Source: an optimization exercise on an open RTL-to-GDS flow (aim: small area). Production flows keep margins and buffers that such runs may drop.
Only simulation tests tie the RTL to the original design; equivalence was not proved.
Some runs may be left out. An edit can pass the tests and still lose a function that they never use.
In runs 12 to 14 the design's own scripts or RTL, not TritonCTS, make the clock network.
The clock port is modelled as an ideal driver, which makes a skipped or thinned clock tree look cheaper than it is; a real chip needs a root buffer or a tree.
No activity file was given, so power comes from the tool's default toggle rates.

### run.sh
#!/bin/bash
# synth_recipe.tcl (not shown) runs the flow's synth.tcl, then flattens the netlist and writes it again
# the make line also repeats each setting of config.mk as NAME=value (left out here)
make -C /OpenROAD-flow-scripts/flow DESIGN_CONFIG=/design/flow/config.mk WORK_HOME=/design/flow/orfs CLKGATE_MAP_FILE= SYNTH_SCRIPT=/design/flow/synth_recipe.tcl finish
### config.mk
export PLATFORM = sky130hd
export DESIGN_NAME = si570_compute
export DESIGN_NICKNAME = si570_compute
export VERILOG_FILES = /design/flow/design.v
export SDC_FILE = /design/flow/constraint.sdc
export NUM_CORES = 4
export LEC_CHECK = 0
export CAP_MARGIN = 20
export CORE_MARGIN = 2
export CORE_UTILIZATION = 30
export SLEW_MARGIN = 20
### constraint.sdc
create_clock -name core_clock -period 20.0 [get_ports {clk}]
set_input_delay 4.0000 -clock core_clock [delete_from_list [all_inputs] [get_ports {clk}]]
set_output_delay 4.0000 -clock core_clock [all_outputs]
set_load 0.01 [all_outputs]
### design.v
module si570_compute
(
    input         clk, resetn,
    input  [47:0] si570_regs_in,
    input         start,
    output        idle,
    output [47:0] si570_regs_out
);
    wire [2:0]  hs_reg = si570_regs_in[47:45];
    wire [6:0]  n1_reg = si570_regs_in[44:38];
    wire [37:0] rf     = si570_regs_in[37:0];
    reg        busy;
    reg [37:0] ring;           
    reg        carry;
    reg [5:0]  ph;             
    reg [5:0]  st;             
    reg [6:0]  rem1;           
    reg [3:0]  rem2;           
    wire pass1   = (st[5:1] == 5'd0);
    wire mask    = (st == 6'd1) && (ph >= 6'd32);
    wire ex      = ring[37];
    wire tap     = ring[32] & ~mask;
    wire step    = (ph == 6'd0) && (st >= 6'd2);
    wire wr      = (st >= 6'd3);
    wire [2:0] ridx = 3'd5 - st[2:0];    
    wire b = (st == 6'd2)  ? carry :
             (st <= 6'd40) ? ex    : rf[ridx];
    wire [7:0] t1  = {rem1, b};
    wire [8:0] d1  = {1'b0, t1} - {2'b0, n1_reg} - 9'd1;
    wire       q1  = ~d1[8];
    wire [6:0] r1n = q1 ? d1[6:0] : t1[6:0];
    wire [4:0] t2  = {rem2, q1};
    wire [5:0] d2  = {1'b0, t2} - {3'b0, hs_reg} - 6'd4;
    wire       q   = ~d2[5];
    wire [3:0] r2n = q ? d2[3:0] : t2[3:0];
    wire sum  = ex ^ tap ^ carry;
    wire cout = (ex & tap) | (ex & carry) | (tap & carry);
    wire ent = pass1 ? sum : (step && wr) ? q : ex;
    integer i;
    always @(posedge clk) begin
        if (!resetn) begin
            busy <= 1'b0;
        end else if (!busy) begin
            if (start) begin
                busy  <= 1'b1;
                for (i = 0; i < 38; i = i + 1) ring[37 - i] <= rf[i];
                carry <= 1'b0;
                ph    <= 6'd36;
                st    <= 6'd0;
                rem1  <= 7'd0;
                rem2  <= 4'd0;
            end
        end else begin
            ring  <= {ring[36:0], ent};
            carry <= cout;
            if (ph == 6'd36) begin
                ph <= 6'd0;
                st <= st + 6'd1;
            end else begin
                ph <= ph + 6'd1;
            end
            if (step) begin
                rem1 <= r1n;
                rem2 <= r2n;
                if (st == 6'd45) busy <= 1'b0;
            end
        end
    end
    assign idle = ~busy;
    genvar p;
    assign si570_regs_out[0] = ring[0];
    generate for (p = 1; p < 38; p = p + 1) begin : g_out
        assign si570_regs_out[p] = ring[38 - p];
    end endgenerate
    assign si570_regs_out[47:38] = {3'd0, 7'd3};
endmodule
### I/O nets highlighted, run 1

Scale: 3 px per µm.
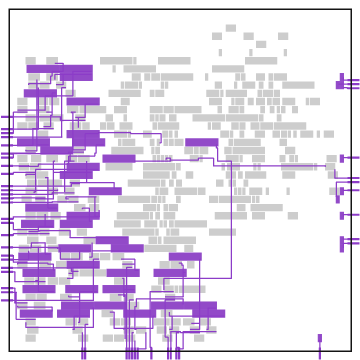
[purple] si570_regs_out | bits: 48 | direction: output | end cells: 48 | buffers: 38 | wire: 1,600 µm

### Where the registers sit, run 1

Scale: 4 px per µm. Other sequential cells in the stronger grey, the rest of the logic in the fainter grey.
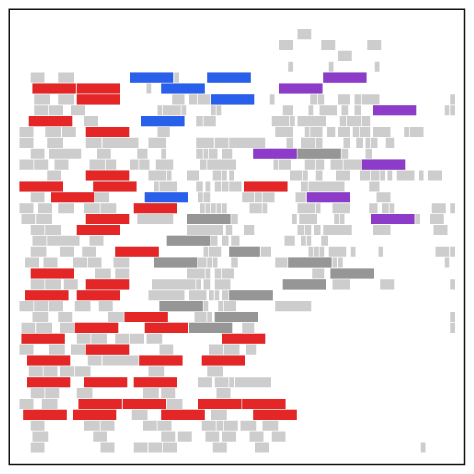
[purple] rem1 | placed flops: 7
[blue] st | placed flops: 6
[red] ring | placed flops: 38
not coloured: 12
utilization after layout: 42.1%
sequential-cell power consumption: 163 µW
fraction of area in registers: 38.7%

### Gate-type map, run 1

Scale: 4 px per µm.
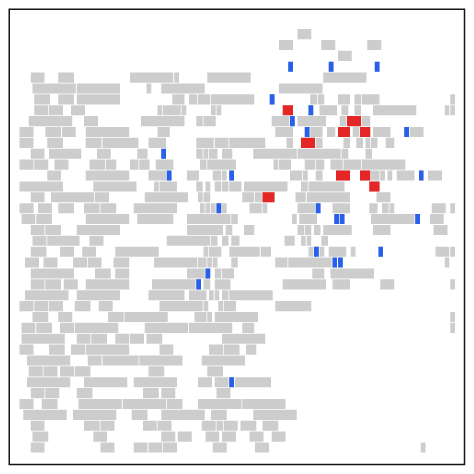
[red] non-inverting ao/oa cells | cells: 9
[blue] inv cells | cells: 24

### Metal layers overlaid, run 1

Scale: 4 px per µm.
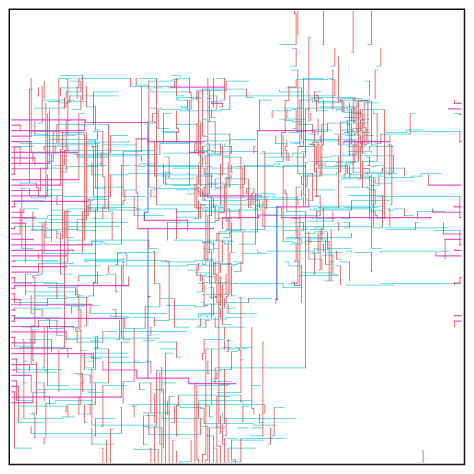
[magenta] metal 3 | wire length: 718 µm
[blue] metal 4 | wire length: 85.9 µm
[cyan] metal 1 | wire length: 3,520 µm
[red] metal 2 | wire length: 3,560 µm
Via Count: 2,512
WL/cell: 14.9 µm
final WL: 7.88 mm

==> impl_metrics.csv, run 1 <==
group,metric,value,unit
status,status,"complete, no violations",
worst_setup_path,worst_path_max_delay_cell,"mux4_2",
logic_synthesis,async_reset_ff_share,0,%
cts,htree_levels,3,
finish,num-fill-cells,1113,
die,die_area,0.0129,mm²
logic_synthesis,synth_largest_area_cell,"edfxtp_1",
cts,clockRootBuffer,"clkbuf_16",
cts,cts_buffers,9,
worst_setup_path,worstPathCellList,"clkdlybuf4s50_1 > mux4_2 > nand2b_1 > o211ai_1 > nand2_1 > ha_1 > inv_1 > fa_1 > nor2b_1 > o31a_1 > o211a_1 > nor2_1 > ha_1 > inv_1 > ha_1 > inv_1 > fa_1 > or2b_2 > nand2_1 > a211o_1 > o2111ai_1 > o311ai_1",
power,ir_drop,0.0489,mV
cts,cts_tree,"done",
die,start_util,31.1,%
logic_synthesis,syn_area,0.00359,mm²
cts,clkLatencyLatePin,0.33,ns
timing,clock-skew-final,0.00880,ns
worst_setup_path,r2r-start,"st[1]",
worst_setup_path,crit_fanout,7,
flow_run,drv_cap,0,
global_routing,grt_antenna_before_repair,0,
worst_hold_path,worstHoldPathCells,1,
power,p_leak,0.00180,µW
logic_synthesis,synth_seq_area_share,52.3,%
timing,final_max_slew_viol_count,0,
cts,ctsResizeCount,0,
cts,clk_pin_slew,0.06,ns
logic_synthesis,ys.flop_type,"edfxtp_1",
finish,nNetsFinal,454,
cts,ctsHoldBuffers,0,
logic_synthesis,ys_ff_latch,63,
worst_setup_path,crit_type,"in2reg",
timing,setup_viol,0,
die,core-area,0.0116,mm²
logic_synthesis,synth.avg_cell_area,12.4,µm²
finish,antenna_cells,0,
logic_synthesis,yosys.area.top_type_share,51.8,%
timing,worst_pin_slew,0.701,ns
timing,period_share,40.3,%
finish,multiInputGateArea,0.00150,mm²
logic_synthesis,synth_warnings,1,
global_routing,grt_overflow,0,
worst_setup_path,worst-path-stages,22,
run 1: power by group:
part	switching (µW)	internal, µW
combinational	29.1	35.0
clock	60.9	97.6
sequential	6.24	157
run 1: cells by family (layout without fill, tap and decap cells):
| family | Yosys count | in the layout | synth area share [%] |
|---|---|---|---|
| simple gates | 66 | 66 | 9.15 |
| compound gates | 43 | 43 | 7.69 |
| mux | 39 | 39 | 12.8 |
| other cells | 2 | 10 | 0.209 |
| xor+xnor | 11 | 11 | 2.68 |
| buf+inv | 45 | 132 | 6.79 |
| flops | 63 | 63 | 52.3 |
| fa+ha+maj | 22 | 22 | 8.28 |
run 1: flip-flops by register name, summed over array words and instances, names as in the netlist:
name   flops
carry      1
st         6
rem1       7
rem2       4
busy       1
ring      38
ph         6
run 1: worst register-to-register path: cells and delay by family (launching register included):
kind | cells | cell delay, ns
AOI/OAI and AO/OA | 6 | 0.93
DFF | 1 | 0.54
adders and majority gates | 6 | 1.56
buffers and inverters | 3 | 0.15
and+or+nand+nor | 8 | 1.32
run 1: metrics by stage:
step	utilization (%)	power (µW)	std cells	hold slack, ns
2_1_floorplan	-	203	299	0.559
3_3_place_gp	39.5	230	513	0.560
3_5_place_dp	39.5	230	513	0.571
4_1_cts	42.1	392	529	0.582
5_1_grt	42.1	404	529	0.603
6_report	42.1	386	529	0.577
run 1: layout make-up:
class / instances / share of cell area (%)
sequential: 63 / 38.7
clock buffer: 9 / 4.62
clock inverter: 7 / 1.64
inverter: 24 / 1.85
timing repair buffer: 92 / 18.8
tap: 143 / 3.67
multi-input combinational: 191 / 30.8
run 1: layout by cell type, fill, tap and decap left out, drive strengths merged, types with 3 or more instances in the layout:
cell / Yosys / final
edfxtp: 62 / 62
nor3: 5 / 5
o21a: 3 / 3
and2: 4 / 4
o21ai: 11 / 11
inv: 24 / 25
nand3: 8 / 8
buf: 13 / 3
mux2: 37 / 37
xor2: 6 / 6
conb: 2 / 10
fa: 3 / 3
nor4: 3 / 3
nand4: 3 / 3
nand2: 14 / 14
nor2: 22 / 22
a21oi: 15 / 15
clkbuf: 8 / 9
xnor2: 5 / 5
clkdlybuf4s50: 0 / 89
ha: 19 / 19
clkinv: 0 / 3
run 1: per-layer routing:
metal | GRT usage [%] | up-vias | part of all wire, %
met1 | 16.2 | 1191 | 45
met4 | 4.39 | 0 | 1.1
met5 | 0 | - | 0
met3 | 5.69 | 8 | 9.1
met2 | 19.5 | 95 | 45
li1 | - | 1218 | -
run 1: final timing paths:
check,end
worst max-delay path,ring[0]
worst min-delay path,ring[23]
worst max register to register,ring[0]
worst min register to register,ring[23]
### Congestion heat map, run 1

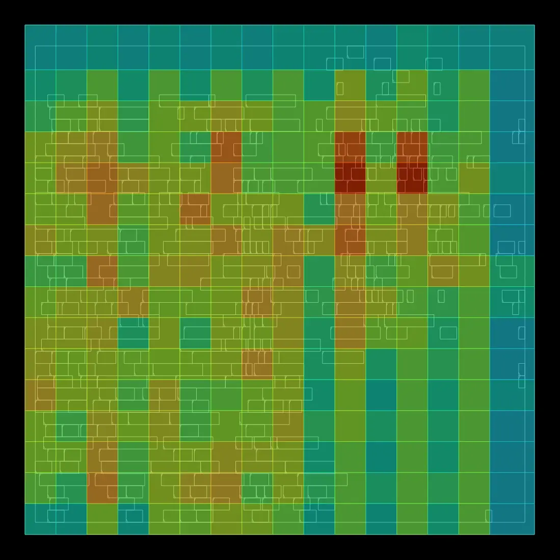

==> inputs of run 2 (changes only) <==
==> flow/run.sh (new file) <==
#!/bin/bash
set -euo pipefail
bash standard.sh synth > synth.log 2>&1
bash standard.sh \
  "BUFFER_PORTS_ARGS=-buffer_cell sky130_fd_sc_hd__buf_1" \
  "CTS_ARGS=-sink_clustering_enable -repair_clock_nets -dont_use_dummy_load -buf_list sky130_fd_sc_hd__clkbuf_4 -sink_clustering_size 20 -sink_clustering_max_diameter 60" \
  finish > layout.log 2>&1
==> standard.sh (new file) <==
#!/bin/bash
# synth_recipe.tcl (not shown) runs the flow's synth.tcl, then flattens the netlist and writes it again
# the make line also repeats each setting of config.mk as NAME=value (left out here)
make -C /OpenROAD-flow-scripts/flow DESIGN_CONFIG=/design/flow/config.mk WORK_HOME=/design/flow/orfs CLKGATE_MAP_FILE= SYNTH_SCRIPT=/design/flow/synth_recipe.tcl "${@:-finish}"
removed: run.sh
### Congestion heat map, run 2

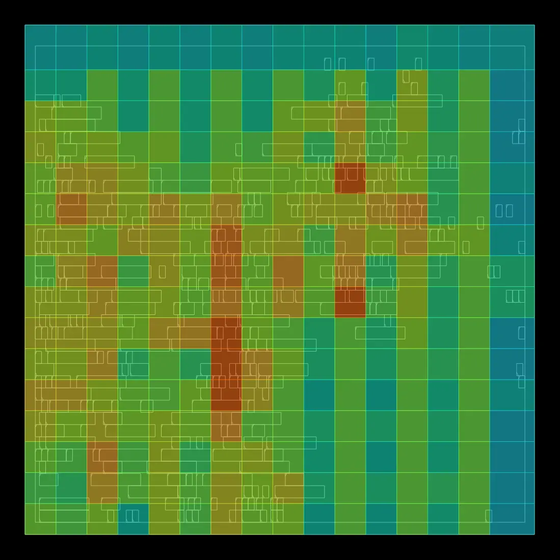
met1 Usage GRT: 16.5%
utilization after layout: 35.2%
WL/cell: 14.1 µm
GR Layer Usage met3: 2.60%
Global Route Usage Sum: 11.7%

==> run 2 against run 1 <==
Against the previous run:
- clock power is 61% lower
- fmax grew 5.0%
- still clean on timing, DRC and antenna
- synthesized cell count unchanged
- cell area decreased by 16%
==> impl_metrics.csv, run 2 <==
group,metric,value,unit
cts,cts_tree,"done",
placed_design,globalplace.congestion,0.799,
die,core-area,0.0116,mm²
logic_synthesis,yosys.area.top_type_share,51.8,%
cts,cts_buffers,9,
drt,wirelength,7.36,mm
power,ir_drop,0.0399,mV
power,p_total,275,µW
logic_synthesis,syn_area,0.00359,mm²
worst_setup_path,r2r_end,"ring[0]",
power,share_comb_of_total_power,18.6,%
worst_setup_path,crit_fanout,7,
finish,layout.cells.most_common,"buf_1",
finish,top_regs,"ring: 38 flops, rem1: 7 flops",
timing,worst_pin_slew,0.695,ns
cts,clkLatencyLatePin,0.40,ns
logic_synthesis,synth_seq_area_share,52.3,%
drt,vias,2482,
power,clkPwrFrac,22.2,%
logic_synthesis,ys.flop_type,"edfxtp_1",
timing,post-route-worst-setup-slack,12.31,ns
logic_synthesis,synth_warnings,1,
finish,antenna_cells,0,
finish,layout.cells.non_filler,522,
logic_synthesis,synth.avg_cell_area,12.4,µm²
cts,clockRootBuffer,"clkbuf_4",
cts,ctsResizeCount,0,
power,p_int,200,µW
placed_design,dp.cells,513,
timing,setup_viol,0,
global_routing,grt_overflow,0,
finish,nNetsFinal,454,
worst_hold_path,min_to,"ring[14]",
timing,final_max_slew_viol_count,0,
power,p_leak,0.00146,µW
worst_setup_path,worstPathCellList,"buf_1 > mux4_2 > nand2b_1 > o211ai_1 > nand2_1 > ha_1 > inv_1 > fa_1 > nor2b_1 > o31a_1 > o211a_1 > nor2_1 > ha_1 > inv_1 > ha_1 > inv_1 > fa_1 > or2b_2 > nand2_1 > a211o_1 > o2111ai_1 > o311ai_1",
logic_synthesis,ys_ff_latch,63,
logic_synthesis,synth_largest_area_cell,"edfxtp_1",
finish,largest_register_ffs,38,
logic_synthesis,async_reset_ff_share,0,%
die,start_util,31.1,%
power,power_switching,75.3,µW
cts,htree_levels,3,
global_routing,grt_antenna_before_repair,0,
timing,period_share,38.4,%
cts,clk_pin_slew,0.12,ns
power,seqPwrFrac,59.1,%
status,status,"complete, no violations",
finish,num-fill-cells,1153,
finish,largest_register,"ring",
worst_hold_path,worstHoldPathCells,1,
die,die_area,0.0129,mm²
flow_run,drv_cap,0,
worst_setup_path,r2r-start,"st[1]",
### Gate-type map, run 2

Scale: 4 px per µm.
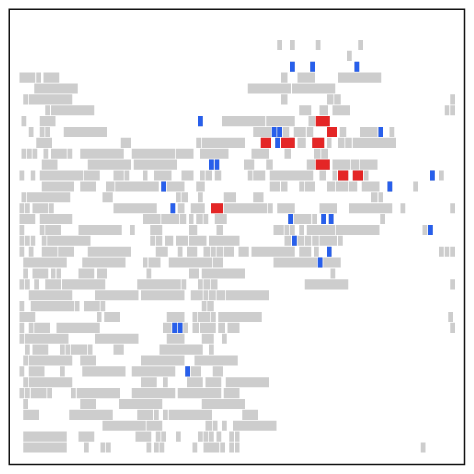
[red] non-inverting ao/oa cells | cells: 9
[blue] inv cells | cells: 24

==> run 2: logic make-up (layout without fill, tap and decap cells) <==
group	Yosys count	count (layout)	synth area share, %
compound gates	43	43	7.69
xor+xnor	11	11	2.68
fa+ha+maj	22	22	8.28
buf+inv	45	125	6.79
flops	63	63	52.3
mux	39	39	12.8
other cells	2	10	0.209
simple gates	66	66	9.15
==> run 2: cell type report <==
cell class	instances	area (µm²)	area share (%)
repair buffers	92	357	8.75
multi-input cells	191	1500	36.8
clock buffers	9	67.6	1.66
flip-flops and latches	63	1880	46.2
inverters	24	90.1	2.21
well taps	143	179	4.39
==> run 2: how the worst max path moves through the flow <==
stage	from	endpoint	slack, ns	depth (start not counted)
after global placement	si570_regs_in[0]	ring[0]	12.07	22
after global routing	si570_regs_in[0]	ring[0]	11.96	22
after detailed placement	si570_regs_in[0]	ring[0]	11.94	22
final	si570_regs_in[0]	ring[0]	12.31	22
after CTS	si570_regs_in[0]	ring[0]	12.36	22
after floorplan	si570_regs_in[2]	ring[0]	12.47	21
==> run 2: stage by stage <==
step | area [µm²] | hold WS [ns]
3_5_place_dp | 4010 | 0.563
3_3_place_gp | 4010 | 0.562
4_1_cts | 4080 | 0.579
6_report | 4080 | 0.583
2_1_floorplan | 3620 | 0.559
5_1_grt | 4080 | 0.598
==> run 2: routing by layer <==
metal | track usage, % | wire [µm]
met5 | 0 | 0
met4 | 4.88 | 123
met3 | 2.60 | 387
met2 | 17.5 | 3210
met1 | 16.5 | 3640
==> run 2: worst reg2reg max path: stages, from the launching register on <==
cell and delay, ns:
edfxtp_1 0.54, ha_1 0.24, and2b_2 0.20, and2_1 0.15, nor3_1 0.13, a21oi_1 0.08
nand2_1 0.08, ha_1 0.15, inv_1 0.06, fa_1 0.40, nor2b_1 0.17, o31a_1 0.23
o211a_1 0.27, nor2_1 0.11, ha_1 0.19, inv_1 0.05, ha_1 0.13, inv_1 0.05
fa_1 0.42, or2b_2 0.32, nand2_1 0.18, a211o_1 0.13, o2111ai_1 0.11, o311ai_1 0.12
==> run 2: power by group through the flow <==
stage          registers [µW]  clock network [µW]  logic (µW)
4_1_cts                   163                64.3        51.9
2_1_floorplan             166                   0        36.6
6_report                  163                61.2        51.3
5_1_grt                   164                68.0        57.8
3_5_place_dp              166                   0        51.6
3_3_place_gp              166                   0        50.8
### Metal layers overlaid, run 2

Scale: 4 px per µm.
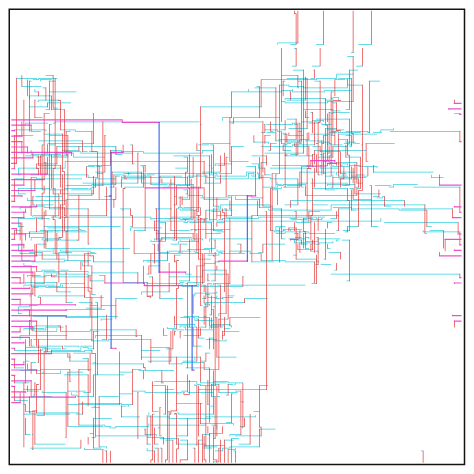

==> inputs of run 3 (changes only) <==
==> design.v (replaced) <==
module si570_compute
(
    input         clk, resetn,
    input  [47:0] si570_regs_in,
    input         start,
    output        idle,
    output [47:0] si570_regs_out
);
    wire [2:0]  hs_reg = si570_regs_in[47:45];
    wire [6:0]  n1_reg = si570_regs_in[44:38];
    wire [37:0] rf     = si570_regs_in[37:0];
    reg        busy;
    reg [37:0] ring;           
    reg        carry;
    reg [5:0]  ph;             
    reg [5:0]  st;             
    reg [6:0]  rem1;           
    reg [3:0]  rem2;           
    wire p1step = (ph == 6'd1) && (st != 6'd0) && (st <= 6'd38);     
    wire mask   = (st >= 6'd34);
    wire pb     = ((st == 6'd39) && (ph != 6'd0)) || ((st == 6'd40) && (ph <= 6'd7));    
    wire first  = (st == 6'd39) && (ph == 6'd1);                       
    wire wr     = pb && !first;
    wire port   = (st == 6'd40) && (ph >= 6'd3);
    wire done   = (st == 6'd40) && (ph == 6'd7);
    wire ex  = ring[37];
    wire tap = ring[4] & ~mask;
    wire b = first ? carry : port ? rf[~ph[2:0]] : ex;
    wire [7:0] t1 = {rem1, b};
    wire [7:0] y1 = {1'b1, ~n1_reg};
    wire [8:0] c1;
    wire [7:0] s1;
    assign c1[0] = 1'b0;
    genvar i;
    generate for (i = 0; i < 8; i = i + 1) begin : g_div1
        assign s1[i]   = t1[i] ^ y1[i] ^ c1[i];
        assign c1[i+1] = (t1[i] & y1[i]) | (t1[i] & c1[i]) | (y1[i] & c1[i]);
    end endgenerate
    wire       q1  = c1[8];
    wire [6:0] r1n = q1 ? s1[6:0] : t1[6:0];
    wire [4:0] t2 = {rem2, q1};
    wire [4:0] y2 = {1'b1, ~hs_reg[2], hs_reg[2], ~hs_reg[1], ~hs_reg[0]};
    wire [5:0] c2;
    wire [4:0] s2;
    assign c2[0] = 1'b1;
    generate for (i = 0; i < 5; i = i + 1) begin : g_div2
        assign s2[i]   = t2[i] ^ y2[i] ^ c2[i];
        assign c2[i+1] = (t2[i] & y2[i]) | (t2[i] & c2[i]) | (y2[i] & c2[i]);
    end endgenerate
    wire       q   = c2[5];
    wire [3:0] r2n = q ? s2[3:0] : t2[3:0];
    wire sum  = ex ^ tap ^ carry;
    wire cout = (ex & tap) | (ex & carry) | (tap & carry);
    wire ent = p1step ? sum : wr ? q : ex;
    wire ld = start & ~busy;
    wire [37:0] ring_sh = {ring[36:0], ent};
    wire [37:0] ring_n = ({38{busy}} & ring_sh) | ({38{ld}} & rf) | ({38{~busy & ~start}} & ring);
    always @(posedge clk) begin
        ring  <= ring_n;
        if (ld) carry <= 1'b0;
        else if (p1step) carry <= cout;
        if (ld || ph == 6'd36) ph <= ld ? 6'd1 : 6'd0;
        else ph <= ph + 6'd1;
        if (ld) st <= 6'd0;
        else if (ph == 6'd36) st <= st + 6'd1;
        rem1 <= pb ? r1n : 7'd0;
        rem2 <= pb ? r2n : 4'd0;
        if (!resetn) busy <= 1'b0;
        else if (ld) busy <= 1'b1;
        else if (done) busy <= 1'b0;
    end
    assign idle = ~busy;
    assign si570_regs_out[37:0] = ring;
    assign si570_regs_out[47:38] = {3'd0, 7'd3};
endmodule
--- a/config.mk
+++ b/config.mk
@@ -5,6 +5,7 @@
 export SDC_FILE = /design/flow/constraint.sdc
 export NUM_CORES = 4
 export LEC_CHECK = 0
+export ABC_AREA = 1
 export CAP_MARGIN = 20
 export CORE_MARGIN = 2
 export CORE_UTILIZATION = 30
### Metal layers overlaid, run 3

Scale: 6 px per µm.
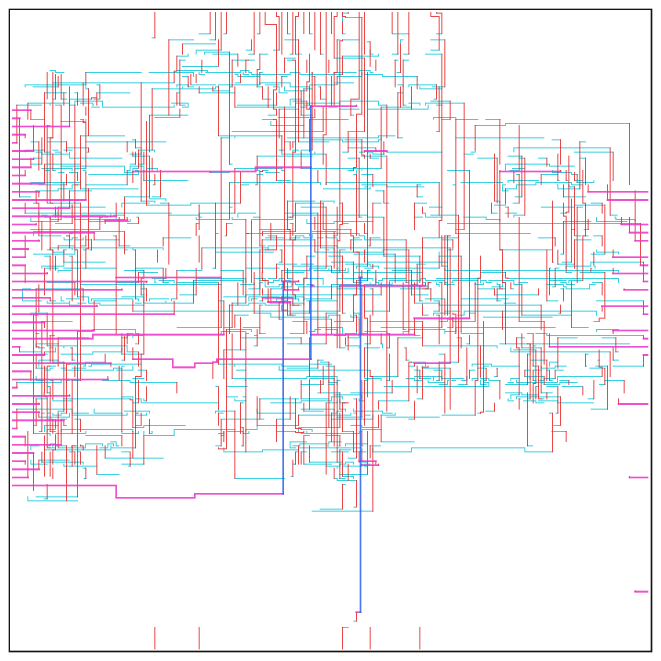
[blue] metal 4 | wire length: 133 µm
[red] metal 2 | wire length: 3,390 µm
[magenta] metal 3 | wire length: 651 µm
[cyan] metal 1 | wire length: 3,660 µm
final WL: 7.83 mm
WL/cell: 12.0 µm
Global Route Usage Sum: 14.1%
Via Count: 3,001

### Gate-type map, run 3

Scale: 6 px per µm.
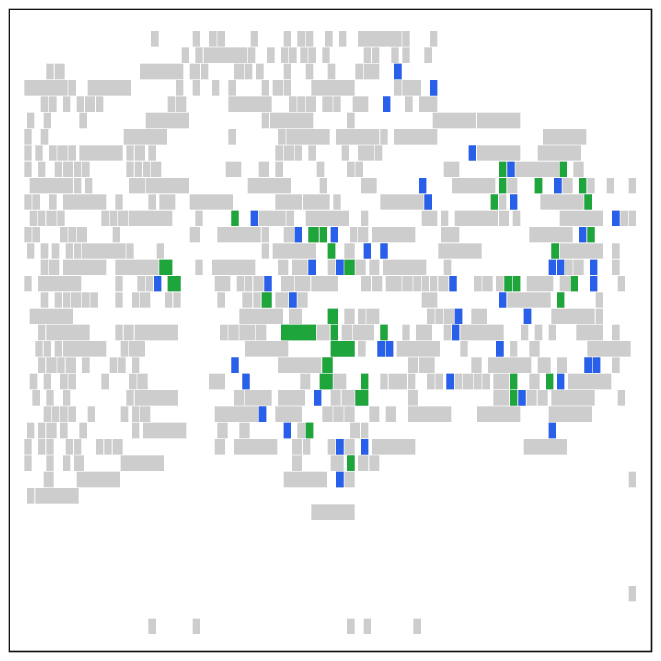
[blue] inv cells | cells: 47
[green] nor cells | cells: 35
most common cell after layout, fill and taps aside: nand2_1
fraction of area in multi-input gates: 44.3%

==> run 3 against run 2 <==
Against the previous run:
- still clean
- cell area shrank 11%
- sequential share of layout area decreased by 12 points
- wire length rose by 6.3%
- combinational power grew 22%
- register-to-register slack got worse by 1.0 ns
- final cell count is 25% higher
==> impl_metrics.csv, run 3 <==
group,metric,value,unit
finish,utilization,35.5,%
cts,clk_pin_slew,0.08,ns
die,core-area,0.0103,mm²
cts,cts_buffers,9,
global_routing,grt_overflow,0,
die,start_util,30.8,%
logic_synthesis,yosys.area.top_type_share,39.8,%
worst_setup_path,crit_path_end,"rem2[1]",
logic_synthesis,synth_adder_area_share,9.87,%
finish,antenna_cells,0,
timing,period_share,43.1,%
timing,setup_viol,0,
worst_setup_path,startpoint,"si570_regs_in[2]",
logic_synthesis,synth_seq_area_share,39.8,%
logic_synthesis,async_reset_ff_share,0,%
global_routing,grt_antenna_before_repair,0,
logic_synthesis,synth.avg_cell_area,7.32,µm²
placed_design,globalplace.congestion,0.899,
timing,final_max_slew_viol_count,0,
finish,largest_register_ffs,38,
logic_synthesis,yosys.area_share.simple,32.1,%
logic_synthesis,synth_largest_area_cell,"dfxtp_1",
finish,largest_register,"ring",
power,p_total,279,µW
logic_synthesis,ys.flop_type,"dfxtp_1",
cts,cts_tree,"done",
cts,clkLatencyLatePin,0.40,ns
cts,htree_levels,3,
finish,layout.cells.non_filler,653,
logic_synthesis,synth-compound-area-share,7.81,%
placed_design,dp.cells,644,
status,status,"complete, no violations",
timing,worst_pin_slew,0.824,ns
worst_setup_path,r2r_end,"rem2[1]",
logic_synthesis,ys_ff_latch,63,
finish,multiInputGateArea,0.00162,mm²
finish,top_regs,"ring: 38 flops, rem1: 7 flops",
finish,num-fill-cells,1151,
worst_setup_path,crit_fanout,15,
power,ir_drop,0.0517,mV
cts,clockRootBuffer,"clkbuf_4",
finish,nNetsFinal,589,
worst_setup_path,r2r-start,"ph[0]",
logic_synthesis,synth_top_family_by_area,"simple AND/OR/NAND/NOR gates",
==> run 3: cell count changes after synthesis, moves of 5 or more <==
cell / before / now
ha_1: 19 / 9
mux2_2: 37 / 0
edfxtp_1: 62 / 0
fa_1: 3 / 10
nand2_1: 14 / 136
dfxtp_1: 1 / 63
inv_2: 0 / 5
inv_1: 24 / 42
xnor2_1: 5 / 0
xor2_1: 6 / 0
buf_2: 1 / 6
a21oi_1: 15 / 23
nand3_1: 8 / 51
==> run 3: area by class of cell <==
cell class / count / area share, %
multi-input combinational: 306 / 44.3
timing repair buffer: 92 / 9.78
sequential: 63 / 34.6
clock buffer: 9 / 1.85
tap: 136 / 4.67
inverter: 47 / 4.84
==> run 3: power breakdown <==
| group | switching, µW | total [µW] | internal [µW] |
|---|---|---|---|
| Sequential | 15.2 | 155 | 140 |
| Combinational | 39.1 | 62.5 | 23.4 |
| Clock | 40.7 | 61.6 | 20.9 |
==> run 3: cell families (layout without fill, tap and decap cells) <==
family	after synthesis	in the layout
simple gates	234	234
buf+inv	72	148
flops	63	63
compound gates	43	43
fa+ha+maj	19	19
other cells	2	10
==> run 3: per-layer routing <==
metal	share of wire, %	routed length [µm]	global-route usage [%]	vias to the layer above
li1	-	-	-	1525
met1	47	3660	18.5	1366
met2	43	3390	20.7	101
met3	8.3	650	6.63	9
met4	1.7	133	4.17	0
met5	0	0	0	-
==> run 3: worst min-delay path by stage <==
| stage | end | slack (ns) | cells past startpoint |
|---|---|---|---|
| after floorplan | st[4] | 0.46 | 2 |
| after global placement | ring[7] | 0.48 | 2 |
| after detailed placement | ring[25] | 0.48 | 2 |
| after CTS | rem1[6] | 0.50 | 2 |
| after global routing | ring[29] | 0.51 | 2 |
| final | rem1[6] | 0.49 | 2 |
==> run 3: worst max-delay path, stage by stage <==
cell      delay [ns]
buf_1           0.11
nand2_1         0.06
nand3_1         0.12
nand3_1         0.08
nand3b_1        0.10
nand2_1         0.08
nand2_1         0.08
ha_1            0.14
inv_1           0.05
fa_1            0.39
fa_1            0.40
fa_1            0.39
fa_1            0.39
fa_1            0.37
inv_1           0.08
fa_1            0.17
nor2_1          0.18
ha_1            0.26
fa_1            0.35
inv_1           0.07
fa_1            0.15
inv_1           0.05
fa_1            0.45
nand2_1         0.17
nor2_1          0.05
o21a_1          0.17
==> run 3: metrics by stage <==
stage                     setup WS (ns)  area, µm²  hold WS (ns)
after global routing              11.09       3650         0.510
after floorplan                   11.46       3200         0.461
after detailed placement          11.01       3580         0.482
after CTS                         11.42       3650         0.499
final                             11.39       3650         0.492
after global placement            11.13       3580         0.476
### I/O nets highlighted, run 3

Scale: 4 px per µm.
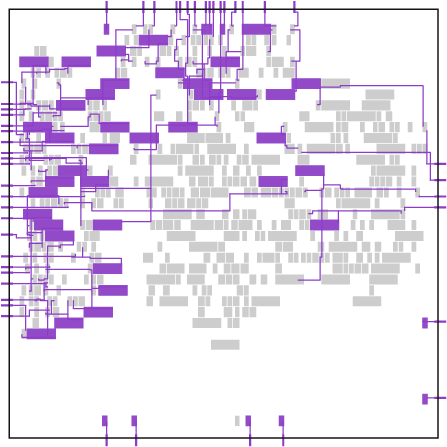

==> inputs of run 4 (changes only) <==
==> design.v (replaced) <==
module si570_compute
(
    input         clk, resetn,
    input  [47:0] si570_regs_in,
    input         start,
    output        idle,
    output [47:0] si570_regs_out
);
    wire [2:0]  hs_reg = si570_regs_in[47:45];
    wire [6:0]  n1_reg = si570_regs_in[44:38];
    wire [37:0] rf     = si570_regs_in[37:0];
    reg        busy;
    reg [37:0] ring;           
    reg        carry;
    reg [5:0]  ph;             
    reg [5:0]  st;             
    reg [6:0]  rem1n;          
    reg [3:0]  rem2n;          
    wire p2     = (st == 6'd63);
    wire e27    = (ph == 6'd27);
    wire p1step = e27 && !p2;
    wire first  = e27 && p2;
    wire mask   = (st >= 6'd58);
    wire wr     = p2 && !e27;
    wire port   = p2 && (ph[5:3] == 3'd0) && (ph[2:1] != 2'd0);
    wire done   = p2 && (ph == 6'd6);
    wire wrap   = (ph == 6'd63) && !p2;
    wire ex  = ring[37];
    wire tap = ring[4] & ~mask;
    wire b = first ? carry : port ? rf[3'd6 - ph[2:0]] : ex;
    wire [7:0] v1 = {rem1n, ~b};
    wire [7:0] y1 = {1'b0, n1_reg};
    wire [8:0] c1;
    wire [7:0] s1;
    assign c1[0] = 1'b1;
    genvar i;
    generate for (i = 0; i < 8; i = i + 1) begin : g_div1
        assign s1[i]   = v1[i] ^ y1[i] ^ c1[i];
        assign c1[i+1] = (v1[i] & y1[i]) | (v1[i] & c1[i]) | (y1[i] & c1[i]);
    end endgenerate
    wire       q1n = c1[8];
    wire [6:0] r1n = q1n ? v1[6:0] : s1[6:0];
    wire [4:0] v2 = {rem2n, q1n};
    wire [4:0] y2 = {1'b0, hs_reg[2], ~hs_reg[2], hs_reg[1], hs_reg[0]};
    wire [5:0] c2;
    wire [4:0] s2;
    assign c2[0] = 1'b0;
    generate for (i = 0; i < 5; i = i + 1) begin : g_div2
        assign s2[i]   = v2[i] ^ y2[i] ^ c2[i];
        assign c2[i+1] = (v2[i] & y2[i]) | (v2[i] & c2[i]) | (y2[i] & c2[i]);
    end endgenerate
    wire       q   = ~c2[5];
    wire [3:0] r2n = c2[5] ? v2[3:0] : s2[3:0];
    wire sum  = ex ^ tap ^ carry;
    wire cout = (ex & tap) | (ex & carry) | (tap & carry);
    wire ent = p1step ? sum : wr ? q : ex;
    wire ld = start & ~busy;
    wire [37:0] ring_sh = {ring[36:0], ent};
    wire [37:0] ring_n = ({38{busy}} & ring_sh) | ({38{ld}} & {rf[36:0], rf[37]}) | ({38{~busy & ~start}} & ring);
    always @(posedge clk) begin
        ring  <= ring_n;
        if (ld) carry <= 1'b0;
        else if (p1step) carry <= cout;
        if (ld) ph <= 6'd28;
        else ph <= (ph + 6'd1) | {1'b0, wrap, wrap, 1'b0, wrap, wrap};
        if (ld) st <= 6'd24;
        else st <= st + {5'd0, wrap};
        rem1n <= p2 ? r1n : 7'h7f;
        rem2n <= p2 ? r2n : 4'hf;
        if (!resetn) busy <= 1'b0;
        else if (ld) busy <= 1'b1;
        else if (done) busy <= 1'b0;
    end
    assign idle = ~busy;
    assign si570_regs_out[37:0] = ring;
    assign si570_regs_out[47:38] = {3'd0, 7'd3};
endmodule
==> flow/run.sh (replaced) <==
#!/bin/bash
set -euo pipefail
bash standard.sh synth > synth.log 2>&1
bash standard.sh \
  "SKIP_REPAIR_TIE_FANOUT=1" \
  "BUFFER_PORTS_ARGS=-buffer_cell sky130_fd_sc_hd__buf_1" \
  "CTS_ARGS=-sink_clustering_enable -repair_clock_nets -dont_use_dummy_load -buf_list sky130_fd_sc_hd__clkbuf_8 -sink_clustering_size 32 -sink_clustering_max_diameter 200" \
  finish > layout.log 2>&1
### I/O nets highlighted, run 4

Scale: 4 px per µm.
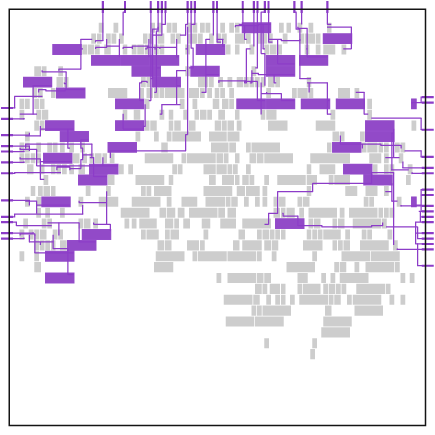
[purple] si570_regs_out | bits: 48 | direction: output | end cells: 40 | buffers: 38 | wire: 1,130 µm
I/O Buffers: 89
# IOs: 100

### Gate-type map, run 4

Scale: 6 px per µm.
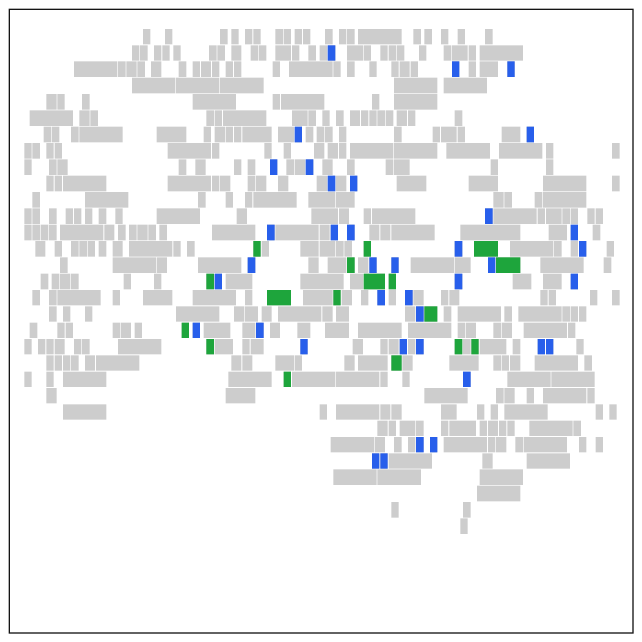
fin cells: 598
fraction of area in multi-input gates: 41.0%

==> run 4 against run 3 <==
Against the previous run:
- utilization grew 0.44 points
- clock power grew 34%
- total power grew 11%
- non-clock buffer count shrank 1
- cell area shrank 4.2%
- final cell count shrank 8.4%
- wire length shrank 11%
- synthesized cell count shrank 9.9%
- flip-flop and latch count is the same
- critical endpoint is now ring[0]
- highest routed layer unchanged
==> impl_metrics.csv, run 4 <==
group,metric,value,unit
power,ir_drop,0.0325,mV
worst_setup_path,worst_path_max_delay_cell,"fa_1",
worst_setup_path,r2r_end,"ring[0]",
logic_synthesis,synth.avg_cell_area,7.65,µm²
status,status,"complete, no violations",
cts,htree_levels,3,
cts,clkLatencyLatePin,0.34,ns
finish,top_regs,"ring: 38 flops, rem1n: 7 flops",
global_routing,grt_antenna_before_repair,0,
worst_setup_path,crit_buf_inv,5,
drt,vias,2676,
timing,period_share,45.7,%
cts,clockRootBuffer,"clkbuf_8",
cts,cts_tree,"done",
logic_synthesis,ys_ff_latch,63,
finish,nNetsFinal,534,
die,start_util,30.7,%
logic_synthesis,synth_seq_area_share,42.3,%
cts,clk_pin_slew,0.07,ns
global_routing,busiest_layer,"met2",
timing,hold_slack,0.491,ns
global_routing,grt_util_met2,21.1,%
finish,largest_register_ffs,38,
worst_setup_path,startpoint,"si570_regs_in[7]",
finish,layout.cells.most_common,"nand2_1",
logic_synthesis,yosys.area.top_type_share,42.3,%
finish,num-fill-cells,1053,
timing,setup_viol,0,
finish,utilization,35.9,%
logic_synthesis,async_reset_ff_share,0,%
run 4: cell count changes after synthesis, moves of 4 or more:
| cell | previous run | this run |
|---|---|---|
| a21oi_1 | 23 | 8 |
| inv_1 | 42 | 36 |
| inv_2 | 5 | 0 |
| nor2_1 | 24 | 12 |
| nor3_1 | 5 | 1 |
| o211ai_1 | 5 | 11 |
run 4: kinds of logic (layout without fill, tap and decap cells):
group	Yosys count	after routing	synth area share [%]
other	2	2	0.252
AND/OR/NAND/NOR	210	210	29.9
XOR/XNOR	5	5	1.47
buffers and inverters	63	138	10.1
adder cells (fa/ha/maj)	16	16	9.23
flip-flops	63	63	42.3
AO/OA/AOI/OAI	31	31	6.80
run 4: report_power, final:
part           total (µW)  switching (µW)  internal (µW)
logic                69.9            42.9           27.0
registers             158            15.3            143
clock network        82.3            42.3           40.0
total                 310             100            210
run 4: through the flow:
step / setup slack (ns) / power, µW / instances / area, µm²
after global placement: 10.63 / 229 / 588 / 3340
after floorplan: 11.08 / 208 / 390 / 2980
final: 10.87 / 310 / 598 / 3500
after CTS: 10.85 / 313 / 597 / 3460
after global routing: 10.41 / 330 / 598 / 3500
after detailed placement: 10.46 / 229 / 588 / 3340
run 4: metal layers:
layer  up-vias  share of wire (%)
met1      1210                 46
met4         0                1.4
met5         -                  0
met2        85                 45
li1       1372                  -
met3         9                6.9
run 4: worst min-delay path by stage:
| stage | endpoint | cells after the start |
|---|---|---|
| 5_1_grt | ring[28] | 2 |
| 3_5_place_dp | ring[2] | 2 |
| 2_1_floorplan | ph[5] | 1 |
| 6_report | ring[8] | 2 |
| 3_3_place_gp | ring[28] | 2 |
| 4_1_cts | ring[28] | 2 |
run 4: tightest hold or removal path, cell delays in order (launching register included):
cell and delay [ns]:
dfxtp_1 0.34, nand2_1 0.06, nand3_1 0.07
run 4: layout make-up:
type,count,area [µm²],share of cell area [%]
Clock buffer,9,124,3.54
Timing Repair Buffer,91,369,10.6
Multi-Input combinational cell,264,1430,41.0
Inverter,38,143,4.08
Sequential cell,63,1260,36.1
Tap cell,133,166,4.76
### Where the registers sit, run 4

Scale: 6 px per µm. Other sequential cells in the stronger grey, the rest of the logic in the fainter grey.
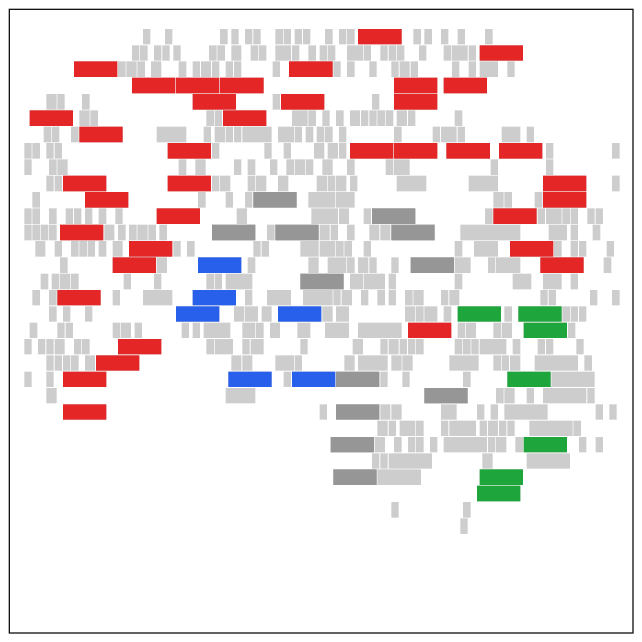

==> inputs of run 5 (changes only) <==
==> flow/run.sh (replaced) <==
#!/bin/bash
set -euo pipefail
bash standard.sh synth > synth.log 2>&1
bash standard.sh \
  "SKIP_REPAIR_TIE_FANOUT=1" \
  "BUFFER_PORTS_ARGS=-buffer_cell sky130_fd_sc_hd__buf_1" \
  "CTS_ARGS=-sink_clustering_enable -repair_clock_nets -dont_use_dummy_load -buf_list sky130_fd_sc_hd__clkbuf_4" \
  finish > layout.log 2>&1
### Where the registers sit, run 5

Scale: 6 px per µm. Other sequential cells in the stronger grey, the rest of the logic in the fainter grey.
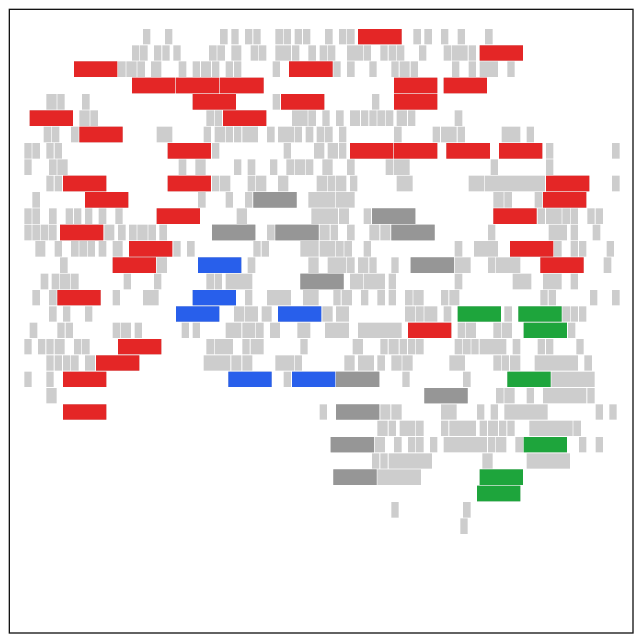
[green] rem1n | placed flops: 7 | where: east
[blue] st | placed flops: 6
[red] ring | placed flops: 38

### I/O nets highlighted, run 5

Scale: 4 px per µm.
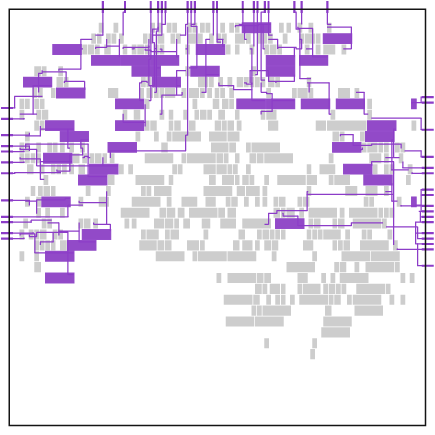
[purple] si570_regs_out | bits: 48 | direction: output | end cells: 40 | buffers: 38 | wire: 1,140 µm

==> run 5 against run 4 <==
Against the previous run:
- still clean on timing, DRC and antenna
- non-clock buffer count is the same
- via count increased by 0.52%
- register-to-register slack got worse by 0.03 ns
- global-route usage is 0.16 points lower
- die area is the same
- fmax rose by 0.43%
- hold slack better by 0.0076 ns
- first-iteration DRC count rose by 6.2%
- synthesized area stayed put
- utilization is 0.58 points lower
- clock power fell by 28%
- critical path type unchanged
- critical endpoint unchanged
==> impl_metrics.csv, run 5 <==
group,metric,value,unit
finish,num-fill-cells,1066,
cts,htree_levels,3,
finish,top_regs,"ring: 38 flops, rem1n: 7 flops",
logic_synthesis,synth-compound-area-share,6.80,%
logic_synthesis,yosys.area.top_type_share,42.3,%
global_routing,grt_antenna_before_repair,0,
finish,multiInputGateArea,0.00143,mm²
cts,cts_tree,"done",
placed_design,port_buffers,89,
finish,largest_register_ffs,38,
logic_synthesis,async_reset_ff_share,0,%
logic_synthesis,synth.avg_cell_area,7.65,µm²
timing,period_share,45.5,%
cts,clkLatencyLatePin,0.39,ns
timing,setup_viol,0,
cts,clockRootBuffer,"clkbuf_4",
power,clkPwrFrac,20.7,%
finish,layout.cells.most_common,"nand2_1",
worst_setup_path,crit_buf_inv,5,
drt,vias,2690,
die,ios,100,
logic_synthesis,synthMuxAreaShare,0,%
power,switching_share,33.5,%
power,seqPwrFrac,55.1,%
logic_synthesis,synth_seq_area_share,42.3,%
finish,regArea,0.00126,mm²
logic_synthesis,synthXorXnorAreaFrac,1.47,%
worst_setup_path,worst_path_max_delay_cell,"fa_1",
power,ir_drop,0.0315,mV
global_routing,met1_usage,16.5,%
global_routing,busiest_layer,"met2",
power,power_switching,96.1,µW
status,status,"complete, no violations",
power,p_total,287,µW
cts,clk_pin_slew,0.10,ns
power,p_int,190,µW
power,share_comb_of_total_power,24.3,%
logic_synthesis,yosys.area_share.simple,29.9,%
finish,nNetsFinal,534,
-- run 5: cell count changes in the layout (fill, tap and decap cells not counted) --
cell	change
clkbuf_8	-9
clkbuf_4	+9
-- run 5: path summary, 6_finish.rpt --
check	to	start	slack [ns]	cells after the start
setup reg to reg	ring[0]	ph[0]	13.65	29
hold reg to reg	ring[11]	ring[11]	0.50	2
setup / recovery	ring[0]	si570_regs_in[7]	10.91	28
hold / removal	ring[11]	ring[11]	0.50	2
-- run 5: cell families after synthesis --
logic type,Yosys count
AND/OR/NAND/NOR,210
buffers and inverters,63
flip-flops,63
AO/OA/AOI/OAI,31
adder cells (fa/ha/maj),16
XOR/XNOR,5
other,2
-- run 5: area by class of cell --
cell class | count | area share [%]
well taps | 133 | 4.84
inverters | 38 | 4.15
repair buffers | 91 | 10.7
clock buffers | 9 | 1.96
multi-input cells | 264 | 41.7
flip-flops and latches | 63 | 36.7
-- run 5: power groups by stage --
stage,logic (µW),registers [µW],clock network (µW)
final,69.6,158,59.3
after global routing,79.9,160,67.1
after CTS,69.5,158,62.9
after detailed placement,69.1,160,0
after global placement,68.8,160,0
after floorplan,44.6,163,0
-- run 5: metrics by stage --
step	instances	worst slack, ns	hold slack, ns	area, µm²	utilization, %
floorplan	390	11.08	0.466	2980	-
global placement	588	10.63	0.476	3340	34.3
detailed placement	588	10.46	0.486	3340	34.3
CTS	597	10.92	0.504	3410	35.0
global route	598	10.49	0.512	3440	35.4
finish	598	10.91	0.499	3440	35.4
-- run 5: metal layers --
metal	vias to the layer above	share of wire, %	routed length (µm)
met4	0	1.1	74
met3	6	7.8	544
met5	-	0	0
li1	1376	-	-
met1	1206	45	3140
met2	102	46	3200
-- run 5: tightest hold or removal path, cell delays in order, from the launching register on --
cell     delay [ns]
dfxtp_1        0.33
nand2_1        0.06
nand3_1        0.06
### Congestion heat map, run 5

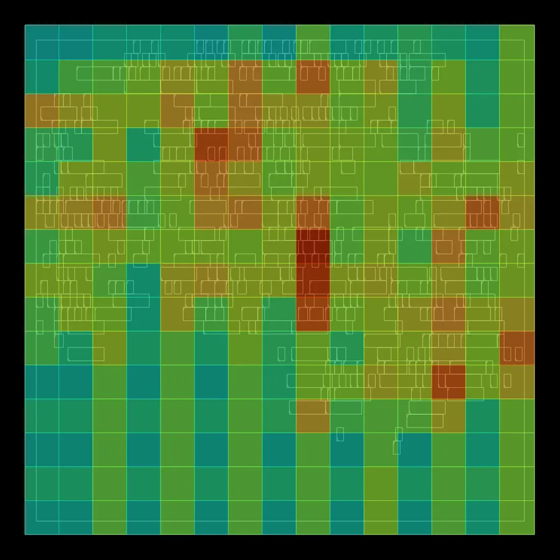

==> inputs of run 6 (changes only) <==
--- a/config.mk
+++ b/config.mk
@@ -8,5 +8,6 @@
 export ABC_AREA = 1
 export CAP_MARGIN = 20
 export CORE_MARGIN = 2
-export CORE_UTILIZATION = 30
+export CORE_UTILIZATION = 60
+export PLACE_DENSITY = 0.75
 export SLEW_MARGIN = 20
### Congestion heat map, run 6

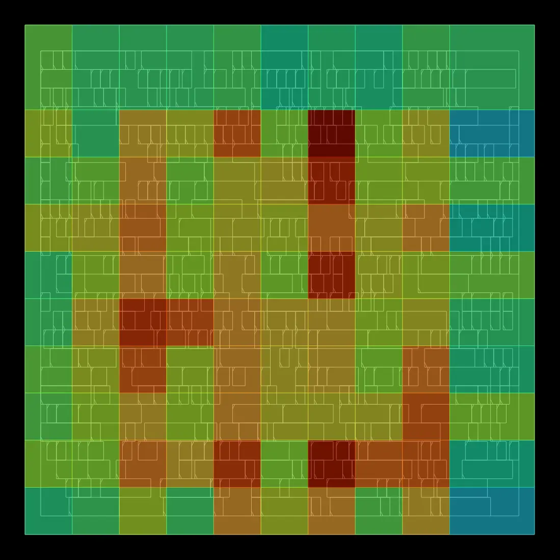
met1 Usage GRT: 32.1%
WL/cell: 12.2 µm
GR peak layer: met2

==> run 6 against run 5 <==
Against the previous run:
- combinational power grew 0.9%
- cell area shrank 3.1%
- setup slack lost 0.13 ns
- first-iteration DRC count shrank 26%
- critical endpoint unchanged
- clock power shrank 2%
- clock-buffer cell count is the same
- wire length shrank 6.9%
==> impl_metrics.csv, run 6 <==
group,metric,value,unit
worst_hold_path,min_to,"ring[25]",
finish,layout.cells.non_filler,532,
finish,top_regs,"ring: 38 flops, rem1n: 7 flops",
finish,multiInputGateArea,0.00143,mm²
finish,regArea,0.00126,mm²
worst_setup_path,r2r_end,"ring[0]",
worst_setup_path,r2r-start,"ph[0]",
global_routing,grt_antenna_before_repair,0,
worst_setup_path,worst_path_max_delay_cell,"fa_1",
logic_synthesis,async_reset_ff_share,0,%
placed_design,port_buffers,89,
worst_setup_path,cp.required,20.32,ns
power,p_total,285,µW
finish,largest_register_ffs,38,
finish,nNetsFinal,534,
status,status,"complete, no violations",
logic_synthesis,yosys.area.top_type_share,42.3,%
cts,clkLatencyLatePin,0.39,ns
timing,max_freq,108,MHz
timing,period_share,46.1,%
finish,num-fill-cells,439,
cts,cts_tree,"done",
cts,htree_levels,3,
finish,layout.cells.most_common,"nand2_1",
logic_synthesis,synth_warnings,1,
logic_synthesis,synth_seq_area_share,42.3,%
timing,worst_pin_slew,1.04,ns
worst_setup_path,r2r_setup_slack,13.36,ns
worst_hold_path,min_from,"ring[24]",
cts,clockRootBuffer,"clkbuf_4",
worst_setup_path,startpoint,"si570_regs_in[7]",
placed_design,dp.cells,523,
power,ir_drop,0.0468,mV
### Metal layers overlaid, run 6

Scale: 8 px per µm.
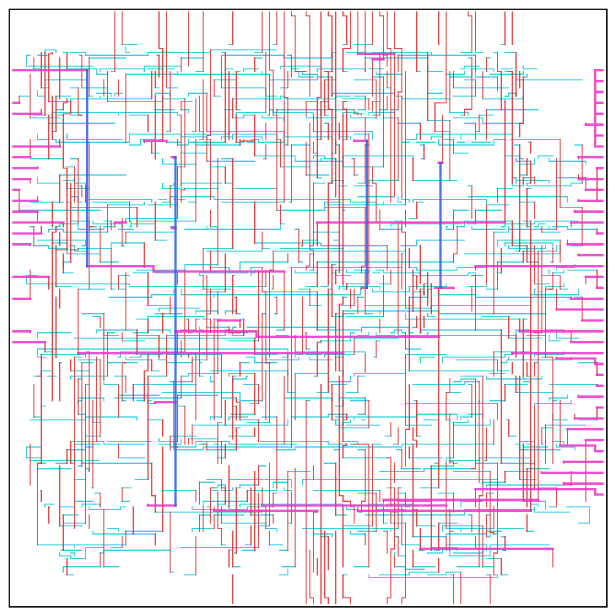
[cyan] metal 1 | wire length: 2,970 µm
[magenta] metal 3 | wire length: 452 µm
[red] metal 2 | wire length: 2,950 µm
[blue] metal 4 | wire length: 102 µm
Global Route Usage Sum: 24.8%
final WL: 6.47 mm
Via Count: 2,673

## run 6: critical path: cells and delay by family
| kind | cells | cell delay [ns] |
|---|---|---|
| buffers and inverters | 5 | 0.58 |
| AND/OR/NAND/NOR | 11 | 1.15 |
| AO/OA/AOI/OAI | 1 | 0.14 |
| adder cells (fa/ha/maj) | 11 | 3.68 |
## run 6: cell type report
type	count	area share, %
Clock buffer	9	2.03
Multi-Input combinational cell	264	42.8
Sequential cell	63	37.9
Tap cell	67	2.52
Inverter	38	4.28
Timing Repair Buffer	91	10.5
## run 6: worst max-delay path by stage
stage	endpoint	cells past startpoint	slack (ns)
2_1_floorplan	ring[0]	27	11.08
3_3_place_gp	ring[0]	28	10.61
3_5_place_dp	ring[0]	28	10.44
4_1_cts	ring[0]	28	10.85
5_1_grt	ring[0]	28	10.31
6_report	ring[0]	28	10.78
## run 6: where the power goes
| group | internal (µW) | switching, µW | leakage (µW) |
|---|---|---|---|
| clock network | 20.9 | 37.2 | 0.0000414 |
| logic | 26.5 | 43.7 | 0.000923 |
| registers | 143 | 14.6 | 0.000523 |
## run 6: cell families (layout without fill, tap and decap cells)
| family | Yosys count | in the layout | synth area share [%] |
|---|---|---|---|
| AND/OR/NAND/NOR | 210 | 210 | 29.9 |
| flip-flops | 63 | 63 | 42.3 |
| buffers and inverters | 63 | 138 | 10.1 |
| AO/OA/AOI/OAI | 31 | 31 | 6.80 |
| adder cells (fa/ha/maj) | 16 | 16 | 9.23 |
| XOR/XNOR | 5 | 5 | 1.47 |
| other | 2 | 2 | 0.252 |
## run 6: per-layer routing
layer	routed length (µm)	up-vias
li1	-	1383
met1	2970	1189
met2	2950	90
met3	452	11
met4	102	0
met5	0	-
## run 6: stage by stage
| step | cell area [µm²] | hold WS [ns] | util, % | setup slack (ns) |
|---|---|---|---|---|
| 3_3_place_gp | 3260 | 0.474 | 68.7 | 10.61 |
| 4_1_cts | 3330 | 0.476 | 70.1 | 10.85 |
| 5_1_grt | 3330 | 0.505 | 70.1 | 10.31 |
| 2_1_floorplan | 2980 | 0.466 | - | 11.08 |
| 3_5_place_dp | 3260 | 0.479 | 68.7 | 10.44 |
| 6_report | 3330 | 0.475 | 70.1 | 10.78 |
### I/O nets highlighted, run 6

Scale: 4 px per µm.
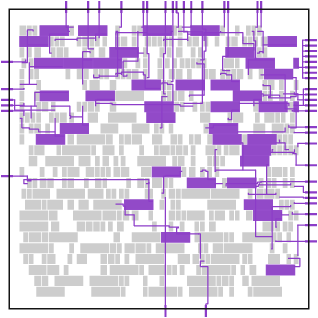

==> inputs of run 7 (changes only) <==
==> flow/run.sh (replaced) <==
#!/bin/bash
set -euo pipefail
bash standard.sh synth > synth.log 2>&1
bash standard.sh \
  "BUFFER_PORTS_ARGS=-buffer_cell sky130_fd_sc_hd__buf_1" \
  "CTS_ARGS=-sink_clustering_enable -repair_clock_nets -dont_use_dummy_load -buf_list sky130_fd_sc_hd__clkbuf_4 -sink_clustering_size 20 -sink_clustering_max_diameter 60" \
  finish > layout.log 2>&1
--- a/config.mk
+++ b/config.mk
@@ -8,6 +8,5 @@
 export ABC_AREA = 1
 export CAP_MARGIN = 20
 export CORE_MARGIN = 2
-export CORE_UTILIZATION = 60
-export PLACE_DENSITY = 0.75
+export CORE_UTILIZATION = 30
 export SLEW_MARGIN = 20
### I/O nets highlighted, run 7

Scale: 4 px per µm.
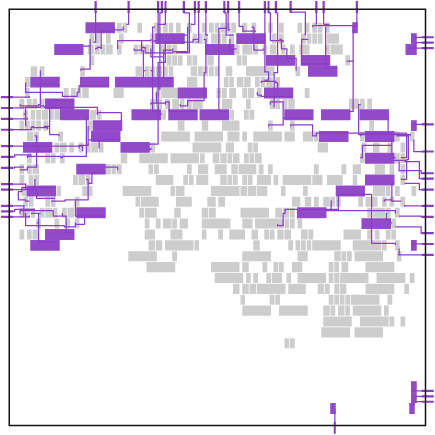

==> run 7 against run 6 <==
Against the previous run:
- synthesized cell count unchanged
- total power increased by 1.4%
- setup slack improved by 0.16 ns
- clock skew decreased by 0.0061 ns
- critical path depth unchanged
- hold slack improved by 0.019 ns
- non-clock buffer count increased by 1
- register-to-register slack improved by 0.22 ns
- largest power group unchanged
==> impl_metrics.csv, run 7 <==
group,metric,value,unit
worst_setup_path,r2r_setup_slack,13.58,ns
power,clkPwrFrac,21.2,%
drt,firstDrtPassIters,4,
worst_setup_path,worst_path_max_delay_cell,"fa_1",
power,power_switching,99.0,µW
worst_setup_path,startpoint,"si570_regs_in[5]",
timing,max_freq,110,MHz
logic_synthesis,synth_warnings,1,
global_routing,grt_overflow,0,
logic_synthesis,synth_seq_area_share,42.3,%
timing,post-route-worst-setup-slack,10.93,ns
power,p_int,191,µW
status,status,"complete, no violations",
finish,largest_register_ffs,38,
drt,wirelength,6.91,mm
worst_setup_path,crit_path_end,"ring[0]",
logic_synthesis,async_reset_ff_share,0,%
power,switching_share,34.2,%
finish,nNetsFinal,543,
global_routing,grtUsageTotal,13.1,%
cts,clockRootBuffer,"clkbuf_4",
drt,vias,2751,
logic_synthesis,yosys-top-cells-area,"dfxtp_1 (42%), nand2_1 (17%), nand3_1 (8.4%)",
finish,top_regs,"ring: 38 flops, rem1n: 7 flops",
power,seqPwrFrac,54.5,%
finish,layout.cells.most_common,"nand2_1",
global_routing,grt_antenna_before_repair,0,
worst_setup_path,r2r_end,"ring[0]",
timing,period_share,45.3,%
placed_design,dp_slack,10.49,ns
placed_design,port_buffers,89,
cts,clkLatencyLatePin,0.41,ns
cts,htree_levels,3,
die,die_area,0.0108,mm²
power,ir_drop,0.0344,mV
### Gate-type map, run 7

Scale: 6 px per µm.
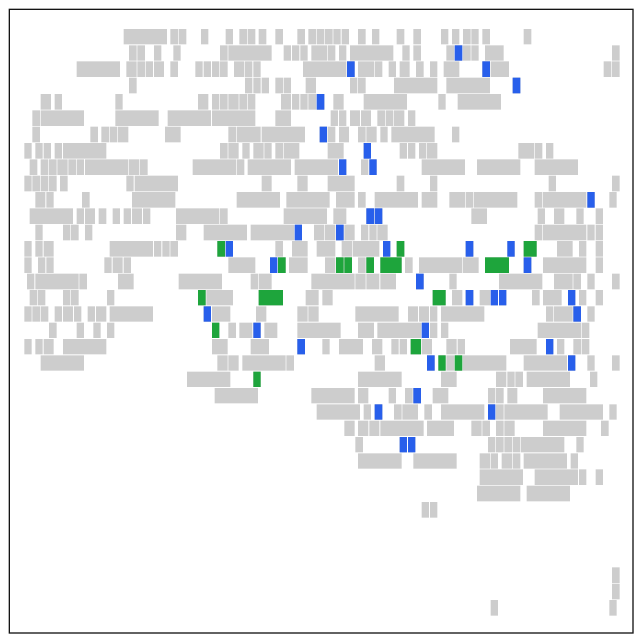
[green] nor cells | cells: 17
[blue] inv cells | cells: 38

[run 7: cell counts after synthesis]
Identical to the previous run, type by type.
[run 7: worst max-delay path, delay by kind of cell]
kind | cells | cell delay (ns)
simple gates | 11 | 1.12
buf+inv | 5 | 0.54
fa+ha+maj | 11 | 3.62
compound gates | 1 | 0.13
[run 7: power groups by stage]
| stage | sequential [µW] | clock (µW) | combinational [µW] |
|---|---|---|---|
| floorplan | 163 | 0 | 44.6 |
| global placement | 160 | 0 | 69.1 |
| detailed placement | 161 | 0 | 70.1 |
| CTS | 158 | 64.6 | 70.5 |
| global route | 161 | 68.6 | 79.7 |
| finish | 158 | 61.3 | 70.4 |
[run 7: worst min path at each step]
stage              from  endpoint  slack, ns  cells after the start
2_1_floorplan     ph[5]     ph[5]       0.47                      1
3_3_place_gp   ring[21]  ring[22]       0.48                      2
3_5_place_dp   ring[27]  ring[28]       0.48                      2
4_1_cts         ring[6]   ring[7]       0.49                      2
5_1_grt         ring[6]   ring[7]       0.50                      2
6_report        ring[6]   ring[7]       0.49                      2
[run 7: kinds of logic (layout without fill, tap and decap cells)]
| kind of cell | after synthesis | count (layout) | share of synthesized area (%) |
|---|---|---|---|
| compound gates | 31 | 31 | 6.80 |
| xor+xnor | 5 | 5 | 1.47 |
| fa+ha+maj | 16 | 16 | 9.23 |
| buf+inv | 63 | 139 | 10.1 |
| flops | 63 | 63 | 42.3 |
| other cells | 2 | 10 | 0.252 |
| simple gates | 210 | 210 | 29.9 |
[run 7: area by class of cell]
class                   instances  area, µm²
inverters                      38        143
well taps                     133        166
multi-input cells             272       1460
flip-flops and latches         63       1260
repair buffers                 92        373
fillers                      1074       6260
clock buffers                   9       67.6
[run 7: routing by layer]
metal | vias to the layer above | global-route usage, % | part of all wire (%)
li1 | 1392 | - | -
met1 | 1260 | 16.6 | 47
met2 | 86 | 21.1 | 45
met3 | 13 | 4.28 | 6.1
met4 | 0 | 4.44 | 1.4
met5 | - | 0 | 0
[run 7: per-stage QoR]
| step | std cells | utilization (%) | power [µW] | cell area (µm²) | hold WS (ns) |
|---|---|---|---|---|---|
| finish | 607 | 35.6 | 290 | 3470 | 0.494 |
| global placement | 596 | 34.6 | 229 | 3370 | 0.477 |
| floorplan | 398 | - | 208 | 3010 | 0.466 |
| CTS | 606 | 35.4 | 293 | 3450 | 0.488 |
| detailed placement | 597 | 34.7 | 231 | 3380 | 0.483 |
| global route | 607 | 35.6 | 309 | 3470 | 0.503 |
==> inputs of run 8 (changes only) <==
--- a/design.v
+++ b/design.v
@@ -17,18 +17,19 @@
     reg [6:0]  rem1n;          
     reg [3:0]  rem2n;          
     wire p2     = (st == 6'd63);
-    wire e27    = (ph == 6'd27);
-    wire p1step = e27 && !p2;
-    wire first  = e27 && p2;
+    wire e0f    = (ph == 6'h0f);
+    wire p1step = e0f && !p2;
+    wire first  = e0f && p2;
     wire mask   = (st >= 6'd58);
-    wire wr     = p2 && !e27;
-    wire port   = p2 && (ph[5:3] == 3'd0) && (ph[2:1] != 2'd0);
-    wire done   = p2 && (ph == 6'd6);
-    wire wrap   = (ph == 6'd63) && !p2;
+    wire wr     = p2 && !e0f;
+    wire port   = p2 && (ph == 6'h3f || ph == 6'h3e || ph == 6'h3c || ph == 6'h38 || ph == 6'h30);
+    wire done   = p2 && (ph == 6'h30);
+    wire wrap   = (ph == 6'h17) && !p2;
+    wire [5:0] ph_n = {ph[4] & ~wrap, ph[3:0], ph[5] ^ ph[4]};
     wire ex  = ring[37];
     wire tap = ring[4] & ~mask;
-    wire b = first ? carry : port ? rf[3'd6 - ph[2:0]] : ex;
-    wire [7:0] v1 = {rem1n, ~b};
+    wire b = first ? carry : port ? (ph[0] ? rf[4] : ph[1] ? rf[3] : ph[2] ? rf[2] : ph[3] ? rf[1] : rf[0]) : ex;
+    wire [7:0] v1 = {rem1n, ~(b & p2)};
     wire [7:0] y1 = {1'b0, n1_reg};
     wire [8:0] c1;
     wire [7:0] s1;
@@ -38,7 +39,7 @@
         assign s1[i]   = v1[i] ^ y1[i] ^ c1[i];
         assign c1[i+1] = (v1[i] & y1[i]) | (v1[i] & c1[i]) | (y1[i] & c1[i]);
     end endgenerate
-    wire       q1n = c1[8];
+    wire       q1n = c1[8] | ~p2;    
     wire [6:0] r1n = q1n ? v1[6:0] : s1[6:0];
     wire [4:0] v2 = {rem2n, q1n};
     wire [4:0] y2 = {1'b0, hs_reg[2], ~hs_reg[2], hs_reg[1], hs_reg[0]};
@@ -49,8 +50,9 @@
         assign s2[i]   = v2[i] ^ y2[i] ^ c2[i];
         assign c2[i+1] = (v2[i] & y2[i]) | (v2[i] & c2[i]) | (y2[i] & c2[i]);
     end endgenerate
-    wire       q   = ~c2[5];
-    wire [3:0] r2n = c2[5] ? v2[3:0] : s2[3:0];
+    wire       q2n = c2[5] | ~p2;
+    wire       q   = ~q2n;
+    wire [3:0] r2n = q2n ? v2[3:0] : s2[3:0];
     wire sum  = ex ^ tap ^ carry;
     wire cout = (ex & tap) | (ex & carry) | (tap & carry);
     wire ent = p1step ? sum : wr ? q : ex;
@@ -61,12 +63,12 @@
         ring  <= ring_n;
         if (ld) carry <= 1'b0;
         else if (p1step) carry <= cout;
-        if (ld) ph <= 6'd28;
-        else ph <= (ph + 6'd1) | {1'b0, wrap, wrap, 1'b0, wrap, wrap};
+        if (ld) ph <= 6'h1e;
+        else ph <= ph_n;
         if (ld) st <= 6'd24;
         else st <= st + {5'd0, wrap};
-        rem1n <= p2 ? r1n : 7'h7f;
-        rem2n <= p2 ? r2n : 4'hf;
+        rem1n <= r1n;
+        rem2n <= r2n;
         if (!resetn) busy <= 1'b0;
         else if (ld) busy <= 1'b1;
         else if (done) busy <= 1'b0;
==> flow/run.sh (replaced) <==
#!/bin/bash
set -euo pipefail
bash standard.sh synth > synth.log 2>&1
bash standard.sh \
  "SKIP_REPAIR_TIE_FANOUT=1" \
  "BUFFER_PORTS_ARGS=-buffer_cell sky130_fd_sc_hd__buf_1" \
  "CTS_ARGS=-sink_clustering_enable -repair_clock_nets -dont_use_dummy_load -buf_list sky130_fd_sc_hd__clkbuf_4" \
  finish > layout.log 2>&1
--- a/config.mk
+++ b/config.mk
@@ -8,5 +8,6 @@
 export ABC_AREA = 1
 export CAP_MARGIN = 20
 export CORE_MARGIN = 2
-export CORE_UTILIZATION = 30
+export CORE_UTILIZATION = 80
+export PLACE_DENSITY = 0.9
 export SLEW_MARGIN = 20
==> run 8 against run 7 <==
Against the previous run:
- the flow now stops in global placement
- synthesized area shrank 2.5%
- synthesized cell count fell by 4.4%
==> impl_metrics.csv, run 8 <==
group,metric,value,unit
status,status,"did not finish",
logic_synthesis,synth_warnings,1,
logic_synthesis,synth_seq_area_share,43.4,%
die,ios,100,
status,error,"[ERROR GPL-0301] Utilization 100.326 % exceeds 100%.",
die,start_util,85.2,%
logic_synthesis,yosys-top-cells-area,"dfxtp_1 (43%), nand2_1 (18%), fa_1 (6.9%)",
logic_synthesis,synthCells,373,
logic_synthesis,synth.most_common_cell,"nand2_1",
logic_synthesis,yosys.area.top_type_share,43.4,%
logic_synthesis,yosysUniqueCellTypes,35,
logic_synthesis,yosys-top-cells-count,"nand2_1 (141), dfxtp_1 (63), inv_1 (39)",
die,num_rows,21,
placed_design,port_buffers,89,
logic_synthesis,async_reset_ff_share,0,%
logic_synthesis,ys_ff_latch,63,
logic_synthesis,syn_area,0.00291,mm²
die,die_w,64.3,µm
logic_synthesis,synth.avg_cell_area,7.80,µm²
status,stop_stage,"global placement",
logic_synthesis,ys.flop_type,"dfxtp_1",
logic_synthesis,synth_largest_area_cell,"dfxtp_1",
die,die_h,64.3,µm
logic_synthesis,synth_edf_count,0,
## run 8: cell types whose count changed after synthesis, moves of 3 or more
cell / before / now
a21oi_1: 8 / 5
buf_4: 15 / 11
clkbuf_1: 3 / 6
inv_1: 36 / 39
nand2_1: 137 / 141
nand3_1: 50 / 30
nor2_1: 12 / 9
o211ai_1: 11 / 7
o221ai_1: 5 / 8
## run 8: kinds of logic after synthesis
kind of cell,after synthesis,synth area share [%]
adders and majority gates,17,9.89
buffers and inverters,64,9.98
xor gates and xnor gates,2,0.602
AOI/OAI and AO/OA,30,7.10
other,2,0.258
DFF,63,43.4
and+or+nand+nor,192,27.7
muxes,3,1.12
==> inputs of run 9 (changes only) <==
--- a/config.mk
+++ b/config.mk
@@ -8,6 +8,6 @@
 export ABC_AREA = 1
 export CAP_MARGIN = 20
 export CORE_MARGIN = 2
-export CORE_UTILIZATION = 80
-export PLACE_DENSITY = 0.9
+export CORE_UTILIZATION = 72
+export PLACE_DENSITY = 0.85
 export SLEW_MARGIN = 20
### Metal layers overlaid, run 9

Scale: 8 px per µm.
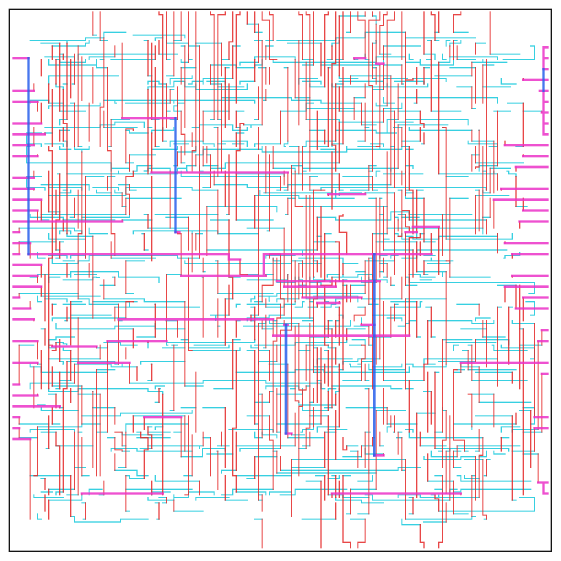
[magenta] metal 3 | wire length: 391 µm
[red] metal 2 | wire length: 2,840 µm
[cyan] metal 1 | wire length: 2,640 µm
[blue] metal 4 | wire length: 80.2 µm

==> run 9 against run 8 <==
Against the previous run:
- the run now finishes clean
- synthesized cell count is the same
- synthesized area is the same
==> impl_metrics.csv, run 9 <==
group,metric,value,unit
logic_synthesis,yosys-top-cells-count,"nand2_1 (141), dfxtp_1 (63), inv_1 (39)",
die,num_rows,23,
status,status,"complete, no violations",
logic_synthesis,yosys.area_share.simple,27.7,%
global_routing,grt_pass1_vias,2231,
die,die_w,67.6,µm
logic_synthesis,synth_seq_area_share,43.4,%
logic_synthesis,synth_edf_count,0,
logic_synthesis,synth.most_common_cell,"nand2_1",
logic_synthesis,ys.flop_type,"dfxtp_1",
logic_synthesis,yosysUniqueCellTypes,35,
logic_synthesis,synth_largest_area_cell,"dfxtp_1",
logic_synthesis,synthCells,373,
logic_synthesis,synth_warnings,1,
worst_setup_path,crit_fanout,10,
timing,period_share,44.8,%
logic_synthesis,synthMuxAreaShare,1.12,%
placed_design,port_buffers,89,
logic_synthesis,synthXorXnorAreaFrac,0.602,%
logic_synthesis,yosys-top-cells-area,"dfxtp_1 (43%), nand2_1 (18%), fa_1 (6.9%)",
logic_synthesis,synth.avg_cell_area,7.80,µm²
worst_hold_path,worstHoldPathType,"reg2reg",
logic_synthesis,synth_adder_area_share,9.89,%
die,ios,100,
logic_synthesis,ys_ff_latch,63,
logic_synthesis,synth_top_family_by_area,"simple AND/OR/NAND/NOR gates",
die,die_h,67.6,µm
finish,largest_register,"ring",
### Congestion heat map, run 9

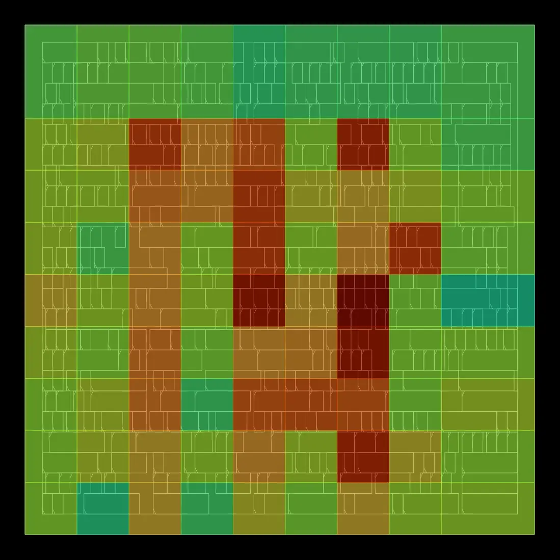
GRT met2 Usage: 46.1%
GR Layer Usage met3: 6.17%
met1 Usage GRT: 32.7%
utilization after layout: 82.7%
Global Route Usage Sum: 27.3%

## run 9: cell counts after synthesis
Identical to the previous run, type by type.
## run 9: path summary, 6_finish.rpt
| kind | start | end | slack [ns] | cells past startpoint |
|---|---|---|---|---|
| max | si570_regs_in[2] | rem2n[3] | 11.03 | 31 |
| min | rem1n[2] | rem1n[3] | 0.46 | 2 |
| min reg2reg | rem1n[2] | rem1n[3] | 0.46 | 2 |
| max reg2reg | ph[2] | rem2n[3] | 14.11 | 27 |
## run 9: per-layer routing
metal,part of all wire (%),vias up,routed length (µm),global-route usage (%)
met5,0,-,0,0
met2,48,102,2840,46.1
li1,-,1317,-,-
met1,44,1121,2640,32.7
met3,6.6,11,391,6.17
met4,1.3,0,80,12.8
## run 9: kinds of logic after synthesis
group	count (synthesis)
DFF	63
muxes	3
adders and majority gates	17
xor gates and xnor gates	2
other	2
buffers and inverters	64
and+or+nand+nor	192
AOI/OAI and AO/OA	30
## run 9: metrics by stage
step	util, %	instance area [µm²]
5_1_grt	82.7	3260
4_1_cts	82.7	3260
2_1_floorplan	-	2910
3_3_place_gp	81.0	3190
3_5_place_dp	81.0	3190
6_report	82.7	3260
## run 9: power groups by stage
stage / Combinational, µW / Sequential [µW] / Clock, µW
after global placement: 46.0 / 153 / 0
after floorplan: 27.1 / 156 / 0
after detailed placement: 47.4 / 153 / 0
final: 47.3 / 151 / 58.9
after global routing: 53.5 / 153 / 65.4
after CTS: 47.7 / 151 / 60.1
## run 9: final cells by class
cell class | instances | area share, %
Timing Repair Buffer | 91 | 10.7
Sequential cell | 63 | 38.7
Inverter | 42 | 4.91
Clock buffer | 9 | 2.07
Multi-Input combinational cell | 246 | 41.7
Tap cell | 50 | 1.92
## run 9: worst register-to-register path, delay by kind of cell, from the launching register on
kind | cells | cell delay, ns
muxes | 1 | 0.36
DFF | 1 | 0.36
and+or+nand+nor | 9 | 1.03
AOI/OAI and AO/OA | 1 | 0.18
adders and majority gates | 11 | 3.53
buffers and inverters | 5 | 0.30
### I/O nets highlighted, run 9

Scale: 6 px per µm.
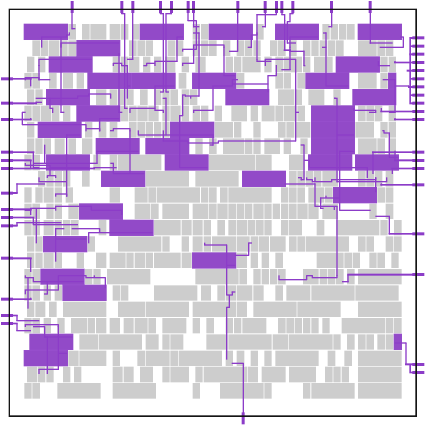

==> inputs of run 10 (changes only) <==
--- a/config.mk
+++ b/config.mk
@@ -8,6 +8,6 @@
 export ABC_AREA = 1
 export CAP_MARGIN = 20
 export CORE_MARGIN = 2
-export CORE_UTILIZATION = 72
-export PLACE_DENSITY = 0.85
+export CORE_UTILIZATION = 66
+export PLACE_DENSITY = 0.8
 export SLEW_MARGIN = 20
### I/O nets highlighted, run 10

Scale: 6 px per µm.
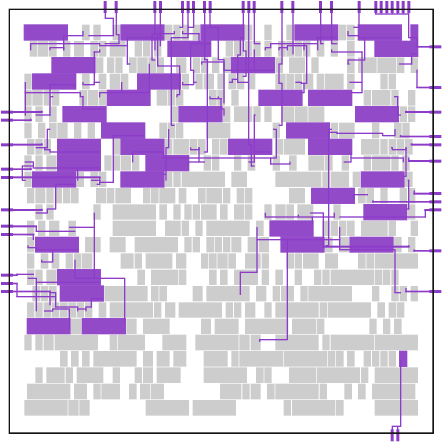
[purple] si570_regs_out | bits: 48 | direction: output | end cells: 40 | buffers: 38 | wire: 981 µm

==> run 10 against run 9 <==
Against the previous run:
- still clean on timing, DRC and antenna
- sequential power about the same
- cell area increased by 0.19%
- non-clock buffer count unchanged
- critical endpoint unchanged
- largest power group unchanged
==> impl_metrics.csv, run 10 <==
group,metric,value,unit
status,status,"complete, no violations",
worst_setup_path,crit_fanout,10,
die,num_rows,24,
logic_synthesis,synth_seq_area_share,43.4,%
timing,period_share,44.9,%
worst_setup_path,r2r_end,"rem2n[3]",
logic_synthesis,ys.flop_type,"dfxtp_1",
global_routing,grtUsageTotal,25.3,%
logic_synthesis,yosys-top-cells-count,"nand2_1 (141), dfxtp_1 (63), inv_1 (39)",
worst_setup_path,crit_family,"adder cells",
die,die_w,70.4,µm
worst_hold_path,worstHoldPathType,"reg2reg",
global_routing,grt_pass1_vias,2296,
worst_hold_path,min_to,"rem1n[1]",
finish,utilization,76.1,%
logic_synthesis,yosys-top-cells-area,"dfxtp_1 (43%), nand2_1 (18%), fa_1 (6.9%)",
finish,largest_register,"ring",
power,p_leak,0.00152,µW
finish,top_regs,"ring: 38 flops, rem1n: 7 flops",
logic_synthesis,ys_ff_latch,63,
logic_synthesis,synth_largest_area_cell,"dfxtp_1",
die,ios,100,
logic_synthesis,synthCells,373,
logic_synthesis,synth.avg_cell_area,7.80,µm²
die,die_h,70.4,µm
worst_setup_path,r2r_setup_slack,14.13,ns
worst_hold_path,worstHoldPathCells,2,
worst_setup_path,r2r-start,"ph[2]",
logic_synthesis,synth_warnings,1,
logic_synthesis,yosysUniqueCellTypes,35,
### Gate-type map, run 10

Scale: 8 px per µm.
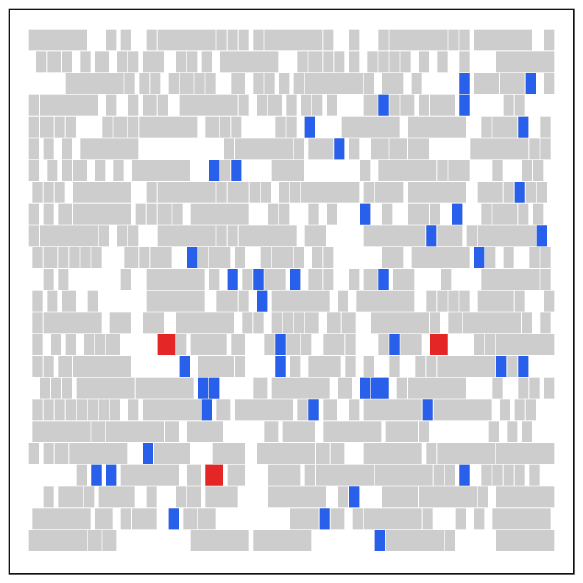
[red] and/or cells | cells: 3
[blue] inv cells | cells: 42

## run 10: changes by cell type in the layout (fill, tap and decap cells not counted)
cell   change
buf_4      -1
buf_6      +1
## run 10: stage by stage
stage / std cells / area, µm²
floorplan: 373 / 2910
global placement: 493 / 3190
detailed placement: 494 / 3200
CTS: 503 / 3270
global route: 503 / 3270
finish: 503 / 3270
## run 10: cell families (layout without fill, tap and decap cells)
| kind of cell | count (synthesis) | in the layout | synth area share [%] |
|---|---|---|---|
| buffers and inverters | 64 | 142 | 9.98 |
| XOR/XNOR | 2 | 2 | 0.602 |
| AND/OR/NAND/NOR | 192 | 192 | 27.7 |
| adder cells (fa/ha/maj) | 17 | 17 | 9.89 |
| multiplexers | 3 | 3 | 1.12 |
| other | 2 | 2 | 0.258 |
| flip-flops | 63 | 63 | 43.4 |
| AO/OA/AOI/OAI | 30 | 30 | 7.10 |
## run 10: worst max path at each step
stage	cells after the start	end	startpoint	slack, ns
finish	29	rem2n[3]	si570_regs_in[0]	11.01
detailed placement	29	rem2n[1]	si570_regs_in[0]	10.57
floorplan	30	rem2n[3]	si570_regs_in[2]	11.07
CTS	29	rem2n[1]	si570_regs_in[0]	11.01
global route	31	rem2n[3]	si570_regs_in[2]	10.77
global placement	29	rem2n[3]	si570_regs_in[0]	10.83
## run 10: final cells by class
type	count	area, µm²
clock buffers	9	67.6
repair buffers	91	353
flip-flops and latches	63	1260
multi-input cells	246	1360
inverters	42	160
well taps	52	65.1
fillers	357	1030
## run 10: report_power, final
part	internal (µW)	switching (µW)	total (µW)
Combinational	18.2	29.1	47.4
Sequential	139	11.4	150
Clock	21.0	37.1	58.1
Total	178	77.6	256
## run 10: worst reg2reg max path, cell delays in order, from the launching register on
cell	delay (ns)
dfxtp_1	0.36
nor2_1	0.19
nand3_1	0.16
a21oi_1	0.18
nand2_1	0.07
nand3_1	0.07
nand2_1	0.07
inv_1	0.07
ha_1	0.14
inv_1	0.05
fa_1	0.40
fa_1	0.40
fa_1	0.39
fa_1	0.39
fa_1	0.39
fa_1	0.37
nand2_1	0.12
nand2_4	0.10
ha_1	0.20
fa_1	0.35
inv_1	0.07
fa_1	0.15
inv_1	0.05
fa_1	0.35
nand2_1	0.09
inv_1	0.07
nor2_4	0.17
mux2_2	0.34
## run 10: routing by layer
metal	global-route usage [%]	vias up	part of all wire [%]
met5	0	-	0
met4	8.97	0	1.5
met3	6.35	10	6.6
met2	39.3	85	47
met1	34.3	1139	45
li1	-	1315	-
### Metal layers overlaid, run 10

Scale: 8 px per µm.
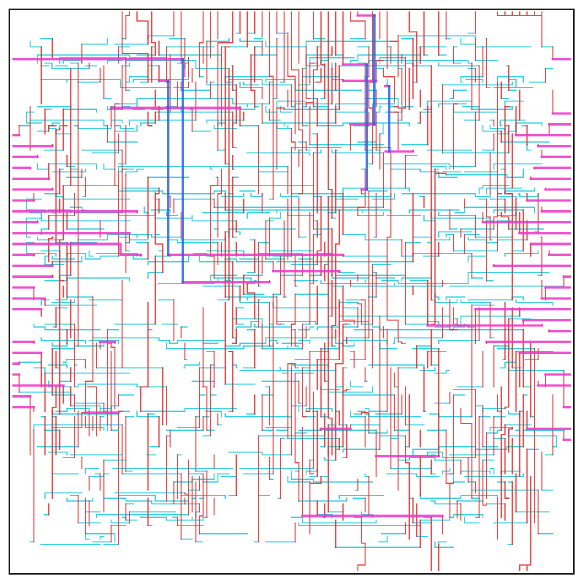

==> inputs of run 11 (changes only) <==
--- a/config.mk
+++ b/config.mk
@@ -8,6 +8,6 @@
 export ABC_AREA = 1
 export CAP_MARGIN = 20
 export CORE_MARGIN = 2
-export CORE_UTILIZATION = 66
-export PLACE_DENSITY = 0.8
+export CORE_UTILIZATION = 60
+export PLACE_DENSITY = 0.75
 export SLEW_MARGIN = 20
### Metal layers overlaid, run 11

Scale: 8 px per µm.
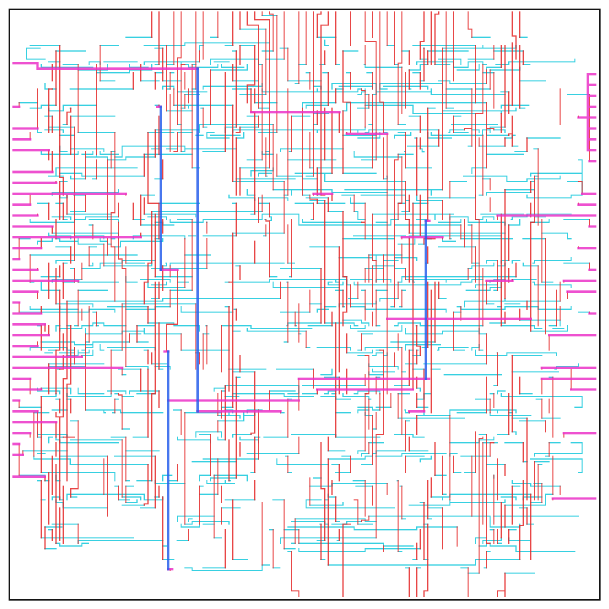
[blue] metal 4 | wire length: 110 µm
[magenta] metal 3 | wire length: 343 µm
[red] metal 2 | wire length: 2,610 µm
[cyan] metal 1 | wire length: 2,750 µm

==> run 11 against run 10 <==
Against the previous run:
- final cell count is 0.60% higher
- flip-flop and latch count stayed put
- setup slack better by 0.095 ns
- utilization is 6.3 points lower
- synthesized cell count stayed put
- total power is 0.21% higher
- die area is 9.4% higher
- sequential share of layout area is 0.097 points lower
- sequential power hardly changed
- clock skew is 0.023 ns higher
- clock-buffer cell count stayed put
- wire length is 2.3% lower
==> impl_metrics.csv, run 11 <==
group,metric,value,unit
logic_synthesis,ys_ff_latch,63,
power,p_leak,0.00152,µW
logic_synthesis,synth.avg_cell_area,7.80,µm²
die,ios,100,
logic_synthesis,synth_adder_area_share,9.89,%
status,status,"complete, no violations",
logic_synthesis,yosys-top-cells-area,"dfxtp_1 (43%), nand2_1 (18%), fa_1 (6.9%)",
die,die_h,73.6,µm
logic_synthesis,synth_top_family_by_area,"simple AND/OR/NAND/NOR gates",
timing,hold_viol_final,0,
die,die_w,73.6,µm
worst_setup_path,crit_fanout,10,
die,num_rows,25,
power,ir_drop,0.0429,mV
logic_synthesis,synth_seq_area_share,43.4,%
logic_synthesis,synth-compound-area-share,7.10,%
placed_design,dp.cells,497,
finish,largest_register,"ring",
finish,drive_above_1_share,5.31,%
logic_synthesis,synthXorXnorAreaFrac,0.602,%
finish,utilization,69.8,%
logic_synthesis,synthMuxAreaShare,1.12,%
logic_synthesis,yosysUniqueCellTypes,35,
finish,layout.cells.non_filler,506,
logic_synthesis,yosys-top-cells-count,"nand2_1 (141), dfxtp_1 (63), inv_1 (39)",
timing,period_share,44.5,%
logic_synthesis,ys.flop_type,"dfxtp_1",
worst_hold_path,worstHoldPathType,"reg2reg",
logic_synthesis,synthCells,373,
finish,num-fill-cells,433,
global_routing,grt_pass1_vias,2259,
logic_synthesis,synth_largest_area_cell,"dfxtp_1",
logic_synthesis,synth_warnings,1,
### Where the registers sit, run 11

Scale: 8 px per µm. Other sequential cells in the stronger grey, the rest of the logic in the fainter grey.
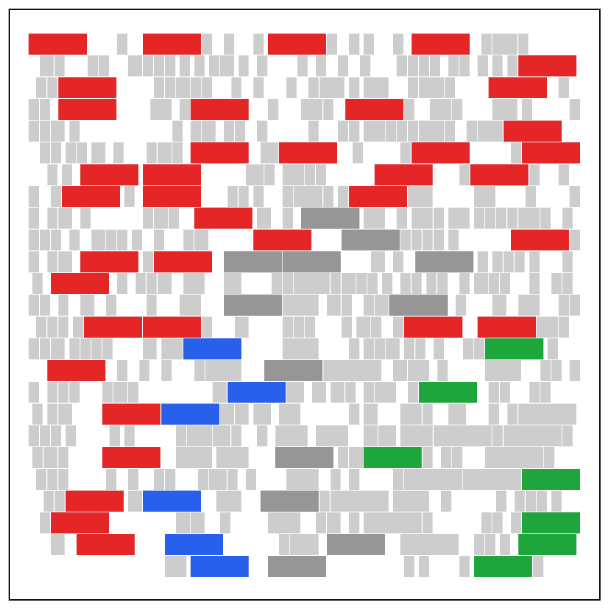
[blue] st | placed flops: 6
[green] rem1n | placed flops: 7 | where: south-east
[red] ring | placed flops: 38 | where: widely spread
not coloured: 12

-- run 11: cell counts after synthesis --
Identical to the previous run, type by type.
-- run 11: cells by family after synthesis --
logic type | Yosys count
compound gates | 30
xor+xnor | 2
fa+ha+maj | 17
buf+inv | 64
flops | 63
mux | 3
other cells | 2
simple gates | 192
-- run 11: metrics by stage --
step | hold WS, ns | cell area (µm²)
global route | 0.474 | 3270
finish | 0.461 | 3270
detailed placement | 0.475 | 3210
CTS | 0.457 | 3270
floorplan | 0.452 | 2910
global placement | 0.467 | 3210
-- run 11: report_power, final --
group / leakage [µW] / switching (µW) / internal, µW
Clock: 0.0000414 / 37.8 / 20.9
Sequential: 0.000524 / 10.3 / 139
Combinational: 0.000955 / 30.1 / 18.3
Total: 0.00152 / 78.2 / 178
-- run 11: area by class of cell --
| class | count | area [µm²] | area share, % |
|---|---|---|---|
| Multi-Input combinational cell | 246 | 1360 | 41.6 |
| Inverter | 42 | 160 | 4.89 |
| Clock buffer | 9 | 67.6 | 2.06 |
| Tap cell | 54 | 67.6 | 2.06 |
| Sequential cell | 63 | 1260 | 38.5 |
| Timing Repair Buffer | 92 | 357 | 10.9 |
-- run 11: worst max-delay path, delay by kind of cell --
kind                     cells  cell delay, ns
AND/OR/NAND/NOR             12            0.94
adder cells (fa/ha/maj)     11            3.50
buffers and inverters        7            0.42
multiplexers                 1            0.34
-- run 11: worst paths after layout --
check	startpoint	endpoint	slack [ns]	cells past startpoint
max	si570_regs_in[2]	rem2n[3]	11.11	31
min	rem1n[1]	rem1n[2]	0.46	2
max reg2reg	ph[2]	rem2n[3]	14.22	27
min reg2reg	rem1n[1]	rem1n[2]	0.46	2
-- run 11: routing by layer --
layer | up-vias | share of wire, % | global-route usage [%]
met5 | - | 0 | 0
met4 | 0 | 1.9 | 12.1
met3 | 9 | 5.9 | 5.21
met2 | 74 | 45 | 35.2
met1 | 1112 | 47 | 29.0
li1 | 1323 | - | -
### I/O nets highlighted, run 11

Scale: 4 px per µm.
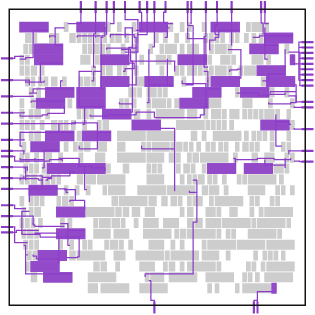

==> inputs of run 12 (changes only) <==
==> flow/run.sh (replaced) <==
#!/bin/bash
set -euo pipefail
bash standard.sh synth > synth.log 2>&1
bash standard.sh \
  "SKIP_REPAIR_TIE_FANOUT=1" \
  "BUFFER_PORTS_ARGS=-buffer_cell sky130_fd_sc_hd__buf_1" \
  "PRE_CTS_TCL=$PWD/flow/leaf_clock.tcl" \
  finish > layout.log 2>&1
==> flow/leaf_clock.tcl (new file) <==
# Clock distribution for a small design: the clock port drives a few leaf clock buffers directly,
# each placed at the centre of a k-means cluster of the flip-flops it drives. Sourced as
# PRE_CTS_TCL; clock_tree_synthesis is then replaced by a no-op that only sets the clock
# propagated, and the rest of ORFS's cts.tcl (placement legalisation, timing repair) runs as usual.
set leaf_k 4
set leaf_master_name sky130_fd_sc_hd__clkbuf_8

set block [ord::get_db_block]
set leaf_master [[ord::get_db] findMaster $leaf_master_name]
set clknet [$block findNet clk]
set pts {}
foreach it [$clknet getITerms] {
  set bb [[$it getInst] getBBox]
  lappend pts [list $it [expr {([$bb xMin] + [$bb xMax]) / 2}] [expr {([$bb yMin] + [$bb yMax]) / 2}]]
}
set n [llength $pts]
set sorted [lsort -integer -index 1 $pts]
set cent {}
for {set k 0} {$k < $leaf_k} {incr k} {
  set p [lindex $sorted [expr {int(($k + 0.5) * $n / $leaf_k)}]]
  lappend cent [list [lindex $p 1] [lindex $p 2]]
}
for {set iter 0} {$iter < 50} {incr iter} {
  set asg {}
  set sx [lrepeat $leaf_k 0]; set sy [lrepeat $leaf_k 0]; set cnt [lrepeat $leaf_k 0]
  foreach p $pts {
    set best 0; set bd 1e18
    for {set k 0} {$k < $leaf_k} {incr k} {
      set c [lindex $cent $k]
      set d [expr {abs([lindex $p 1] - [lindex $c 0]) + abs([lindex $p 2] - [lindex $c 1])}]
      if {$d < $bd} { set bd $d; set best $k }
    }
    lappend asg $best
    lset sx $best [expr {[lindex $sx $best] + [lindex $p 1]}]
    lset sy $best [expr {[lindex $sy $best] + [lindex $p 2]}]
    lset cnt $best [expr {[lindex $cnt $best] + 1}]
  }
  set cent {}
  for {set k 0} {$k < $leaf_k} {incr k} {
    set c [lindex $cnt $k]
    if {$c == 0} { set c 1 }
    lappend cent [list [expr {[lindex $sx $k] / $c}] [expr {[lindex $sy $k] / $c}]]
  }
}
puts "leaf clock clusters: $cnt"
for {set k 0} {$k < $leaf_k} {incr k} {
  set net [odb::dbNet_create $block clknet_leaf_$k]
  $net setSigType CLOCK
  set inst [odb::dbInst_create $block $leaf_master clkbuf_leaf_$k]
  set c [lindex $cent $k]
  $inst setLocation [lindex $c 0] [lindex $c 1]
  $inst setPlacementStatus PLACED
  [$inst findITerm A] connect $clknet
  [$inst findITerm X] connect $net
  set leaf_net($k) $net
}
set idx 0
foreach p $pts {
  set it [lindex $p 0]
  $it disconnect
  $it connect $leaf_net([lindex $asg $idx])
  incr idx
}
rename clock_tree_synthesis orig_clock_tree_synthesis
proc clock_tree_synthesis {args} {
  puts "clock_tree_synthesis skipped: leaf clock buffers placed by leaf_clock.tcl"
  set_propagated_clock [all_clocks]
}
### I/O nets highlighted, run 12

Scale: 4 px per µm.
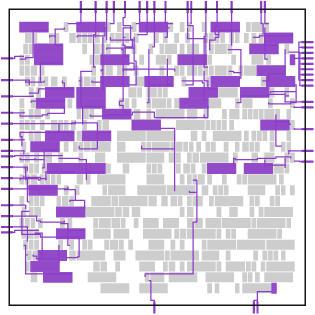
[purple] si570_regs_out | bits: 48 | direction: output | end cells: 40 | buffers: 38 | wire: 1,020 µm

### Metal layers overlaid, run 12

Scale: 8 px per µm.
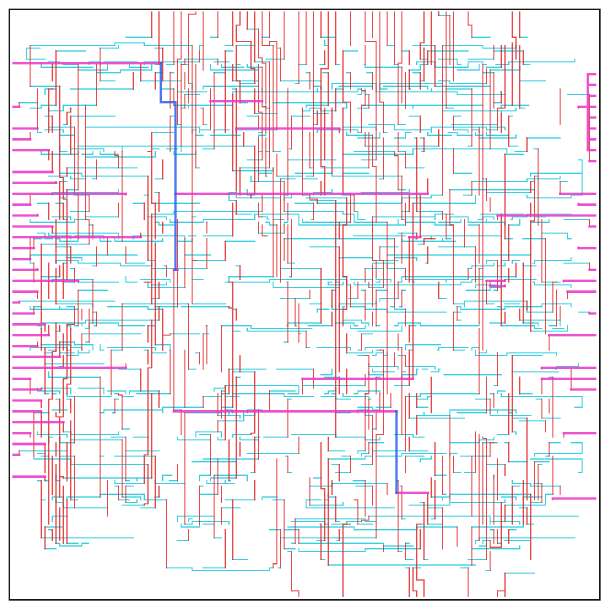
[red] metal 2 | wire length: 2,640 µm
[blue] metal 4 | wire length: 37.9 µm
[cyan] metal 1 | wire length: 2,650 µm
[magenta] metal 3 | wire length: 343 µm
final WL: 5.67 mm
WL/cell: 11.3 µm
Via Count: 2,491
Global Route Usage Sum: 20.7%

==> run 12 against run 11 <==
Against the previous run:
- first-iteration DRC count down 18%
- register-to-register slack about the same
- hold slack better by 0.014 ns
- cell area down 0.38%
- synthesized area unchanged
- final cell count down 0.99%
- die area unchanged
- clock power down 15%
- largest cell class unchanged
==> impl_metrics.csv, run 12 <==
group,metric,value,unit
die,num_rows,25,
worst_hold_path,worstHoldPathType,"reg2reg",
logic_synthesis,yosys-top-cells-area,"dfxtp_1 (43%), nand2_1 (18%), fa_1 (6.9%)",
worst_setup_path,crit_fanout,10,
worst_setup_path,crit_family,"adder cells",
logic_synthesis,synth_warnings,1,
worst_setup_path,r2r_setup_slack,14.22,ns
finish,num-fill-cells,430,
logic_synthesis,yosys-top-cells-count,"nand2_1 (141), dfxtp_1 (63), inv_1 (39)",
timing,period_share,45.4,%
status,status,"complete, no violations",
placed_design,dp.cells,497,
finish,regArea,0.00126,mm²
power,p_leak,0.00151,µW
finish,layout.cells.non_filler,501,
worst_setup_path,r2r_end,"rem2n[3]",
logic_synthesis,synth_largest_area_cell,"dfxtp_1",
worst_setup_path,r2r_cells,27,
worst_setup_path,r2r-start,"ph[2]",
logic_synthesis,synth.avg_cell_area,7.80,µm²
worst_hold_path,min_from,"ring[1]",
finish,multiInputGateArea,0.00136,mm²
worst_hold_path,worstHoldPathCells,2,
die,ios,100,
logic_synthesis,ys_ff_latch,63,
finish,design_area,0.00326,mm²
worst_hold_path,min_to,"ring[2]",
logic_synthesis,yosysUniqueCellTypes,35,
logic_synthesis,synthCells,373,
run 12: cell types whose count changed in the layout (fill, tap and decap cells not counted), sizes merged:
cell / delta
clkbuf: -5
run 12: cells by family (layout without fill, tap and decap cells):
kind of cell / after synthesis / after routing / synth area share (%)
AO/OA/AOI/OAI: 30 / 30 / 7.10
XOR/XNOR: 2 / 2 / 0.602
adder cells (fa/ha/maj): 17 / 17 / 9.89
buffers and inverters: 64 / 138 / 9.98
flip-flops: 63 / 63 / 43.4
multiplexers: 3 / 3 / 1.12
other: 2 / 2 / 0.258
AND/OR/NAND/NOR: 192 / 192 / 27.7
run 12: how the worst max path moves through the flow:
stage | from | endpoint | slack (ns) | cells past startpoint
2_1_floorplan | si570_regs_in[2] | rem2n[3] | 11.07 | 30
3_3_place_gp | si570_regs_in[2] | rem2n[3] | 10.85 | 31
3_5_place_dp | si570_regs_in[2] | rem2n[3] | 10.72 | 31
4_1_cts | si570_regs_in[2] | rem2n[3] | 10.89 | 31
5_1_grt | si570_regs_in[1] | rem2n[3] | 10.53 | 31
6_report | si570_regs_in[2] | rem2n[3] | 10.92 | 31
run 12: per-layer routing:
| metal | share of wire [%] | up-vias | track usage (%) |
|---|---|---|---|
| met5 | 0 | - | 0 |
| met4 | 0.65 | 0 | 2.42 |
| met3 | 6.0 | 5 | 2.74 |
| met2 | 47 | 65 | 35.9 |
| met1 | 47 | 1108 | 28.2 |
| li1 | - | 1313 | - |
run 12: power by group:
part | leakage [µW] | switching [µW] | internal (µW)
Sequential | 0.000524 | 10.3 | 139
Combinational | 0.000955 | 29.9 | 18.3
Clock | 0.0000288 | 31.2 | 18.5
Total | 0.00151 | 71.4 | 176
run 12: cell type report:
cell class	count	share of cell area, %
plain buffers	4	1.69
inverters	42	4.91
multi-input cells	246	41.7
flip-flops and latches	63	38.7
well taps	54	2.07
repair buffers	92	10.9
run 12: through the flow:
step	hold slack, ns	utilization [%]	setup slack [ns]	total power [µW]
2_1_floorplan	0.452	-	11.07	183
3_3_place_gp	0.467	68.3	10.85	199
3_5_place_dp	0.475	68.3	10.72	201
4_1_cts	0.483	69.5	10.89	249
5_1_grt	0.501	69.5	10.53	263
6_report	0.475	69.5	10.92	247
run 12: worst min-delay path: stages, from the launching register on:
cell	delay, ns
dfxtp_1	0.32
nand2_1	0.06
o211ai_1	0.08
### Gate-type map, run 12

Scale: 8 px per µm.
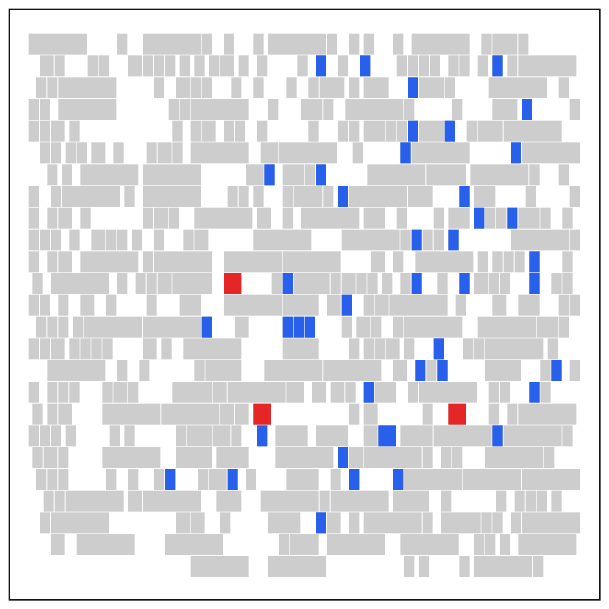

==> inputs of run 13 (changes only) <==
--- a/design.v
+++ b/design.v
@@ -13,14 +13,14 @@
     reg [37:0] ring;           
     reg        carry;
     reg [5:0]  ph;             
-    reg [5:0]  st;             
+    reg        p2;             
+    reg        mask;           
     reg [6:0]  rem1n;          
     reg [3:0]  rem2n;          
-    wire p2     = (st == 6'd63);
+    wire [10:0] chain = {rem2n, rem1n};
     wire e0f    = (ph == 6'h0f);
     wire p1step = e0f && !p2;
     wire first  = e0f && p2;
-    wire mask   = (st >= 6'd58);
     wire wr     = p2 && !e0f;
     wire port   = p2 && (ph == 6'h3f || ph == 6'h3e || ph == 6'h3c || ph == 6'h38 || ph == 6'h30);
     wire done   = p2 && (ph == 6'h30);
@@ -29,7 +29,7 @@
     wire ex  = ring[37];
     wire tap = ring[4] & ~mask;
     wire b = first ? carry : port ? (ph[0] ? rf[4] : ph[1] ? rf[3] : ph[2] ? rf[2] : ph[3] ? rf[1] : rf[0]) : ex;
-    wire [7:0] v1 = {rem1n, ~(b & p2)};
+    wire [7:0] v1 = {rem1n, p2 ? ~b : chain[10] ^ chain[8]};
     wire [7:0] y1 = {1'b0, n1_reg};
     wire [8:0] c1;
     wire [7:0] s1;
@@ -41,7 +41,7 @@
     end endgenerate
     wire       q1n = c1[8] | ~p2;    
     wire [6:0] r1n = q1n ? v1[6:0] : s1[6:0];
-    wire [4:0] v2 = {rem2n, q1n};
+    wire [4:0] v2 = {rem2n, p2 ? q1n : rem1n[6]};
     wire [4:0] y2 = {1'b0, hs_reg[2], ~hs_reg[2], hs_reg[1], hs_reg[0]};
     wire [5:0] c2;
     wire [4:0] s2;
@@ -65,10 +65,17 @@
         else if (p1step) carry <= cout;
         if (ld) ph <= 6'h1e;
         else ph <= ph_n;
-        if (ld) st <= 6'd24;
-        else st <= st + {5'd0, wrap};
-        rem1n <= r1n;
-        rem2n <= r2n;
+        if (ld) begin
+            rem1n <= 7'h6d;
+            rem2n <= 4'h3;
+            p2    <= 1'b0;
+            mask  <= 1'b0;
+        end else begin
+            rem1n <= r1n;
+            rem2n <= r2n;
+            if (wrap && !chain[10] && chain[9] && chain[5] && chain[2]) p2 <= 1'b1;
+            if (p1step && chain[10] && chain[3] && chain[1]) mask <= 1'b1;
+        end
         if (!resetn) busy <= 1'b0;
         else if (ld) busy <= 1'b1;
         else if (done) busy <= 1'b0;
### Gate-type map, run 13

Scale: 8 px per µm.
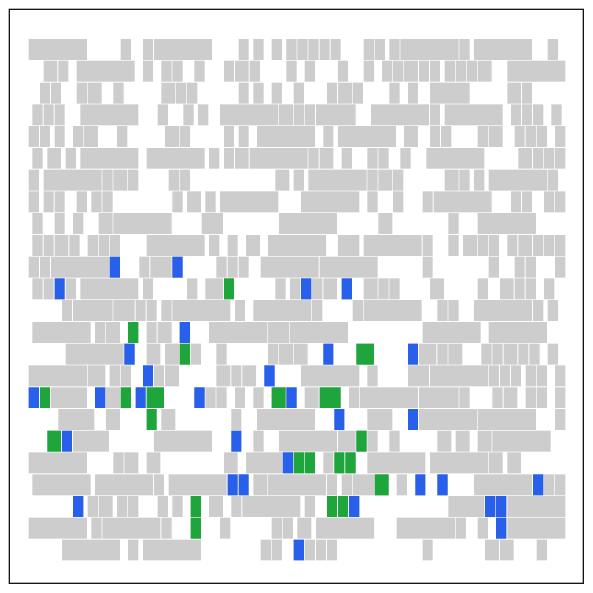
fin cells: 495
fraction of area in multi-input gates: 42.2%

### Where the registers sit, run 13

Scale: 8 px per µm. Other sequential cells in the stronger grey, the rest of the logic in the fainter grey.
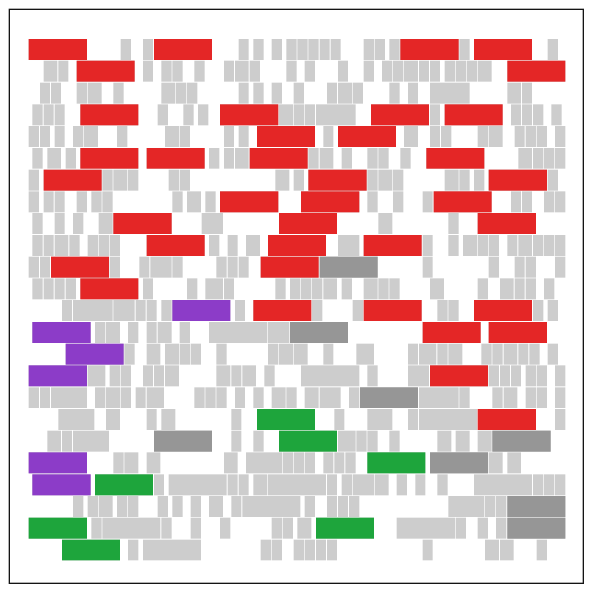
utilization after layout: 69.9%
Seq. cell area: 0.00118 mm²
sequential-cell power consumption: 149 µW
fraction of area in registers: 38.5%

==> run 13 against run 12 <==
Against the previous run:
- still clean on timing, DRC and antenna
- synthesized area is 5.8% lower
- critical endpoint is now rem2n[2]
- cell area is 6.0% lower
- final cell count is 1.2% lower
- utilization is 0.43 points higher
- clock power is 4.6% lower
==> impl_metrics.csv, run 13 <==
group,metric,value,unit
logic_synthesis,ys_ff_latch,59,
drt,wirelength,6.01,mm
status,status,"complete, no violations",
worst_hold_path,worstHoldPathType,"reg2reg",
power,p_leak,0.00139,µW
worst_setup_path,slowest_delay,0.42,ns
power,power_switching,78.9,µW
finish,num-fill-cells,389,
logic_synthesis,yosysUniqueCellTypes,25,
power,clkPwrFrac,18.7,%
die,num_rows,24,
die,die_w,71.6,µm
finish,largest_register,"ring",
worst_setup_path,crit_fanout,8,
timing,period_share,46.4,%
power,p_int,176,µW
timing,hold_slack,0.464,ns
placed_design,globalplace.congestion,0.869,
drt,met3_length,432,µm
power,seqPwrFrac,58.4,%
drt,wl_met1,2.84,mm
logic_synthesis,yosys-top-cells-area,"dfxtp_1 (43%), nand2_1 (20%), nand3_1 (8.4%)",
drt,vias,2495,
global_routing,grtUsageTotal,23.7,%
global_routing,grt_first_pass_wirelength,10.1,mm
timing,rsz0062_at_grt,"false",
drt,maxUsedRoutingLayer,"met4",
drt,post_drt_wl_per_cell,12.1,µm
timing,timing.slew.headroom,57.0,%
logic_synthesis,synthCells,373,
power,p_total,254,µW
timing,max_freq,108,MHz
timing,setup_tns,0,ns
logic_synthesis,synth_warnings,1,
die,ios,100,
power,switching_share,31.0,%
logic_synthesis,yosys-top-cells-count,"nand2_1 (147), dfxtp_1 (59), nand3_1 (46)",
placed_design,dp.cells,491,
timing,period_minus_slack,9.28,ns
global_routing,grt_max_degree,41,
logic_synthesis,synth.avg_cell_area,7.35,µm²
drt,wl_met2,2.62,mm
drt,antenna_left,0,
run 13: cell count changes after synthesis, sizes merged, moves of 3 or more:
cell    before  now
dfxtp       63   59
nand2      144  148
o221ai       8    0
nor2        12   17
inv         41   32
nand3       30   46
buf         16   19
run 13: cells by family (layout without fill, tap and decap cells):
family / after synthesis / count (layout) / share of synthesized area (%)
AND/OR/NAND/NOR: 217 / 217 / 32.5
flip-flops: 59 / 59 / 43.1
buffers and inverters: 57 / 127 / 9.73
AO/OA/AOI/OAI: 23 / 23 / 4.84
adder cells (fa/ha/maj): 15 / 15 / 9.59
other: 2 / 2 / 0.274
run 13: path summary, 6_finish.rpt:
check	to	start	slack (ns)	cells past startpoint
worst min-delay path	mask	mask	0.46	2
worst max-delay path	rem2n[2]	si570_regs_in[0]	10.72	34
worst max register to register	rem2n[2]	ph[4]	14.05	33
worst min register to register	mask	mask	0.46	2
run 13: power by group through the flow:
| stage | clock (µW) | combinational (µW) | sequential [µW] |
|---|---|---|---|
| floorplan | 0 | 35.1 | 154 |
| global placement | 0 | 57.2 | 151 |
| detailed placement | 0 | 58.9 | 151 |
| CTS | 48.6 | 59.2 | 148 |
| global route | 51.9 | 68.0 | 151 |
| finish | 47.5 | 58.4 | 149 |
run 13: per-layer routing:
layer  vias to the layer above  global-route usage, %
li1                       1290                      -
met1                      1109                   33.9
met2                        86                   40.0
met3                        10                   2.11
met4                         0                   3.77
met5                         -                      0
run 13: critical path: cells and delay by family:
family | cells | cell delay, ns
adder cells (fa/ha/maj) | 11 | 3.35
AO/OA/AOI/OAI | 2 | 0.23
buffers and inverters | 8 | 0.75
AND/OR/NAND/NOR | 13 | 1.03
run 13: per-stage QoR:
stage	area [µm²]	worst slack, ns	util [%]
after CTS	3070	10.72	69.9
after floorplan	2740	11.25	-
after global placement	3010	10.85	68.7
final	3070	10.72	69.9
after detailed placement	3010	10.56	68.7
after global routing	3070	10.26	69.9
run 13: cell type report:
cell class / count / area (µm²) / area share, %
plain buffers: 4 / 55.1 / 1.80
inverters: 32 / 120 / 3.92
flip-flops and latches: 59 / 1180 / 38.5
repair buffers: 91 / 349 / 11.4
multi-input cells: 257 / 1290 / 42.2
well taps: 52 / 65.1 / 2.12
### I/O nets highlighted, run 13

Scale: 4 px per µm.
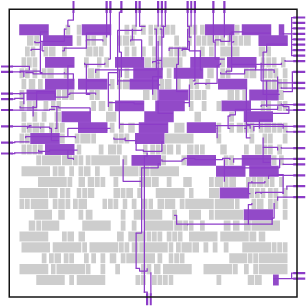

==> inputs of run 14 (changes only) <==
--- a/flow/leaf_clock.tcl
+++ b/flow/leaf_clock.tcl
@@ -4,9 +4,12 @@
 # propagated, and the rest of ORFS's cts.tcl (placement legalisation, timing repair) runs as usual.
 set leaf_k 4
 set leaf_master_name sky130_fd_sc_hd__clkbuf_8
+# clusters of at most this many flip-flops get the smaller clkbuf_4
+set small_cluster 10
 
 set block [ord::get_db_block]
 set leaf_master [[ord::get_db] findMaster $leaf_master_name]
+set small_master [[ord::get_db] findMaster sky130_fd_sc_hd__clkbuf_4]
 set clknet [$block findNet clk]
 set pts {}
 foreach it [$clknet getITerms] {
@@ -46,7 +49,9 @@
 for {set k 0} {$k < $leaf_k} {incr k} {
   set net [odb::dbNet_create $block clknet_leaf_$k]
   $net setSigType CLOCK
-  set inst [odb::dbInst_create $block $leaf_master clkbuf_leaf_$k]
+  set master $leaf_master
+  if {[lindex $cnt $k] <= $small_cluster} { set master $small_master }
+  set inst [odb::dbInst_create $block $master clkbuf_leaf_$k]
   set c [lindex $cent $k]
   $inst setLocation [lindex $c 0] [lindex $c 1]
   $inst setPlacementStatus PLACED
### I/O nets highlighted, run 14

Scale: 4 px per µm.
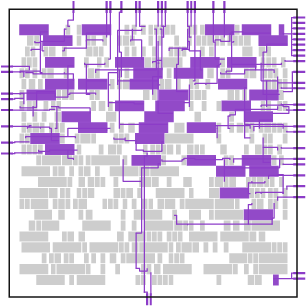
[purple] si570_regs_out | bits: 48 | direction: output | end cells: 40 | buffers: 38 | wire: 1,090 µm

==> run 14 against run 13 <==
Against the previous run:
- still clean
- sequential power is essentially flat
- critical path depth is the same
- sequential share of layout area increased by 0.079 points
- synthesized area unchanged
- critical endpoint unchanged
- largest cell class unchanged
==> impl_metrics.csv, run 14 <==
group,metric,value,unit
worst_hold_path,min_from,"mask",
logic_synthesis,synth.avg_cell_area,7.35,µm²
power,powerDensity,82.5,mW/mm²
worst_setup_path,crit_fanout,8,
global_routing,grt_first_pass_wirelength,10.2,mm
worst_setup_path,r2r_cells,33,
worst_hold_path,worstHoldPathCells,2,
die,ios,100,
timing,max_freq,108,MHz
logic_synthesis,yosys-top-cells-count,"nand2_1 (147), dfxtp_1 (59), nand3_1 (46)",
worst_hold_path,min_to,"mask",
logic_synthesis,yosysUniqueCellTypes,25,
placed_design,globalplace.congestion,0.869,
drt,viasPerCell,5.04,
worst_setup_path,crit_family,"adder cells",
die,start_util,62.5,%
placed_design,dp_slack,10.56,ns
logic_synthesis,synth_largest_area_cell,"dfxtp_1",
worst_setup_path,r2r-start,"ph[4]",
power,p_leak,0.00139,µW
finish,regArea,0.00118,mm²
global_routing,grt_max_degree,41,
logic_synthesis,synthCells,373,
worst_hold_path,worstHoldPathType,"reg2reg",
logic_synthesis,synth_warnings,1,
logic_synthesis,ys_ff_latch,59,
logic_synthesis,synth.most_common_cell,"nand2_1",
worst_setup_path,slowest_delay,0.42,ns
logic_synthesis,yosys-top-cells-area,"dfxtp_1 (43%), nand2_1 (20%), nand3_1 (8.4%)",
cts,ctsHoldBuffers,0,
drt,vias,2494,
finish,multiInputGateArea,0.00129,mm²
global_routing,grtUsageTotal,23.7,%
worst_setup_path,r2r_setup_slack,14.05,ns
worst_setup_path,worstSetupEndpointType,"flop",
timing,post-route-worst-setup-slack,10.72,ns
drt,wirelength,6.03,mm
drt,antenna_left,0,
worst_setup_path,cp.required,20.09,ns
global_routing,grt_pass1_vias,2285,
worst_setup_path,r2r_end,"rem2n[2]",
timing,setup_tns,0,ns
die,die_w,71.6,µm
finish,largest_register,"ring",
die,num_rows,24,
timing,period_share,46.4,%
timing,timing.slew.headroom,56.7,%
worst_setup_path,crit_buf_inv,8,
timing,period_minus_slack,9.28,ns
drt,drt_iter0_drc,143,
timing,rsz0062_at_grt,"false",
drt,post_drt_wl_per_cell,12.2,µm
status,status,"complete, no violations",
finish,num-fill-cells,390,
### Metal layers overlaid, run 14

Scale: 8 px per µm.
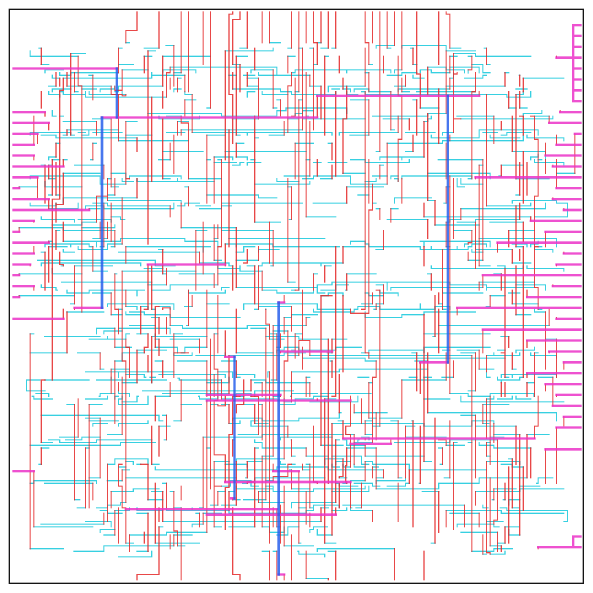
[magenta] metal 3 | wire length: 445 µm
[red] metal 2 | wire length: 2,630 µm
[blue] metal 4 | wire length: 115 µm
[cyan] metal 1 | wire length: 2,840 µm

[run 14: worst min-delay path, stage by stage (launching register included)]
cell	delay [ns]
dfxtp_1	0.31
inv_1	0.06
a21oi_1	0.06
[run 14: final cells by class]
cell class / instances / area share (%)
Timing Repair Buffer: 91 / 11.4
Buffer: 4 / 1.60
Sequential cell: 59 / 38.6
Multi-Input combinational cell: 257 / 42.3
Inverter: 32 / 3.93
Tap cell: 52 / 2.13
[run 14: per-layer routing]
layer | vias up | global-route usage (%) | part of all wire [%]
met5 | - | 0 | 0
met2 | 86 | 40.0 | 44
met1 | 1108 | 33.9 | 47
met4 | 0 | 3.77 | 1.9
li1 | 1290 | - | -
met3 | 10 | 2.25 | 7.4
[run 14: report_power, final]
part / switching (µW) / internal [µW]
clock: 29.2 / 16.3
sequential: 14.3 / 134
combinational: 35.6 / 22.9
[run 14: through the flow]
step / hold slack [ns] / total power [µW] / instances / utilization [%] / area (µm²)
after floorplan: 0.435 / 189 / 373 / - / 2740
after global placement: 0.448 / 208 / 491 / 68.7 / 3010
final: 0.464 / 252 / 495 / 69.8 / 3060
after global routing: 0.494 / 269 / 495 / 69.8 / 3060
after CTS: 0.467 / 254 / 495 / 69.8 / 3060
after detailed placement: 0.452 / 210 / 491 / 68.7 / 3010
[run 14: logic make-up after synthesis]
logic type	Yosys count	share of synthesized area, %
buf+inv	57	9.73
fa+ha+maj	15	9.59
other cells	2	0.274
simple gates	217	32.5
compound gates	23	4.84
flops	59	43.1
[run 14: how the worst max path moves through the flow]
stage                           startpoint        to  cells after the start
final                     si570_regs_in[0]  rem2n[2]                     34
after global routing      si570_regs_in[4]  rem2n[2]                     32
after CTS                 si570_regs_in[0]  rem2n[2]                     34
after detailed placement  si570_regs_in[0]  rem2n[2]                     34
after global placement    si570_regs_in[4]  rem2n[2]                     32
after floorplan           si570_regs_in[0]  rem2n[2]                     33

## re-timing with driven ports
How much do the figures lean on ideal ports? The routed layouts below were timed once more, with nothing changed but the port constraints. Step 1 assumes that a clkbuf_16 drives the clock port and a buf_2 every other input. Step 2, shift: input delay + t, output delay - t, t = (earliest + latest rising clock arrival at the registers) / 2. This alone moves slack from input paths to output paths. Three values: no drivers, after step 1, after step 2; two values: the first two.
| run | t, ns | slack for setup (ns) | latest minus earliest clock arrival (ns) | worst register clock-pin slew, ns | cell pins on the clock port's net |
|---|---|---|---|---|---|
| run 1 | 0.360 | 11.930 / 11.943 / 11.582 | 0.009 / 0.009 | 0.06 / 0.06 | 1 |
| run 2 | 0.413 | 12.314 / 12.317 / 11.904 | 0.036 / 0.036 | 0.12 / 0.12 | 1 |
| run 3 | 0.420 | 11.385 / 11.375 / 10.955 | 0.037 / 0.036 | 0.11 / 0.11 | 1 |
| run 4 | 0.356 | 10.868 / 10.870 / 10.513 | 0.021 / 0.021 | 0.07 / 0.07 | 1 |
| run 5 | 0.402 | 10.907 / 10.904 / 10.502 | 0.036 / 0.035 | 0.11 / 0.11 | 1 |
| run 6 | 0.404 | 10.776 / 10.772 / 10.368 | 0.033 / 0.033 | 0.11 / 0.11 | 1 |
| run 7 | 0.419 | 10.934 / 10.938 / 10.519 | 0.026 / 0.026 | 0.11 / 0.11 | 1 |
| run 9 | 0.400 | 11.030 / 11.017 / 10.617 | 0.033 / 0.034 | 0.11 / 0.11 | 1 |
| run 10 | 0.386 | 11.014 / 11.016 / 10.630 | 0.016 / 0.016 | 0.10 / 0.10 | 1 |
| run 11 | 0.394 | 11.109 / 11.114 / 10.720 | 0.040 / 0.039 | 0.10 / 0.10 | 1 |
| run 12 | 0.206 | 10.917 / 10.951 / 10.746 | 0.039 / 0.039 | 0.11 / 0.11 | 4 |
| run 13 | 0.200 | 10.722 / 10.755 / 10.556 | 0.029 / 0.029 | 0.10 / 0.10 | 4 |
| run 14 | 0.212 | 10.722 / 10.756 / 10.543 | 0.013 / 0.013 | 0.10 / 0.10 | 4 |
After both steps every run listed still meets setup and hold. The setup slack of run 3, which loses most, moves by -0.010 ns with the drivers and by -0.430 ns with both steps.
